Context: an optimization exercise on an open-source flow, tuned for small area. The choices shown serve that exercise and are no tape-out recipe. The RTL was checked by simulation tests, not by an equivalence proof against the original design. The series may have gaps, and a smaller design here may also do less where the tests do not look.

[flow/design.v]
module cordic_cia #(parameter N = 30, parameter B = 8) (
	input [N-1:0] a,
	input [N-1:0] b,
	input cin,
	output [N-1:0] s
);
localparam NB = (N + B - 1) / B;
wire [NB:0] bc;           
assign bc[0] = cin;
genvar k, m;
generate
	for (m = 0; m < NB; m = m + 1) begin : blk
		localparam LO = B * m;
		localparam HI = (B * m + B - 1 < N) ? B * m + B - 1 : N - 1;
		localparam W = HI - LO + 1;
		wire [W:0] c;
		wire [W-1:0] s0;
		assign c[0] = (m == 0) ? cin : 1'b0;
		for (k = 0; k < W; k = k + 1) begin : fab
			assign s0[k] = a[LO+k] ^ b[LO+k] ^ c[k];
			assign c[k+1] = (a[LO+k] & b[LO+k]) | (a[LO+k] & c[k]) | (b[LO+k] & c[k]);
		end
		if (m == 0) begin : first
			assign s[HI:LO] = s0;
			assign bc[1] = c[W];
		end else begin : inc
			wire [W:0] p;         
			assign p[0] = 1'b1;
			for (k = 0; k < W; k = k + 1) begin : pa
				assign p[k+1] = p[k] & s0[k];
			end
			for (k = 0; k < W; k = k + 1) begin : sx
				assign s[LO+k] = s0[k] ^ (bc[m] & p[k]);
			end
			assign bc[m+1] = c[W] | (bc[m] & p[W]);
		end
	end
endgenerate
endmodule
module cordic_sx #(parameter N = 30, parameter LO = 10, parameter B = 8) (
	input [N-1:0] a,
	input [LO:0] b,           
	input sgn,
	input cin,
	output [N-1:0] s
);
wire cl;
genvar k;
generate
	if (LO > 0) begin : lo
		wire [LO-1:0] sl;
		cordic_cia #(LO + 1, B) ulo (.a({1'b0, a[LO-1:0]}), .b({1'b0, b[LO-1:0]}), .cin(cin), .s({cl, sl}));
		assign s[LO-1:0] = sl;
	end else begin : nolo
		assign cl = cin;
	end
endgenerate
wire inc = cl & ~sgn;
wire dec = ~cl & sgn;
wire [N-LO:0] p1;        
wire [N-LO:0] p0;        
assign p1[0] = 1'b1;
assign p0[0] = 1'b1;
generate
	for (k = 0; k < N - LO; k = k + 1) begin : hi
		assign p1[k+1] = p1[k] & a[LO+k];
		assign p0[k+1] = p0[k] & ~a[LO+k];
		assign s[LO+k] = a[LO+k] ^ ((inc & p1[k]) | (dec & p0[k]));
	end
endgenerate
endmodule
module cordic_tsh #(parameter N = 15, parameter M = 0) (
	input [N-1:0] h,
	input inc,
	input dec,
	output [((N - M > 1) ? N - M : 1) - 1:0] t
);
localparam W = (N - M > 1) ? N - M : 1;
localparam M1 = N - W;
wire [N:0] p1;            
wire [N:0] p0;            
assign p1[0] = 1'b1;
assign p0[0] = 1'b1;
genvar k;
generate
	for (k = 0; k < N; k = k + 1) begin : pre
		assign p1[k+1] = p1[k] & h[k];
		assign p0[k+1] = p0[k] & ~h[k];
	end
	for (k = 0; k < W; k = k + 1) begin : ob
		assign t[k] = h[M1+k] ^ ((inc & p1[M1+k]) | (dec & p0[M1+k]));
	end
endgenerate
endmodule
module cordic (
	input clk,
	input rst,
	input in_valid,
	input signed [31:0] angle,
	output reg out_valid,
	output signed [31:0] cosine,
	output signed [31:0] sine,
	output signed [31:0] finalAngle
);
wire [30:0] a = angle[30:0];
wire [1:0] q = (a > 31'd1264972284) ? 2'd3 : (a > 31'd843314856) ? 2'd2 : (a > 31'd421657428) ? 2'd1 : 2'd0;
reg [31:0] c0;
always @* begin
	case (q)
	2'd0: c0 = 32'hffffffff;
	2'd1: c0 = 32'he6de04ab;
	2'd2: c0 = 32'hcdbc0956;
	2'd3: c0 = 32'hb49a0e02;
	endcase
end
wire [31:0] w0f;
cordic_cia #(32, 8) uw0 (.a({1'b0, a}), .b(c0), .cin(1'b0), .s(w0f));
wire [29:0] w0 = w0f[29:0];
wire signed [31:0] wx0 = {{2{w0_s1[29]}}, w0_s1};
wire [0:0] d0 = ~w0_s1[29];
wire [1:0] cm1;
assign cm1[0] = wx0 >= -32'sd210828714;
assign cm1[1] = wx0 >= 32'sd210828714;
wire [0:0] d1 = cm1[{d0}];
wire [3:0] cm2;
assign cm2[0] = wx0 >= -32'sd335288171;
assign cm2[1] = wx0 >= -32'sd86369257;
assign cm2[2] = wx0 >= 32'sd86369257;
assign cm2[3] = wx0 >= 32'sd335288171;
wire [0:0] d2 = cm2[{d0, d1}];
reg [26:0] kc0;
always @* begin
	case ({d0, d1, d2})
	0: kc0 = 27'h7e7862a;
	1: kc0 = 27'h10a8ac;
	2: kc0 = 27'h11152a8;
	3: kc0 = 27'h13a752a;
	4: kc0 = 27'h6c58ad6;
	5: kc0 = 27'h6eead58;
	6: kc0 = 27'h7ef5754;
	7: kc0 = 27'h1879d6;
	default: kc0 = 27'h0;
	endcase
end
wire [26:0] w3;
cordic_cia #(27, 32) ua0 (.a(wx0[26:0]), .b(kc0), .cin(1'b0), .s(w3));
wire signed [31:0] wx3 = {{5{w3_s2[26]}}, w3_s2};
wire [0:0] d3 = ~w3_s2[26];
wire [1:0] cm4;
assign cm4[0] = wx3 >= -32'sd33381289;
assign cm4[1] = wx3 >= 32'sd33381289;
wire [0:0] d4 = cm4[{d3}];
wire [3:0] cm5;
assign cm5[0] = wx3 >= -32'sd50136710;
assign cm5[1] = wx3 >= -32'sd16625868;
assign cm5[2] = wx3 >= 32'sd16625868;
assign cm5[3] = wx3 >= 32'sd50136710;
wire [0:0] d5 = cm5[{d3, d4}];
wire [7:0] cm6;
assign cm6[0] = wx3 >= -32'sd58522588;
assign cm6[1] = wx3 >= -32'sd41750832;
assign cm6[2] = wx3 >= -32'sd25011746;
assign cm6[3] = wx3 >= -32'sd8239990;
assign cm6[4] = wx3 >= 32'sd8239990;
assign cm6[5] = wx3 >= 32'sd25011746;
assign cm6[6] = wx3 >= 32'sd41750832;
assign cm6[7] = wx3 >= 32'sd58522588;
wire [0:0] d6 = cm6[{d3, d4, d5}];
reg [22:0] kc3;
always @* begin
	case ({d3, d4, d5, d6})
	0: kc3 = 23'h3cfa86;
	1: kc3 = 23'h3cfd32;
	2: kc3 = 23'h3d0fda;
	3: kc3 = 23'h3d1286;
	4: kc3 = 23'h3da4cc;
	5: kc3 = 23'h3da778;
	6: kc3 = 23'h3dba20;
	7: kc3 = 23'h3dbccc;
	8: kc3 = 23'h424334;
	9: kc3 = 23'h4245e0;
	10: kc3 = 23'h425888;
	11: kc3 = 23'h425b34;
	12: kc3 = 23'h42ed7a;
	13: kc3 = 23'h42f026;
	14: kc3 = 23'h4302ce;
	15: kc3 = 23'h43057a;
	default: kc3 = 23'h0;
	endcase
end
wire [22:0] w7;
cordic_cia #(23, 32) ua3 (.a(wx3[22:0]), .b(kc3), .cin(1'b0), .s(w7));
wire signed [31:0] wx7 = {{9{w7_s3[22]}}, w7_s3};
wire [0:0] d7 = ~w7_s3[22];
wire [1:0] cm8;
assign cm8[0] = wx7 >= -32'sd2097109;
assign cm8[1] = wx7 >= 32'sd2097109;
wire [0:0] d8 = cm8[{d7}];
wire [3:0] cm9;
assign cm9[0] = wx7 >= -32'sd3145679;
assign cm9[1] = wx7 >= -32'sd1048539;
assign cm9[2] = wx7 >= 32'sd1048539;
assign cm9[3] = wx7 >= 32'sd3145679;
wire [0:0] d9 = cm9[{d7, d8}];
wire [7:0] cm10;
assign cm10[0] = wx7 >= -32'sd3669966;
assign cm10[1] = wx7 >= -32'sd2621392;
assign cm10[2] = wx7 >= -32'sd1572826;
assign cm10[3] = wx7 >= -32'sd524252;
assign cm10[4] = wx7 >= 32'sd524252;
assign cm10[5] = wx7 >= 32'sd1572826;
assign cm10[6] = wx7 >= 32'sd2621392;
assign cm10[7] = wx7 >= 32'sd3669966;
wire [0:0] d10 = cm10[{d7, d8, d9}];
reg [18:0] kc7;
always @* begin
	case ({d7, d8, d9, d10})
	0: kc7 = 19'h3ffcd;
	1: kc7 = 19'h3ffcf;
	2: kc7 = 19'h3ffcf;
	3: kc7 = 19'h3ffd1;
	4: kc7 = 19'h3ffd9;
	5: kc7 = 19'h3ffdb;
	6: kc7 = 19'h3ffdb;
	7: kc7 = 19'h3ffdd;
	8: kc7 = 19'h40023;
	9: kc7 = 19'h40025;
	10: kc7 = 19'h40025;
	11: kc7 = 19'h40027;
	12: kc7 = 19'h4002f;
	13: kc7 = 19'h40031;
	14: kc7 = 19'h40031;
	15: kc7 = 19'h40033;
	default: kc7 = 19'h0;
	endcase
end
wire [18:0] w11;
cordic_cia #(19, 32) ua7 (.a(wx7[18:0]), .b(kc7), .cin(1'b0), .s(w11));
wire signed [31:0] wx11 = {{13{w11_s4[18]}}, w11_s4};
wire [0:0] d11 = ~w11_s4[18];
wire [1:0] cm12;
assign cm12[0] = wx11 >= -32'sd131071;
assign cm12[1] = wx11 >= 32'sd131071;
wire [0:0] d12 = cm12[{d11}];
wire [3:0] cm13;
assign cm13[0] = wx11 >= -32'sd196606;
assign cm13[1] = wx11 >= -32'sd65536;
assign cm13[2] = wx11 >= 32'sd65536;
assign cm13[3] = wx11 >= 32'sd196606;
wire [0:0] d13 = cm13[{d11, d12}];
wire [7:0] cm14;
assign cm14[0] = wx11 >= -32'sd229373;
assign cm14[1] = wx11 >= -32'sd163839;
assign cm14[2] = wx11 >= -32'sd98303;
assign cm14[3] = wx11 >= -32'sd32769;
assign cm14[4] = wx11 >= 32'sd32769;
assign cm14[5] = wx11 >= 32'sd98303;
assign cm14[6] = wx11 >= 32'sd163839;
assign cm14[7] = wx11 >= 32'sd229373;
wire [0:0] d14 = cm14[{d11, d12, d13}];
reg [15:0] kc11;
always @* begin
	case ({d11, d12, d13, d14})
	0: kc11 = 16'hbffc;
	1: kc11 = 16'h3ffe;
	2: kc11 = 16'hbffe;
	3: kc11 = 16'h4000;
	4: kc11 = 16'hbffe;
	5: kc11 = 16'h4000;
	6: kc11 = 16'hc000;
	7: kc11 = 16'h4002;
	8: kc11 = 16'hbffe;
	9: kc11 = 16'h4000;
	10: kc11 = 16'hc000;
	11: kc11 = 16'h4002;
	12: kc11 = 16'hc000;
	13: kc11 = 16'h4002;
	14: kc11 = 16'hc002;
	15: kc11 = 16'h4004;
	default: kc11 = 16'h0;
	endcase
end
wire [15:0] w15;
cordic_cia #(16, 32) ua11 (.a(wx11[15:0]), .b(kc11), .cin(1'b0), .s(w15));
wire signed [31:0] wx15 = {{16{w15_s5[15]}}, w15_s5};
wire [0:0] d15 = ~w15_s5[15];
wire [1:0] cm16;
assign cm16[0] = wx15 >= -32'sd8191;
assign cm16[1] = wx15 >= 32'sd8191;
wire [0:0] d16 = cm16[{d15}];
wire [3:0] cm17;
assign cm17[0] = wx15 >= -32'sd12286;
assign cm17[1] = wx15 >= -32'sd4096;
assign cm17[2] = wx15 >= 32'sd4096;
assign cm17[3] = wx15 >= 32'sd12286;
wire [0:0] d17 = cm17[{d15, d16}];
wire [7:0] cm18;
assign cm18[0] = wx15 >= -32'sd14333;
assign cm18[1] = wx15 >= -32'sd10239;
assign cm18[2] = wx15 >= -32'sd6143;
assign cm18[3] = wx15 >= -32'sd2049;
assign cm18[4] = wx15 >= 32'sd2049;
assign cm18[5] = wx15 >= 32'sd6143;
assign cm18[6] = wx15 >= 32'sd10239;
assign cm18[7] = wx15 >= 32'sd14333;
wire [0:0] d18 = cm18[{d15, d16, d17}];
reg [11:0] kc15;
always @* begin
	case ({d15, d16, d17, d18})
	0: kc15 = 12'hbfc;
	1: kc15 = 12'h3fe;
	2: kc15 = 12'hbfe;
	3: kc15 = 12'h400;
	4: kc15 = 12'hbfe;
	5: kc15 = 12'h400;
	6: kc15 = 12'hc00;
	7: kc15 = 12'h402;
	8: kc15 = 12'hbfe;
	9: kc15 = 12'h400;
	10: kc15 = 12'hc00;
	11: kc15 = 12'h402;
	12: kc15 = 12'hc00;
	13: kc15 = 12'h402;
	14: kc15 = 12'hc02;
	15: kc15 = 12'h404;
	default: kc15 = 12'h0;
	endcase
end
wire [11:0] w19;
cordic_cia #(12, 32) ua15 (.a(wx15[11:0]), .b(kc15), .cin(1'b0), .s(w19));
wire signed [31:0] wx19 = {{20{w19_s6[11]}}, w19_s6};
wire [0:0] d19 = ~w19_s6[11];
wire [1:0] cm20;
assign cm20[0] = wx19 >= -32'sd511;
assign cm20[1] = wx19 >= 32'sd511;
wire [0:0] d20 = cm20[{d19}];
wire [3:0] cm21;
assign cm21[0] = wx19 >= -32'sd766;
assign cm21[1] = wx19 >= -32'sd256;
assign cm21[2] = wx19 >= 32'sd256;
assign cm21[3] = wx19 >= 32'sd766;
wire [0:0] d21 = cm21[{d19, d20}];
wire [7:0] cm22;
assign cm22[0] = wx19 >= -32'sd893;
assign cm22[1] = wx19 >= -32'sd639;
assign cm22[2] = wx19 >= -32'sd383;
assign cm22[3] = wx19 >= -32'sd129;
assign cm22[4] = wx19 >= 32'sd129;
assign cm22[5] = wx19 >= 32'sd383;
assign cm22[6] = wx19 >= 32'sd639;
assign cm22[7] = wx19 >= 32'sd893;
wire [0:0] d22 = cm22[{d19, d20, d21}];
reg [7:0] kc19;
always @* begin
	case ({d19, d20, d21, d22})
	0: kc19 = 8'hbc;
	1: kc19 = 8'h3e;
	2: kc19 = 8'hbe;
	3: kc19 = 8'h40;
	4: kc19 = 8'hbe;
	5: kc19 = 8'h40;
	6: kc19 = 8'hc0;
	7: kc19 = 8'h42;
	8: kc19 = 8'hbe;
	9: kc19 = 8'h40;
	10: kc19 = 8'hc0;
	11: kc19 = 8'h42;
	12: kc19 = 8'hc0;
	13: kc19 = 8'h42;
	14: kc19 = 8'hc2;
	15: kc19 = 8'h44;
	default: kc19 = 8'h0;
	endcase
end
wire [7:0] w23;
cordic_cia #(8, 32) ua19 (.a(wx19[7:0]), .b(kc19), .cin(1'b0), .s(w23));
wire signed [31:0] wx23 = {{24{w23_s7[7]}}, w23_s7};
wire [0:0] d23 = ~w23_s7[7];
wire [1:0] cm24;
assign cm24[0] = wx23 >= -32'sd31;
assign cm24[1] = wx23 >= 32'sd31;
wire [0:0] d24 = cm24[{d23}];
wire [3:0] cm25;
assign cm25[0] = wx23 >= -32'sd46;
assign cm25[1] = wx23 >= -32'sd16;
assign cm25[2] = wx23 >= 32'sd16;
assign cm25[3] = wx23 >= 32'sd46;
wire [0:0] d25 = cm25[{d23, d24}];
wire [7:0] cm26;
assign cm26[0] = wx23 >= -32'sd53;
assign cm26[1] = wx23 >= -32'sd39;
assign cm26[2] = wx23 >= -32'sd23;
assign cm26[3] = wx23 >= -32'sd9;
assign cm26[4] = wx23 >= 32'sd9;
assign cm26[5] = wx23 >= 32'sd23;
assign cm26[6] = wx23 >= 32'sd39;
assign cm26[7] = wx23 >= 32'sd53;
wire [0:0] d26 = cm26[{d23, d24, d25}];
reg [5:0] kc23;
always @* begin
	case ({d23, d24, d25, d26})
	0: kc23 = 6'h38;
	1: kc23 = 6'h32;
	2: kc23 = 6'h2a;
	3: kc23 = 6'h24;
	4: kc23 = 6'h1a;
	5: kc23 = 6'h14;
	6: kc23 = 6'hc;
	7: kc23 = 6'h6;
	8: kc23 = 6'h3a;
	9: kc23 = 6'h34;
	10: kc23 = 6'h2c;
	11: kc23 = 6'h26;
	12: kc23 = 6'h1c;
	13: kc23 = 6'h16;
	14: kc23 = 6'he;
	15: kc23 = 6'h8;
	default: kc23 = 6'h0;
	endcase
end
wire [5:0] w27;
cordic_cia #(6, 32) ua23 (.a(wx23[5:0]), .b(kc23), .cin(1'b0), .s(w27));
wire signed [31:0] wx27 = {{26{w27_s8[5]}}, w27_s8};
wire [0:0] d27 = ~w27_s8[5];
wire [1:0] cm28;
assign cm28[0] = wx27 >= -32'sd2;
assign cm28[1] = wx27 >= 32'sd2;
wire [0:0] d28 = cm28[{d27}];
wire [3:0] cm29;
assign cm29[0] = wx27 >= -32'sd3;
assign cm29[1] = wx27 >= -32'sd1;
assign cm29[2] = wx27 >= 32'sd1;
assign cm29[3] = wx27 >= 32'sd3;
wire [0:0] d29 = cm29[{d27, d28}];
wire [7:0] cm30;
assign cm30[0] = wx27 >= -32'sd3;
assign cm30[1] = wx27 >= -32'sd3;
assign cm30[2] = wx27 >= -32'sd1;
assign cm30[3] = wx27 >= -32'sd1;
assign cm30[4] = wx27 >= 32'sd1;
assign cm30[5] = wx27 >= 32'sd1;
assign cm30[6] = wx27 >= 32'sd3;
assign cm30[7] = wx27 >= 32'sd3;
wire [0:0] d30 = cm30[{d27, d28, d29}];
reg [5:0] kc27;
always @* begin
	case ({d27, d28, d29, d30})
	0: kc27 = 6'h3;
	1: kc27 = 6'h3;
	2: kc27 = 6'h3;
	3: kc27 = 6'h3;
	4: kc27 = 6'h1;
	5: kc27 = 6'h1;
	6: kc27 = 6'h1;
	7: kc27 = 6'h1;
	8: kc27 = 6'h3f;
	9: kc27 = 6'h3f;
	10: kc27 = 6'h3f;
	11: kc27 = 6'h3f;
	12: kc27 = 6'h3d;
	13: kc27 = 6'h3d;
	14: kc27 = 6'h3d;
	15: kc27 = 6'h3d;
	default: kc27 = 6'h0;
	endcase
end
wire [5:0] w31;
cordic_cia #(6, 32) ua27 (.a(wx27[5:0]), .b(kc27), .cin(1'b0), .s(w31));
wire [5:0] nw31 = ~w31_s9;
wire [30:0] fin;
cordic_cia #(31, 32) ufin (.a(a_s9), .b({{25{nw31[5]}}, nw31}), .cin(1'b0), .s(fin));
reg [28:0] xF, yF;
always @* begin
	case ({q_s3, d0_s3, d1_s3, d2_s3})
	0: begin xF = 29'h10361fdd; yF = 29'h0136e9db; end
	1: begin xF = 29'h12a3f393; yF = 29'h088064ff; end
	2: begin xF = 29'h177f9b00; yF = 29'h0d5c0c6d; end
	3: begin xF = 29'h1ec91624; yF = 29'h0fc9e025; end
	4: begin xF = 29'h0136e9dc; yF = 29'h0fc9e023; end
	5: begin xF = 29'h08806500; yF = 29'h0d5c0c6d; end
	6: begin xF = 29'h0d5c0c6d; yF = 29'h08806500; end
	7: begin xF = 29'h0fc9e023; yF = 29'h0136e9dc; end
	8: begin xF = 29'h0136e9dc; yF = 29'h0fc9e023; end
	9: begin xF = 29'h08806500; yF = 29'h0d5c0c6d; end
	10: begin xF = 29'h0d5c0c6d; yF = 29'h08806500; end
	11: begin xF = 29'h0fc9e023; yF = 29'h0136e9dc; end
	12: begin xF = 29'h0fc9e025; yF = 29'h1ec91624; end
	13: begin xF = 29'h0d5c0c6d; yF = 29'h177f9b00; end
	14: begin xF = 29'h088064ff; yF = 29'h12a3f393; end
	15: begin xF = 29'h0136e9db; yF = 29'h10361fdd; end
	16: begin xF = 29'h0fc9e025; yF = 29'h1ec91624; end
	17: begin xF = 29'h0d5c0c6d; yF = 29'h177f9b00; end
	18: begin xF = 29'h088064ff; yF = 29'h12a3f393; end
	19: begin xF = 29'h0136e9db; yF = 29'h10361fdd; end
	20: begin xF = 29'h1ec91626; yF = 29'h10361fdb; end
	21: begin xF = 29'h177f9b00; yF = 29'h12a3f393; end
	22: begin xF = 29'h12a3f393; yF = 29'h177f9b00; end
	23: begin xF = 29'h10361fdb; yF = 29'h1ec91626; end
	24: begin xF = 29'h1ec91626; yF = 29'h10361fdb; end
	25: begin xF = 29'h177f9b00; yF = 29'h12a3f393; end
	26: begin xF = 29'h12a3f393; yF = 29'h177f9b00; end
	27: begin xF = 29'h10361fdb; yF = 29'h1ec91626; end
	28: begin xF = 29'h10361fdd; yF = 29'h0136e9db; end
	29: begin xF = 29'h12a3f393; yF = 29'h088064ff; end
	30: begin xF = 29'h177f9b00; yF = 29'h0d5c0c6d; end
	31: begin xF = 29'h1ec91624; yF = 29'h0fc9e025; end
	default: begin xF = 29'h0; yF = 29'h0; end
	endcase
end
wire [0:0] nd3 = ~d3_s3;
wire [28:0] x4;
wire [28:0] y4;
cordic_sx #(29, 25, 8) ux3 (.a(xF), .b({1'b0, yF[27:3]} ^ {26{nd3}}), .sgn(yF[28] ^ nd3), .cin(nd3), .s(x4));
cordic_sx #(29, 25, 8) uy3 (.a(yF), .b({1'b0, xF[27:3]} ^ {26{d3_s3}}), .sgn(xF[28] ^ d3_s3), .cin(d3_s3), .s(y4));
wire [0:0] nd4 = ~d4_s3;
wire [28:0] x5;
wire [28:0] y5;
cordic_sx #(29, 24, 8) ux4 (.a(x4), .b({1'b0, y4[27:4]} ^ {25{nd4}}), .sgn(y4[28] ^ nd4), .cin(nd4), .s(x5));
cordic_sx #(29, 24, 8) uy4 (.a(y4), .b({1'b0, x4[27:4]} ^ {25{d4_s3}}), .sgn(x4[28] ^ d4_s3), .cin(d4_s3), .s(y5));
wire [0:0] nd5 = ~d5_s3;
wire [28:0] x6;
wire [28:0] y6;
cordic_sx #(29, 23, 8) ux5 (.a(x5), .b({1'b0, y5[27:5]} ^ {24{nd5}}), .sgn(y5[28] ^ nd5), .cin(nd5), .s(x6));
cordic_sx #(29, 23, 8) uy5 (.a(y5), .b({1'b0, x5[27:5]} ^ {24{d5_s3}}), .sgn(x5[28] ^ d5_s3), .cin(d5_s3), .s(y6));
wire [0:0] nd6 = ~d6_s4;
wire [28:0] x7;
wire [28:0] y7;
cordic_sx #(29, 22, 6) ux6 (.a(x6_s4), .b({1'b0, y6_s4[27:6]} ^ {23{nd6}}), .sgn(y6_s4[28] ^ nd6), .cin(nd6), .s(x7));
cordic_sx #(29, 22, 6) uy6 (.a(y6_s4), .b({1'b0, x6_s4[27:6]} ^ {23{d6_s4}}), .sgn(x6_s4[28] ^ d6_s4), .cin(d6_s4), .s(y7));
wire [0:0] nd7 = ~d7_s4;
wire [28:0] x8;
wire [28:0] y8;
cordic_sx #(29, 21, 6) ux7 (.a(x7), .b({1'b0, y7[27:7]} ^ {22{nd7}}), .sgn(y7[28] ^ nd7), .cin(nd7), .s(x8));
cordic_sx #(29, 21, 6) uy7 (.a(y7), .b({1'b0, x7[27:7]} ^ {22{d7_s4}}), .sgn(x7[28] ^ d7_s4), .cin(d7_s4), .s(y8));
wire [0:0] nd8 = ~d8_s4;
wire [28:0] x9;
wire [28:0] y9;
cordic_sx #(29, 20, 6) ux8 (.a(x8), .b({1'b0, y8[27:8]} ^ {21{nd8}}), .sgn(y8[28] ^ nd8), .cin(nd8), .s(x9));
cordic_sx #(29, 20, 6) uy8 (.a(y8), .b({1'b0, x8[27:8]} ^ {21{d8_s4}}), .sgn(x8[28] ^ d8_s4), .cin(d8_s4), .s(y9));
wire [0:0] nd9 = ~d9_s5;
wire [28:0] x10;
wire [28:0] y10;
cordic_sx #(29, 19, 6) ux9 (.a(x9_s5), .b({1'b0, y9_s5[27:9]} ^ {20{nd9}}), .sgn(y9_s5[28] ^ nd9), .cin(nd9), .s(x10));
cordic_sx #(29, 19, 6) uy9 (.a(y9_s5), .b({1'b0, x9_s5[27:9]} ^ {20{d9_s5}}), .sgn(x9_s5[28] ^ d9_s5), .cin(d9_s5), .s(y10));
wire [0:0] nd10 = ~d10_s5;
wire [28:0] x11;
wire [28:0] y11;
cordic_sx #(29, 18, 6) ux10 (.a(x10), .b({1'b0, y10[27:10]} ^ {19{nd10}}), .sgn(y10[28] ^ nd10), .cin(nd10), .s(x11));
cordic_sx #(29, 18, 6) uy10 (.a(y10), .b({1'b0, x10[27:10]} ^ {19{d10_s5}}), .sgn(x10[28] ^ d10_s5), .cin(d10_s5), .s(y11));
wire [0:0] nd11 = ~d11_s5;
wire [28:0] x12;
wire [28:0] y12;
cordic_sx #(29, 17, 6) ux11 (.a(x11), .b({1'b0, y11[27:11]} ^ {18{nd11}}), .sgn(y11[28] ^ nd11), .cin(nd11), .s(x12));
cordic_sx #(29, 17, 6) uy11 (.a(y11), .b({1'b0, x11[27:11]} ^ {18{d11_s5}}), .sgn(x11[28] ^ d11_s5), .cin(d11_s5), .s(y12));
wire [0:0] nd12 = ~d12_s6;
wire [29:0] x13;
wire [29:0] y13;
cordic_sx #(30, 16, 12) ux12 (.a({x12_s6[28], x12_s6}), .b({1'b0, y12_s6[27:12]} ^ {17{nd12}}), .sgn(y12_s6[28] ^ nd12), .cin(nd12), .s(x13));
cordic_sx #(30, 16, 12) uy12 (.a({y12_s6[28], y12_s6}), .b({1'b0, x12_s6[27:12]} ^ {17{d12_s6}}), .sgn(x12_s6[28] ^ d12_s6), .cin(d12_s6), .s(y13));
wire [0:0] nd13 = ~d13_s6;
wire [29:0] x14;
wire [29:0] y14;
cordic_sx #(30, 16, 12) ux13 (.a(x13), .b({1'b0, y13[28:13]} ^ {17{nd13}}), .sgn(y13[29] ^ nd13), .cin(nd13), .s(x14));
cordic_sx #(30, 16, 12) uy13 (.a(y13), .b({1'b0, x13[28:13]} ^ {17{d13_s6}}), .sgn(x13[29] ^ d13_s6), .cin(d13_s6), .s(y14));
wire [0:0] nd14 = ~d14_s7;
wire [29:0] x15;
wire [29:0] y15;
cordic_sx #(30, 15, 12) ux14 (.a(x14_s7), .b({1'b0, y14_s7[28:14]} ^ {16{nd14}}), .sgn(y14_s7[29] ^ nd14), .cin(nd14), .s(x15));
cordic_sx #(30, 15, 12) uy14 (.a(y14_s7), .b({1'b0, x14_s7[28:14]} ^ {16{d14_s7}}), .sgn(x14_s7[29] ^ d14_s7), .cin(d14_s7), .s(y15));
wire [14:0] XH = x15[29:15];
wire [14:0] YH = y15[29:15];
wire [16:0] lx15 = {2'b00, x15[14:0]};
wire [16:0] ly15 = {2'b00, y15[14:0]};
wire [0:0] nd15 = ~d15_s7;
wire [14:0] tx15;
wire [14:0] ty15;
cordic_tsh #(15, 0) utx15 (.h(XH), .inc(~lx15[16] & lx15[15]), .dec(lx15[16] & lx15[15]), .t(tx15));
cordic_tsh #(15, 0) uty15 (.h(YH), .inc(~ly15[16] & ly15[15]), .dec(ly15[16] & ly15[15]), .t(ty15));
wire [16:0] lx16;
wire [16:0] ly16;
cordic_sx #(17, 14, 12) ulx15 (.a(lx15), .b({1'b0, ty15[13:0]} ^ {15{nd15}}), .sgn(ty15[14] ^ nd15), .cin(nd15), .s(lx16));
cordic_sx #(17, 14, 12) uly15 (.a(ly15), .b({1'b0, tx15[13:0]} ^ {15{d15_s7}}), .sgn(tx15[14] ^ d15_s7), .cin(d15_s7), .s(ly16));
wire [0:0] nd16 = ~d16_s8;
wire [13:0] tx16;
wire [13:0] ty16;
cordic_tsh #(15, 1) utx16 (.h(XH_s8), .inc(~lx16_s8[16] & lx16_s8[15]), .dec(lx16_s8[16] & lx16_s8[15]), .t(tx16));
cordic_tsh #(15, 1) uty16 (.h(YH_s8), .inc(~ly16_s8[16] & ly16_s8[15]), .dec(ly16_s8[16] & ly16_s8[15]), .t(ty16));
wire [16:0] lx17;
wire [16:0] ly17;
cordic_sx #(17, 13, 10) ulx16 (.a(lx16_s8), .b({1'b0, ty16[12:0]} ^ {14{nd16}}), .sgn(ty16[13] ^ nd16), .cin(nd16), .s(lx17));
cordic_sx #(17, 13, 10) uly16 (.a(ly16_s8), .b({1'b0, tx16[12:0]} ^ {14{d16_s8}}), .sgn(tx16[13] ^ d16_s8), .cin(d16_s8), .s(ly17));
wire [0:0] nd17 = ~d17_s8;
wire [12:0] tx17;
wire [12:0] ty17;
cordic_tsh #(15, 2) utx17 (.h(XH_s8), .inc(~lx17[16] & lx17[15]), .dec(lx17[16] & lx17[15]), .t(tx17));
cordic_tsh #(15, 2) uty17 (.h(YH_s8), .inc(~ly17[16] & ly17[15]), .dec(ly17[16] & ly17[15]), .t(ty17));
wire [16:0] lx18;
wire [16:0] ly18;
cordic_sx #(17, 12, 10) ulx17 (.a(lx17), .b({1'b0, ty17[11:0]} ^ {13{nd17}}), .sgn(ty17[12] ^ nd17), .cin(nd17), .s(lx18));
cordic_sx #(17, 12, 10) uly17 (.a(ly17), .b({1'b0, tx17[11:0]} ^ {13{d17_s8}}), .sgn(tx17[12] ^ d17_s8), .cin(d17_s8), .s(ly18));
wire [0:0] nd18 = ~d18_s9;
wire [11:0] tx18;
wire [11:0] ty18;
cordic_tsh #(15, 3) utx18 (.h(XH_s9), .inc(~lx18_s9[16] & lx18_s9[15]), .dec(lx18_s9[16] & lx18_s9[15]), .t(tx18));
cordic_tsh #(15, 3) uty18 (.h(YH_s9), .inc(~ly18_s9[16] & ly18_s9[15]), .dec(ly18_s9[16] & ly18_s9[15]), .t(ty18));
wire [16:0] lx19;
wire [16:0] ly19;
cordic_sx #(17, 11, 12) ulx18 (.a(lx18_s9), .b({1'b0, ty18[10:0]} ^ {12{nd18}}), .sgn(ty18[11] ^ nd18), .cin(nd18), .s(lx19));
cordic_sx #(17, 11, 12) uly18 (.a(ly18_s9), .b({1'b0, tx18[10:0]} ^ {12{d18_s9}}), .sgn(tx18[11] ^ d18_s9), .cin(d18_s9), .s(ly19));
wire [0:0] nd19 = ~d19_s9;
wire [10:0] tx19;
wire [10:0] ty19;
cordic_tsh #(15, 4) utx19 (.h(XH_s9), .inc(~lx19[16] & lx19[15]), .dec(lx19[16] & lx19[15]), .t(tx19));
cordic_tsh #(15, 4) uty19 (.h(YH_s9), .inc(~ly19[16] & ly19[15]), .dec(ly19[16] & ly19[15]), .t(ty19));
wire [16:0] lx20;
wire [16:0] ly20;
cordic_sx #(17, 10, 12) ulx19 (.a(lx19), .b({1'b0, ty19[9:0]} ^ {11{nd19}}), .sgn(ty19[10] ^ nd19), .cin(nd19), .s(lx20));
cordic_sx #(17, 10, 12) uly19 (.a(ly19), .b({1'b0, tx19[9:0]} ^ {11{d19_s9}}), .sgn(tx19[10] ^ d19_s9), .cin(d19_s9), .s(ly20));
wire [0:0] nd20 = ~d20_s10;
wire [9:0] tx20;
wire [9:0] ty20;
cordic_tsh #(15, 5) utx20 (.h(XH_s10), .inc(~lx20_s10[16] & lx20_s10[15]), .dec(lx20_s10[16] & lx20_s10[15]), .t(tx20));
cordic_tsh #(15, 5) uty20 (.h(YH_s10), .inc(~ly20_s10[16] & ly20_s10[15]), .dec(ly20_s10[16] & ly20_s10[15]), .t(ty20));
wire [16:0] lx21;
wire [16:0] ly21;
cordic_sx #(17, 9, 12) ulx20 (.a(lx20_s10), .b({1'b0, ty20[8:0]} ^ {10{nd20}}), .sgn(ty20[9] ^ nd20), .cin(nd20), .s(lx21));
cordic_sx #(17, 9, 12) uly20 (.a(ly20_s10), .b({1'b0, tx20[8:0]} ^ {10{d20_s10}}), .sgn(tx20[9] ^ d20_s10), .cin(d20_s10), .s(ly21));
wire [0:0] nd21 = ~d21_s10;
wire [8:0] tx21;
wire [8:0] ty21;
cordic_tsh #(15, 6) utx21 (.h(XH_s10), .inc(~lx21[16] & lx21[15]), .dec(lx21[16] & lx21[15]), .t(tx21));
cordic_tsh #(15, 6) uty21 (.h(YH_s10), .inc(~ly21[16] & ly21[15]), .dec(ly21[16] & ly21[15]), .t(ty21));
wire [16:0] lx22;
wire [16:0] ly22;
cordic_sx #(17, 8, 12) ulx21 (.a(lx21), .b({1'b0, ty21[7:0]} ^ {9{nd21}}), .sgn(ty21[8] ^ nd21), .cin(nd21), .s(lx22));
cordic_sx #(17, 8, 12) uly21 (.a(ly21), .b({1'b0, tx21[7:0]} ^ {9{d21_s10}}), .sgn(tx21[8] ^ d21_s10), .cin(d21_s10), .s(ly22));
wire [0:0] nd22 = ~d22_s11;
wire [7:0] tx22;
wire [7:0] ty22;
cordic_tsh #(15, 7) utx22 (.h(XH_s11), .inc(~lx22_s11[16] & lx22_s11[15]), .dec(lx22_s11[16] & lx22_s11[15]), .t(tx22));
cordic_tsh #(15, 7) uty22 (.h(YH_s11), .inc(~ly22_s11[16] & ly22_s11[15]), .dec(ly22_s11[16] & ly22_s11[15]), .t(ty22));
wire [16:0] lx23;
wire [16:0] ly23;
cordic_sx #(17, 7, 14) ulx22 (.a(lx22_s11), .b({1'b0, ty22[6:0]} ^ {8{nd22}}), .sgn(ty22[7] ^ nd22), .cin(nd22), .s(lx23));
cordic_sx #(17, 7, 14) uly22 (.a(ly22_s11), .b({1'b0, tx22[6:0]} ^ {8{d22_s11}}), .sgn(tx22[7] ^ d22_s11), .cin(d22_s11), .s(ly23));
wire [0:0] nd23 = ~d23_s11;
wire [6:0] tx23;
wire [6:0] ty23;
cordic_tsh #(15, 8) utx23 (.h(XH_s11), .inc(~lx23[16] & lx23[15]), .dec(lx23[16] & lx23[15]), .t(tx23));
cordic_tsh #(15, 8) uty23 (.h(YH_s11), .inc(~ly23[16] & ly23[15]), .dec(ly23[16] & ly23[15]), .t(ty23));
wire [16:0] lx24;
wire [16:0] ly24;
cordic_sx #(17, 6, 14) ulx23 (.a(lx23), .b({1'b0, ty23[5:0]} ^ {7{nd23}}), .sgn(ty23[6] ^ nd23), .cin(nd23), .s(lx24));
cordic_sx #(17, 6, 14) uly23 (.a(ly23), .b({1'b0, tx23[5:0]} ^ {7{d23_s11}}), .sgn(tx23[6] ^ d23_s11), .cin(d23_s11), .s(ly24));
wire [0:0] nd24 = ~d24_s12;
wire [5:0] tx24;
wire [5:0] ty24;
cordic_tsh #(15, 9) utx24 (.h(XH_s12), .inc(~lx24_s12[16] & lx24_s12[15]), .dec(lx24_s12[16] & lx24_s12[15]), .t(tx24));
cordic_tsh #(15, 9) uty24 (.h(YH_s12), .inc(~ly24_s12[16] & ly24_s12[15]), .dec(ly24_s12[16] & ly24_s12[15]), .t(ty24));
wire [16:0] lx25;
wire [16:0] ly25;
cordic_sx #(17, 5, 12) ulx24 (.a(lx24_s12), .b({1'b0, ty24[4:0]} ^ {6{nd24}}), .sgn(ty24[5] ^ nd24), .cin(nd24), .s(lx25));
cordic_sx #(17, 5, 12) uly24 (.a(ly24_s12), .b({1'b0, tx24[4:0]} ^ {6{d24_s12}}), .sgn(tx24[5] ^ d24_s12), .cin(d24_s12), .s(ly25));
wire [0:0] nd25 = ~d25_s12;
wire [4:0] tx25;
wire [4:0] ty25;
cordic_tsh #(15, 10) utx25 (.h(XH_s12), .inc(~lx25[16] & lx25[15]), .dec(lx25[16] & lx25[15]), .t(tx25));
cordic_tsh #(15, 10) uty25 (.h(YH_s12), .inc(~ly25[16] & ly25[15]), .dec(ly25[16] & ly25[15]), .t(ty25));
wire [16:0] lx26;
wire [16:0] ly26;
cordic_sx #(17, 4, 12) ulx25 (.a(lx25), .b({1'b0, ty25[3:0]} ^ {5{nd25}}), .sgn(ty25[4] ^ nd25), .cin(nd25), .s(lx26));
cordic_sx #(17, 4, 12) uly25 (.a(ly25), .b({1'b0, tx25[3:0]} ^ {5{d25_s12}}), .sgn(tx25[4] ^ d25_s12), .cin(d25_s12), .s(ly26));
wire [0:0] nd26 = ~d26_s12;
wire [3:0] tx26;
wire [3:0] ty26;
cordic_tsh #(15, 11) utx26 (.h(XH_s12), .inc(~lx26[16] & lx26[15]), .dec(lx26[16] & lx26[15]), .t(tx26));
cordic_tsh #(15, 11) uty26 (.h(YH_s12), .inc(~ly26[16] & ly26[15]), .dec(ly26[16] & ly26[15]), .t(ty26));
wire [16:0] lx27;
wire [16:0] ly27;
cordic_sx #(17, 3, 12) ulx26 (.a(lx26), .b({1'b0, ty26[2:0]} ^ {4{nd26}}), .sgn(ty26[3] ^ nd26), .cin(nd26), .s(lx27));
cordic_sx #(17, 3, 12) uly26 (.a(ly26), .b({1'b0, tx26[2:0]} ^ {4{d26_s12}}), .sgn(tx26[3] ^ d26_s12), .cin(d26_s12), .s(ly27));
wire [0:0] nd27 = ~d27_s13;
wire [2:0] tx27;
wire [2:0] ty27;
cordic_tsh #(15, 12) utx27 (.h(XH_s13), .inc(~lx27_s13[16] & lx27_s13[15]), .dec(lx27_s13[16] & lx27_s13[15]), .t(tx27));
cordic_tsh #(15, 12) uty27 (.h(YH_s13), .inc(~ly27_s13[16] & ly27_s13[15]), .dec(ly27_s13[16] & ly27_s13[15]), .t(ty27));
wire [16:0] lx28;
wire [16:0] ly28;
cordic_sx #(17, 2, 12) ulx27 (.a(lx27_s13), .b({1'b0, ty27[1:0]} ^ {3{nd27}}), .sgn(ty27[2] ^ nd27), .cin(nd27), .s(lx28));
cordic_sx #(17, 2, 12) uly27 (.a(ly27_s13), .b({1'b0, tx27[1:0]} ^ {3{d27_s13}}), .sgn(tx27[2] ^ d27_s13), .cin(d27_s13), .s(ly28));
wire [0:0] nd28 = ~d28_s13;
wire [1:0] tx28;
wire [1:0] ty28;
cordic_tsh #(15, 13) utx28 (.h(XH_s13), .inc(~lx28[16] & lx28[15]), .dec(lx28[16] & lx28[15]), .t(tx28));
cordic_tsh #(15, 13) uty28 (.h(YH_s13), .inc(~ly28[16] & ly28[15]), .dec(ly28[16] & ly28[15]), .t(ty28));
wire [16:0] lx29;
wire [16:0] ly29;
cordic_sx #(17, 1, 12) ulx28 (.a(lx28), .b({1'b0, ty28[0:0]} ^ {2{nd28}}), .sgn(ty28[1] ^ nd28), .cin(nd28), .s(lx29));
cordic_sx #(17, 1, 12) uly28 (.a(ly28), .b({1'b0, tx28[0:0]} ^ {2{d28_s13}}), .sgn(tx28[1] ^ d28_s13), .cin(d28_s13), .s(ly29));
wire [0:0] nd29 = ~d29_s13;
wire [0:0] tx29;
wire [0:0] ty29;
cordic_tsh #(15, 14) utx29 (.h(XH_s13), .inc(~lx29[16] & lx29[15]), .dec(lx29[16] & lx29[15]), .t(tx29));
cordic_tsh #(15, 14) uty29 (.h(YH_s13), .inc(~ly29[16] & ly29[15]), .dec(ly29[16] & ly29[15]), .t(ty29));
wire [16:0] lx30;
wire [16:0] ly30;
cordic_sx #(17, 0, 12) ulx29 (.a(lx29), .b(1'b0 ^ {1{nd29}}), .sgn(ty29[0] ^ nd29), .cin(nd29), .s(lx30));
cordic_sx #(17, 0, 12) uly29 (.a(ly29), .b(1'b0 ^ {1{d29_s13}}), .sgn(tx29[0] ^ d29_s13), .cin(d29_s13), .s(ly30));
wire [0:0] nd30 = ~d30_s13;
wire [0:0] tx30;
wire [0:0] ty30;
cordic_tsh #(15, 14) utx30 (.h(XH_s13), .inc(~lx30[16] & lx30[15]), .dec(lx30[16] & lx30[15]), .t(tx30));
cordic_tsh #(15, 14) uty30 (.h(YH_s13), .inc(~ly30[16] & ly30[15]), .dec(ly30[16] & ly30[15]), .t(ty30));
wire [16:0] lx31;
wire [16:0] ly31;
cordic_sx #(17, 0, 12) ulx30 (.a(lx30), .b(1'b0 ^ {1{nd30}}), .sgn(ty30[0] ^ nd30), .cin(nd30), .s(lx31));
cordic_sx #(17, 0, 12) uly30 (.a(ly30), .b(1'b0 ^ {1{d30_s13}}), .sgn(tx30[0] ^ d30_s13), .cin(d30_s13), .s(ly31));
wire [14:0] XR;
wire [14:0] YR;
cordic_tsh #(15, 0) urx (.h(XH_s13), .inc(~lx31[16] & lx31[15]), .dec(lx31[16] & lx31[15]), .t(XR));
cordic_tsh #(15, 0) ury (.h(YH_s13), .inc(~ly31[16] & ly31[15]), .dec(ly31[16] & ly31[15]), .t(YR));
wire [29:0] x31 = {XR, lx31[14:0]};
wire [29:0] y31 = {YR, ly31[14:0]};
assign sine = {{2{x31[29]}}, x31};
assign cosine = {{2{y31[29]}}, y31};
assign finalAngle = {1'b0, fin_s13};
reg [11:0] vpipe;
always @(posedge clk) begin
	if (rst) begin
		vpipe <= 12'd0;
		out_valid <= 1'b0;
	end else begin
		vpipe <= {vpipe[10:0], in_valid};
		out_valid <= vpipe[11];
	end
end
reg [29:0] w0_s1;
always @(posedge clk) w0_s1 <= w0;
reg [26:0] w3_s2;
always @(posedge clk) w3_s2 <= w3;
reg [22:0] w7_s3;
always @(posedge clk) w7_s3 <= w7;
reg [18:0] w11_s4;
always @(posedge clk) w11_s4 <= w11;
reg [15:0] w15_s5;
always @(posedge clk) w15_s5 <= w15;
reg [11:0] w19_s6;
always @(posedge clk) w19_s6 <= w19;
reg [7:0] w23_s7;
always @(posedge clk) w23_s7 <= w23;
reg [5:0] w27_s8;
always @(posedge clk) w27_s8 <= w27;
reg [5:0] w31_s9;
always @(posedge clk) w31_s9 <= w31;
reg [30:0] a_s1;
always @(posedge clk) a_s1 <= a;
reg [30:0] a_s2;
always @(posedge clk) a_s2 <= a_s1;
reg [30:0] a_s3;
always @(posedge clk) a_s3 <= a_s2;
reg [30:0] a_s4;
always @(posedge clk) a_s4 <= a_s3;
reg [30:0] a_s5;
always @(posedge clk) a_s5 <= a_s4;
reg [30:0] a_s6;
always @(posedge clk) a_s6 <= a_s5;
reg [30:0] a_s7;
always @(posedge clk) a_s7 <= a_s6;
reg [30:0] a_s8;
always @(posedge clk) a_s8 <= a_s7;
reg [30:0] a_s9;
always @(posedge clk) a_s9 <= a_s8;
reg [1:0] q_s1;
always @(posedge clk) q_s1 <= q;
reg [1:0] q_s2;
always @(posedge clk) q_s2 <= q_s1;
reg [1:0] q_s3;
always @(posedge clk) q_s3 <= q_s2;
reg [0:0] d0_s2;
always @(posedge clk) d0_s2 <= d0;
reg [0:0] d0_s3;
always @(posedge clk) d0_s3 <= d0_s2;
reg [0:0] d1_s2;
always @(posedge clk) d1_s2 <= d1;
reg [0:0] d1_s3;
always @(posedge clk) d1_s3 <= d1_s2;
reg [0:0] d2_s2;
always @(posedge clk) d2_s2 <= d2;
reg [0:0] d2_s3;
always @(posedge clk) d2_s3 <= d2_s2;
reg [0:0] d3_s3;
always @(posedge clk) d3_s3 <= d3;
reg [0:0] d4_s3;
always @(posedge clk) d4_s3 <= d4;
reg [0:0] d5_s3;
always @(posedge clk) d5_s3 <= d5;
reg [28:0] x6_s4;
always @(posedge clk) x6_s4 <= x6;
reg [28:0] y6_s4;
always @(posedge clk) y6_s4 <= y6;
reg [0:0] d6_s3;
always @(posedge clk) d6_s3 <= d6;
reg [0:0] d6_s4;
always @(posedge clk) d6_s4 <= d6_s3;
reg [0:0] d7_s4;
always @(posedge clk) d7_s4 <= d7;
reg [0:0] d8_s4;
always @(posedge clk) d8_s4 <= d8;
reg [28:0] x9_s5;
always @(posedge clk) x9_s5 <= x9;
reg [28:0] y9_s5;
always @(posedge clk) y9_s5 <= y9;
reg [0:0] d9_s4;
always @(posedge clk) d9_s4 <= d9;
reg [0:0] d9_s5;
always @(posedge clk) d9_s5 <= d9_s4;
reg [0:0] d10_s4;
always @(posedge clk) d10_s4 <= d10;
reg [0:0] d10_s5;
always @(posedge clk) d10_s5 <= d10_s4;
reg [0:0] d11_s5;
always @(posedge clk) d11_s5 <= d11;
reg [28:0] x12_s6;
always @(posedge clk) x12_s6 <= x12;
reg [28:0] y12_s6;
always @(posedge clk) y12_s6 <= y12;
reg [0:0] d12_s5;
always @(posedge clk) d12_s5 <= d12;
reg [0:0] d12_s6;
always @(posedge clk) d12_s6 <= d12_s5;
reg [0:0] d13_s5;
always @(posedge clk) d13_s5 <= d13;
reg [0:0] d13_s6;
always @(posedge clk) d13_s6 <= d13_s5;
reg [29:0] x14_s7;
always @(posedge clk) x14_s7 <= x14;
reg [29:0] y14_s7;
always @(posedge clk) y14_s7 <= y14;
reg [0:0] d14_s5;
always @(posedge clk) d14_s5 <= d14;
reg [0:0] d14_s6;
always @(posedge clk) d14_s6 <= d14_s5;
reg [0:0] d14_s7;
always @(posedge clk) d14_s7 <= d14_s6;
reg [0:0] d15_s6;
always @(posedge clk) d15_s6 <= d15;
reg [0:0] d15_s7;
always @(posedge clk) d15_s7 <= d15_s6;
reg [14:0] XH_s8;
always @(posedge clk) XH_s8 <= XH;
reg [14:0] YH_s8;
always @(posedge clk) YH_s8 <= YH;
reg [16:0] lx16_s8;
always @(posedge clk) lx16_s8 <= lx16;
reg [16:0] ly16_s8;
always @(posedge clk) ly16_s8 <= ly16;
reg [0:0] d16_s6;
always @(posedge clk) d16_s6 <= d16;
reg [0:0] d16_s7;
always @(posedge clk) d16_s7 <= d16_s6;
reg [0:0] d16_s8;
always @(posedge clk) d16_s8 <= d16_s7;
reg [0:0] d17_s6;
always @(posedge clk) d17_s6 <= d17;
reg [0:0] d17_s7;
always @(posedge clk) d17_s7 <= d17_s6;
reg [0:0] d17_s8;
always @(posedge clk) d17_s8 <= d17_s7;
reg [14:0] XH_s9;
always @(posedge clk) XH_s9 <= XH_s8;
reg [14:0] YH_s9;
always @(posedge clk) YH_s9 <= YH_s8;
reg [16:0] lx18_s9;
always @(posedge clk) lx18_s9 <= lx18;
reg [16:0] ly18_s9;
always @(posedge clk) ly18_s9 <= ly18;
reg [0:0] d18_s6;
always @(posedge clk) d18_s6 <= d18;
reg [0:0] d18_s7;
always @(posedge clk) d18_s7 <= d18_s6;
reg [0:0] d18_s8;
always @(posedge clk) d18_s8 <= d18_s7;
reg [0:0] d18_s9;
always @(posedge clk) d18_s9 <= d18_s8;
reg [0:0] d19_s7;
always @(posedge clk) d19_s7 <= d19;
reg [0:0] d19_s8;
always @(posedge clk) d19_s8 <= d19_s7;
reg [0:0] d19_s9;
always @(posedge clk) d19_s9 <= d19_s8;
reg [14:0] XH_s10;
always @(posedge clk) XH_s10 <= XH_s9;
reg [14:0] YH_s10;
always @(posedge clk) YH_s10 <= YH_s9;
reg [16:0] lx20_s10;
always @(posedge clk) lx20_s10 <= lx20;
reg [16:0] ly20_s10;
always @(posedge clk) ly20_s10 <= ly20;
reg [0:0] d20_s7;
always @(posedge clk) d20_s7 <= d20;
reg [0:0] d20_s8;
always @(posedge clk) d20_s8 <= d20_s7;
reg [0:0] d20_s9;
always @(posedge clk) d20_s9 <= d20_s8;
reg [0:0] d20_s10;
always @(posedge clk) d20_s10 <= d20_s9;
reg [0:0] d21_s7;
always @(posedge clk) d21_s7 <= d21;
reg [0:0] d21_s8;
always @(posedge clk) d21_s8 <= d21_s7;
reg [0:0] d21_s9;
always @(posedge clk) d21_s9 <= d21_s8;
reg [0:0] d21_s10;
always @(posedge clk) d21_s10 <= d21_s9;
reg [14:0] XH_s11;
always @(posedge clk) XH_s11 <= XH_s10;
reg [14:0] YH_s11;
always @(posedge clk) YH_s11 <= YH_s10;
reg [16:0] lx22_s11;
always @(posedge clk) lx22_s11 <= lx22;
reg [16:0] ly22_s11;
always @(posedge clk) ly22_s11 <= ly22;
reg [0:0] d22_s7;
always @(posedge clk) d22_s7 <= d22;
reg [0:0] d22_s8;
always @(posedge clk) d22_s8 <= d22_s7;
reg [0:0] d22_s9;
always @(posedge clk) d22_s9 <= d22_s8;
reg [0:0] d22_s10;
always @(posedge clk) d22_s10 <= d22_s9;
reg [0:0] d22_s11;
always @(posedge clk) d22_s11 <= d22_s10;
reg [0:0] d23_s8;
always @(posedge clk) d23_s8 <= d23;
reg [0:0] d23_s9;
always @(posedge clk) d23_s9 <= d23_s8;
reg [0:0] d23_s10;
always @(posedge clk) d23_s10 <= d23_s9;
reg [0:0] d23_s11;
always @(posedge clk) d23_s11 <= d23_s10;
reg [14:0] XH_s12;
always @(posedge clk) XH_s12 <= XH_s11;
reg [14:0] YH_s12;
always @(posedge clk) YH_s12 <= YH_s11;
reg [16:0] lx24_s12;
always @(posedge clk) lx24_s12 <= lx24;
reg [16:0] ly24_s12;
always @(posedge clk) ly24_s12 <= ly24;
reg [0:0] d24_s8;
always @(posedge clk) d24_s8 <= d24;
reg [0:0] d24_s9;
always @(posedge clk) d24_s9 <= d24_s8;
reg [0:0] d24_s10;
always @(posedge clk) d24_s10 <= d24_s9;
reg [0:0] d24_s11;
always @(posedge clk) d24_s11 <= d24_s10;
reg [0:0] d24_s12;
always @(posedge clk) d24_s12 <= d24_s11;
reg [0:0] d25_s8;
always @(posedge clk) d25_s8 <= d25;
reg [0:0] d25_s9;
always @(posedge clk) d25_s9 <= d25_s8;
reg [0:0] d25_s10;
always @(posedge clk) d25_s10 <= d25_s9;
reg [0:0] d25_s11;
always @(posedge clk) d25_s11 <= d25_s10;
reg [0:0] d25_s12;
always @(posedge clk) d25_s12 <= d25_s11;
reg [0:0] d26_s8;
always @(posedge clk) d26_s8 <= d26;
reg [0:0] d26_s9;
always @(posedge clk) d26_s9 <= d26_s8;
reg [0:0] d26_s10;
always @(posedge clk) d26_s10 <= d26_s9;
reg [0:0] d26_s11;
always @(posedge clk) d26_s11 <= d26_s10;
reg [0:0] d26_s12;
always @(posedge clk) d26_s12 <= d26_s11;
reg [14:0] XH_s13;
always @(posedge clk) XH_s13 <= XH_s12;
reg [14:0] YH_s13;
always @(posedge clk) YH_s13 <= YH_s12;
reg [16:0] lx27_s13;
always @(posedge clk) lx27_s13 <= lx27;
reg [16:0] ly27_s13;
always @(posedge clk) ly27_s13 <= ly27;
reg [0:0] d27_s9;
always @(posedge clk) d27_s9 <= d27;
reg [0:0] d27_s10;
always @(posedge clk) d27_s10 <= d27_s9;
reg [0:0] d27_s11;
always @(posedge clk) d27_s11 <= d27_s10;
reg [0:0] d27_s12;
always @(posedge clk) d27_s12 <= d27_s11;
reg [0:0] d27_s13;
always @(posedge clk) d27_s13 <= d27_s12;
reg [0:0] d28_s9;
always @(posedge clk) d28_s9 <= d28;
reg [0:0] d28_s10;
always @(posedge clk) d28_s10 <= d28_s9;
reg [0:0] d28_s11;
always @(posedge clk) d28_s11 <= d28_s10;
reg [0:0] d28_s12;
always @(posedge clk) d28_s12 <= d28_s11;
reg [0:0] d28_s13;
always @(posedge clk) d28_s13 <= d28_s12;
reg [0:0] d29_s9;
always @(posedge clk) d29_s9 <= d29;
reg [0:0] d29_s10;
always @(posedge clk) d29_s10 <= d29_s9;
reg [0:0] d29_s11;
always @(posedge clk) d29_s11 <= d29_s10;
reg [0:0] d29_s12;
always @(posedge clk) d29_s12 <= d29_s11;
reg [0:0] d29_s13;
always @(posedge clk) d29_s13 <= d29_s12;
reg [0:0] d30_s9;
always @(posedge clk) d30_s9 <= d30;
reg [0:0] d30_s10;
always @(posedge clk) d30_s10 <= d30_s9;
reg [0:0] d30_s11;
always @(posedge clk) d30_s11 <= d30_s10;
reg [0:0] d30_s12;
always @(posedge clk) d30_s12 <= d30_s11;
reg [0:0] d30_s13;
always @(posedge clk) d30_s13 <= d30_s12;
reg [30:0] fin_s10;
always @(posedge clk) fin_s10 <= fin;
reg [30:0] fin_s11;
always @(posedge clk) fin_s11 <= fin_s10;
reg [30:0] fin_s12;
always @(posedge clk) fin_s12 <= fin_s11;
reg [30:0] fin_s13;
always @(posedge clk) fin_s13 <= fin_s12;
endmodule
[flow/run.sh]
#!/bin/bash
# synth_recipe.tcl (not shown) runs the flow's synth.tcl, then flattens the netlist and writes it again
# the make line also repeats each setting of config.mk as NAME=value (left out here)
make -C /OpenROAD-flow-scripts/flow DESIGN_CONFIG=/design/flow/config.mk WORK_HOME=/design/flow/orfs CLKGATE_MAP_FILE= SYNTH_SCRIPT=/design/flow/synth_recipe.tcl finish
[flow/config.mk]
export PLATFORM = sky130hd
export DESIGN_NAME = cordic
export DESIGN_NICKNAME = cordic
export VERILOG_FILES = /design/flow/design.v
export SDC_FILE = /design/flow/constraint.sdc
export NUM_CORES = 4
export LEC_CHECK = 0
export CAP_MARGIN = 20
export CORE_MARGIN = 2
export CORE_UTILIZATION = 40
export CTS_BUF_LIST = sky130_fd_sc_hd__clkbuf_16
export CTS_CLUSTER_DIAMETER = 150
export CTS_CLUSTER_SIZE = 25
export SLEW_MARGIN = 20
[flow/constraint.sdc]
create_clock -name core_clock -period 15.0 [get_ports {clk}]
set_input_delay 3.0000 -clock core_clock [delete_from_list [all_inputs] [get_ports {clk}]]
set_output_delay 3.0000 -clock core_clock [all_outputs]
set_load 0.01 [all_outputs]
==> out/results.ini, run 1 <==
[run_status]
status = no timing/DRC/antenna violations

[clock_tree]
hold_buffers = 0
ctsResizeCount = 7
htreeDepth = 2
cts_tree = done
clockBufferDepth = 3
root_buffer = clkbuf_16
clock_sinks = 1305
clk_transition_reported_paths_ps = 90
cts_inserted_buffers = 59
cts_setup_buffers = 3

[timing]
worst_pin_slew_ps = 1020
tns_ps = 0
hold_viol_final = 0
post-route-period-util = 0.961
hold_slack_ps = 326
finalSetupViolCount = 0
min_period_ps = 14410
maxSlewHeadroom = 0.317
slew_violations = 0
fmax_mhz = 69.4

[grt]
first_global_vias = 58700
grt_max_degree = 54
grt_pass1_wl_um = 305000
grt_overflow = 0
grtUsageTotal = 0.170
grt_antenna_before_repair = 1

[yosys]
ys_warn_count = 1
synth_cell_types = 117
ys_seq_elements = 1305
synth_ff_type = dfxtp_1
ys_seq_area_frac = 0.306
syn_nets = 9952
synth.top_cell.area_share = 0.306
synth_most_common_cell = dfxtp_1
synth_xor_xnor_area_share = 0.183
synth.area.mux_share = 0.0249
synth_compound_area_frac = 0.0786
synth_top_family_by_area = adder cells
postSynthCellCount = 8913
synthAdderAreaFrac = 0.211
yosys.area.top_type = dfxtp_1
synth_common_cells = dfxtp_1 (1,305), xnor2_1 (1,082), inv_1 (788)
synth_edf_count = 0
syn_avg_cell_area_um2 = 9.57
synthSimpleGateAreaFrac = 0.145
async_flop_share = 0
ys_top_cells_by_area = dfxtp_1 (31%), fa_1 (17%), xnor2_1 (11%)
syn_area_um2 = 85300

[routing]
drt-total-wl_um = 186000
first_pass_iters = 24
wl_per_cell_um = 15.9
ant_nets = 0
vias_per_cell = 4.98
drt_iter0_drc = 3265
drc_errors = 0
vias = 58100

[worst_setup_path]
r2r-start = d9_s5
critPathLaunchType = flip-flop
critPathCaptureType = output pin
crit_buf_inv = 3
path_depth = 32
critPathMaxFanout = 11
endpoint = cosine[27]
startpoint = XH_s13[1]
worstSetupPathType = reg -> out
arrival_ps = 11410
reg2reg_setup_slack_ps = 910
critPathRequiredTime_ps = 12000
worstRegToRegCells = 55
critPathMostFrequentCell = xnor2_1
worst_path_largest_cell_delay_ps = 720
reg2reg_to = y12_s6[28]
slowest_stage = or4_1
cpLargestDelayFamily = simple AND/OR/NAND/NOR gates

[cells_and_area]
seq_cells = 1305
nMultiInputCombCells = 6472
area.share.sequential = 0.287
inv_count = 793
signal_buffers = 190
clock_area_frac = 0.0174
utilization = 0.429
clock_buffers = 59
regArea_um2 = 26100
n_antenna_cell = 4
multi_input_area_share = 0.605
area_growth_pct = 6.67
nFillCells = 20400
area_share_nonclk_buffers = 0.0192
multi_input_area_um2 = 55000
final_nets = 9860
dominant_cells = multi-input combinational cells
drive_gt1_frac = 0.0391
fin_cells = 11700

[floorplan]
core_area_um2 = 212000
tapCellCount = 2821
initial_core_util = 0.402

[placed_design]
preCtsSetupSlack_ps = 391
postPlaceCellArea_um2 = 89100
place.gp.congestion = 0.885
hpwlAfterDp_um = 153000
portBuffers = 129
dpl.cell_count = 11600

[worst_hold_path]
hp-class = reg -> reg
hold_start = d24_s11
whs_endpoint = d24_s12
hold_path_depth = 0

[run]
drv_cap = 0

run 1: cells in the final DEF (no fill, tap or decap), drive strengths merged, types with 20 or more instances in the layout:
cell	netlist	final
fa	720	720
nand2	571	571
and3	91	91
nand3b	23	23
a21oi	272	272
ha	284	284
inv	788	792
and4	27	27
xnor2	1085	1085
buf	95	61
nor2	528	528
nor3	222	222
a211oi	20	20
or4	38	38
o31ai	35	35
clkdlybuf4s50	0	129
a21o	24	24
dfxtp	1305	1305
o22ai	49	49
a31oi	89	89
or3	103	103
and2	53	53
o21ai	294	294
xor2	694	694
nor4	105	105
or2	66	66
o211ai	47	47
clkbuf	248	59
mux2i	167	167
nor2b	71	71
mux2	38	38
nand2b	85	85
or3b	21	21
o21a	44	44
nand3	239	239
nor3b	42	42
nand4	91	91
run 1: layer usage:
| layer | GRT usage | share of wire |
|---|---|---|
| met1 | 0.215 | 0.45 |
| met2 | 0.313 | 0.51 |
| met3 | 0.0138 | 0.024 |
| met4 | 0.0345 | 0.020 |
| met5 | 0 | 0 |
Fig. 1: run 1, routed clock nets over the placement
Drawn at 1.5 px/µm.
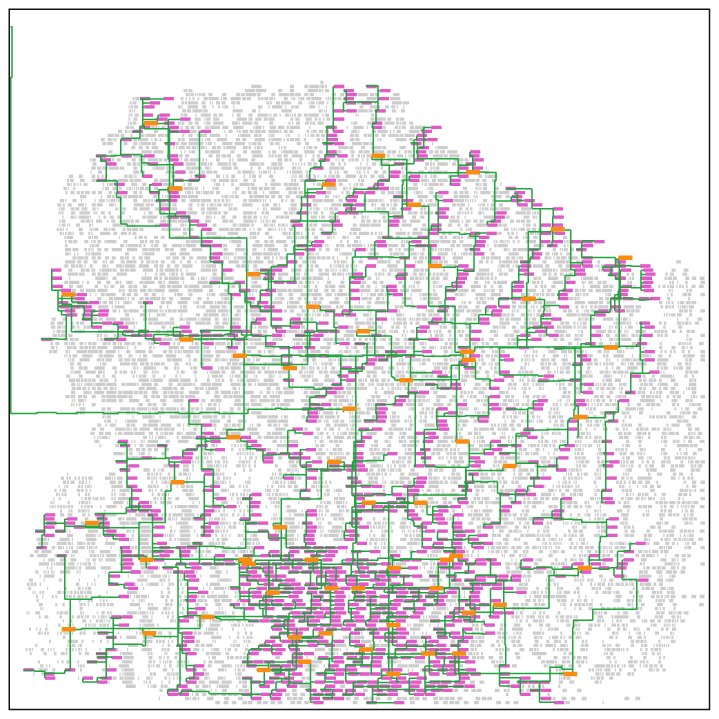
- orange: cells driving clock nets (count 59)
- magenta: flip-flops (count 1,305)
- green: clock wires (length 14,500 µm)
- routed clock nets: 60
Worst-Skew Late Latency: 720 ps
clock skew: 36.5 ps

Fig. 2: run 1, top view of the die
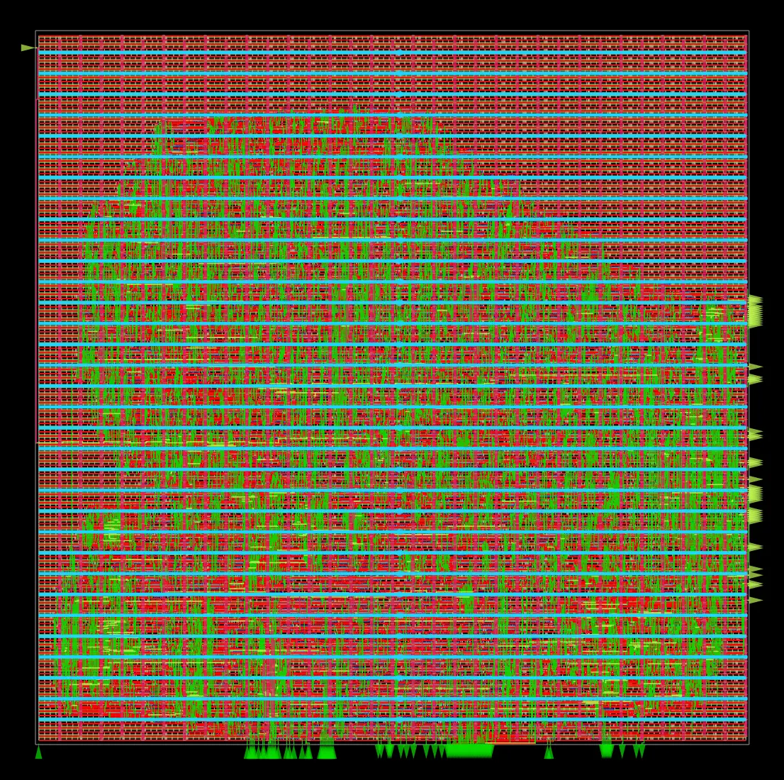
num rows: 169
io pins: 132
total die area: 217,000 µm²
Die Height: 466 µm
die width: 466 µm

Fig. 3: run 1, cells by drive strength
Drawn at 1.5 px/µm.
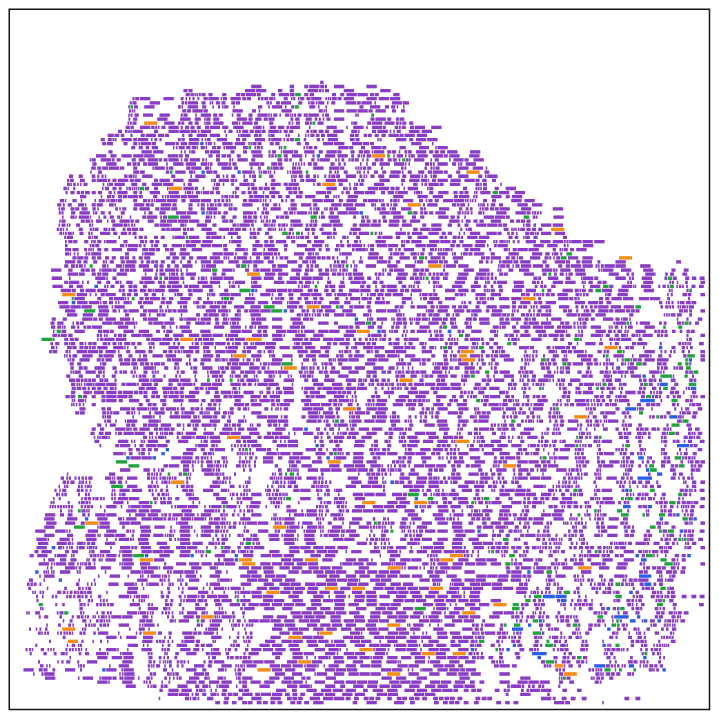
- green: drive 2 (cells 199; share 2.3%)
- purple: drive 1 or less (cells 8,483; share 96%)
- blue: drive 3 to 4 (cells 83; share 0.94%)
- orange: drive 6 and up (cells 63; share 0.71%)
Setup WS post-layout: 591 ps
Final Instance Area: 91,000 µm²

==> run 2: too many edits to list; what changed since run 1 <==
flow/design.v: 1035 -> 1051 lines; modules unchanged: 3
  cordic: edited, 941 -> 957 lines
Fig. 4: run 2, wiring by layer
Drawn at 1 px/µm. Only two layers are drawn.
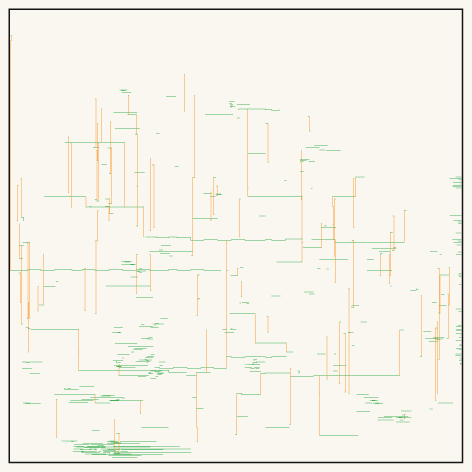
- green: met3 (wire length 4,520 µm)
- orange: met4 (wire length 4,260 µm)
average wire per standard cell: 15.5 µm
Total GRT Usage: 0.167
wirelength, routed: 172,000 µm

Fig. 5: run 2, cells by drive strength
Drawn at 1.5 px/µm.
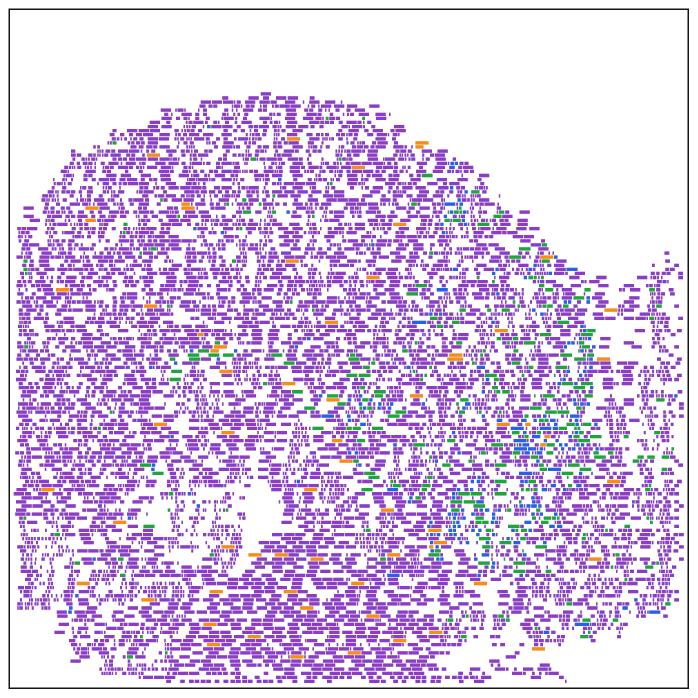
- purple: drive 1 or less (cells 7,863; share 93%)
- blue: drive 3 to 4 (cells 232; share 2.7%)
- orange: drive 6 and up (cells 66; share 0.78%)
- green: drive 2 (cells 298; share 3.5%)
Final Instance Area: 87,500 µm²
Buffers, non-clock: 320

==> run 2 against run 1 <==
Effect of this change:
- still clean on timing, DRC and antenna
- via count decreased by 6.4%
- hold slack lost 9.1 ps
- worst setup slack got worse by 420 ps
- core utilization grew 0.96 points
- largest cell class unchanged
==> out/results.ini, run 2 <==
[run_status]
status = no timing/DRC/antenna violations

[routing]
vias = 54400  ; -6.4%
drc_errors = 0  ; unchanged
vias_per_cell = 4.89  ; -1.8%
drt_iter0_drc = 2708  ; -17%
ant_nets = 0  ; unchanged
first_pass_iters = 7  ; -71%

[yosys]
synth_common_cells = dfxtp_1 (1,202), xnor2_1 (993), inv_1 (819)
synth_cell_types = 95  ; -19%
ys_warn_count = 1  ; unchanged
ys_seq_elements = 1202  ; -7.9%
yosys.area.top_type = dfxtp_1
synthAdderAreaFrac = 0.225  ; +0.0143
synth_most_common_cell = dfxtp_1
syn_nets = 9431  ; -5.2%
synth_top_family_by_area = adder cells
postSynthCellCount = 8383  ; -5.9%
synth_xor_xnor_area_share = 0.190  ; +0.00618
async_flop_share = 0  ; unchanged
synth_edf_count = 0  ; unchanged
synth.area.mux_share = 0.0262  ; +0.00128
syn_avg_cell_area_um2 = 9.56  ; about the same
synthSimpleGateAreaFrac = 0.136  ; -0.00873
ys_top_cells_by_area = dfxtp_1 (30%), fa_1 (18%), xnor2_1 (11%)
synth_ff_type = dfxtp_1
ys_seq_area_frac = 0.300  ; -0.00613
syn_area_um2 = 80200  ; -6.0%
synth_compound_area_frac = 0.0695  ; -0.00910
synth.top_cell.area_share = 0.300  ; -0.00613

[timing]
finalSetupViolCount = 0  ; unchanged
tns_ps = 0  ; unchanged
slew_violations = 0  ; unchanged
finClkSkew_ps = 30.8  ; -5.73 ps
hold_viol_final = 0  ; unchanged
post-route-period-util = 0.989  ; +0.0281
worst_slack_ps = 168  ; -422 ps
min_period_ps = 14830  ; +422 ps
rsz0062_at_grt = yes
hold_slack_ps = 317  ; -9.13 ps
fmax_mhz = 67.4  ; -2.8%
maxSlewHeadroom = 0.352  ; +0.0354
worst_pin_slew_ps = 972  ; -45.3 ps

[floorplan]
io_pins = 132  ; unchanged
die_x_um = 452  ; -3.0%
initial_core_util = 0.402  ; about the same
dieHeight_um = 452  ; -3.0%
core_area_um2 = 199000  ; -6.0%
die-area_um2 = 204000  ; -6.0%
row_count = 164  ; -3.0%

[worst_setup_path]
critPathCaptureType = flip-flop
r2r-start = XH_s10[5]
reg2reg_setup_slack_ps = 170  ; -740 ps
startpoint = XH_s10[5]
worst_path_largest_cell_delay_ps = 480  ; -240 ps
worstSetupPathType = reg -> reg
reg2reg_to = mx26_s11[9]
slowest_stage = or4b_4
endpoint = mx26_s11[9]
critPathMaxFanout = 3  ; -8
worstRegToRegCells = 72  ; +31%
critPathLaunchType = flip-flop
arrival_ps = 15470  ; +4060 ps
path_depth = 72  ; +130%
crit_buf_inv = 9  ; +6
critPathRequiredTime_ps = 15630  ; +3630 ps
critPathMostFrequentCell = fa_2
cpLargestDelayFamily = adder cells

[clock_tree]
clock_sinks = 1202  ; -7.9%
hold_buffers = 0  ; unchanged
htreeDepth = 2  ; unchanged
root_buffer = clkbuf_16
ctsResizeCount = 73  ; +66
cts_tree = done
clk_latency_ps = 700  ; -20 ps
clockBufferDepth = 3  ; unchanged
cts_setup_buffers = 8  ; +5
clk_transition_reported_paths_ps = 100  ; about the same
cts_inserted_buffers = 55  ; -6.8%

[run]
drv_cap = 0  ; unchanged

[cells_and_area]
final_cell_mix = dfxtp_1 (1,175), xnor2_1 (979), inv_1 (812), xor2_1 (722), fa_1 (667)
area_growth_pct = 9.13
final_nets = 9500  ; -3.7%
drive_gt1_frac = 0.0705  ; +0.0314
nFillCells = 19300  ; -5.5%
layout_commonest_cell = dfxtp_1
utilization = 0.439  ; +0.00963
fin_cells = 11100  ; -4.6%

[grt]
first_global_vias = 55500  ; -5.5%
grt_max_degree = 52  ; -3.7%
grt_pass1_wl_um = 282000  ; -7.8%
grt_antenna_before_repair = 2  ; +1
grt_overflow = 0  ; unchanged

[placed_design]
dpl.cell_count = 11000  ; -4.7%
postPlaceCellArea_um2 = 84900  ; -4.8%
portBuffers = 129  ; unchanged
hpwlAfterDp_um = 142000  ; -7.2%
preCtsSetupSlack_ps = -921  ; -1310 ps
place.gp.congestion = 0.876  ; -1.1%

[worst_hold_path]
hp-class = reg -> reg

==> run 2: cell count changes after synthesis, moves of 33 or more <==
cell	delta
a21oi_1	-58
a31oi_1	-33
dfxtp_1	-103
nor3_1	-51
xnor2_1	-89
xor2_1	+42
==> run 2: final cells by class <==
class                   instances  area [µm²]  area share
well taps                    2656        3320      0.0380
clock inverters                 9         123     0.00140
multi-input cells            6048       52700       0.603
clock buffers                  55        1380      0.0157
diodes                          2        5.00   0.0000572
repair buffers                320        2750      0.0315
flip-flops and latches       1202       24100       0.275
inverters                     825        3100      0.0354
==> run 2: worst min-delay path by stage <==
stage	start	to	slack, ps	cells after the start
final	a_s8[6]	a_s9[6]	320	0
after global routing	a_s8[6]	a_s9[6]	320	0
after CTS	a_s8[6]	a_s9[6]	320	0
after detailed placement	d14_s6	d14_s7	310	0
after global placement	a_s3[28]	a_s4[28]	310	0
after floorplan	a_s1[0]	a_s2[0]	310	0
==> run 2: routing by layer <==
metal / vias to the layer above / wire length [µm] / global-route usage
li1: 27200 / - / -
met1: 26200 / 71900 / 0.196
met2: 774 / 91200 / 0.320
met3: 206 / 4520 / 0.0158
met4: 0 / 4260 / 0.0414
met5: - / 0 / 0

==> re-timing with driven ports <==
How much do the figures lean on ideal ports? The routed layouts below were timed once more, with nothing changed but the port constraints. Step 1: set_driving_cell puts a clkbuf_16 on clk and a buf_2 on each other input, an assumption about the parent block. Step 2 adds t to the input delays and takes it off the output delays; t is the mean of the earliest and latest rising clock arrival at the registers after step 1. Input paths then give back, and output paths get back, about the clock's delay inside the block. a / b / c = ideal / step 1 / step 2; a / b = the first two.
run | shift t [ns] | slack for setup (ns) | worst setup path after step 2 | worst data-port slew with drivers (ns)
run 1 | 0.786 | 0.591 / 0.507 / 0.906 | register to register | 0.04
run 2 | 0.769 | 0.168 / 0.168 / 0.168 | register to register | 0.06
After both steps every run listed still meets setup and hold.
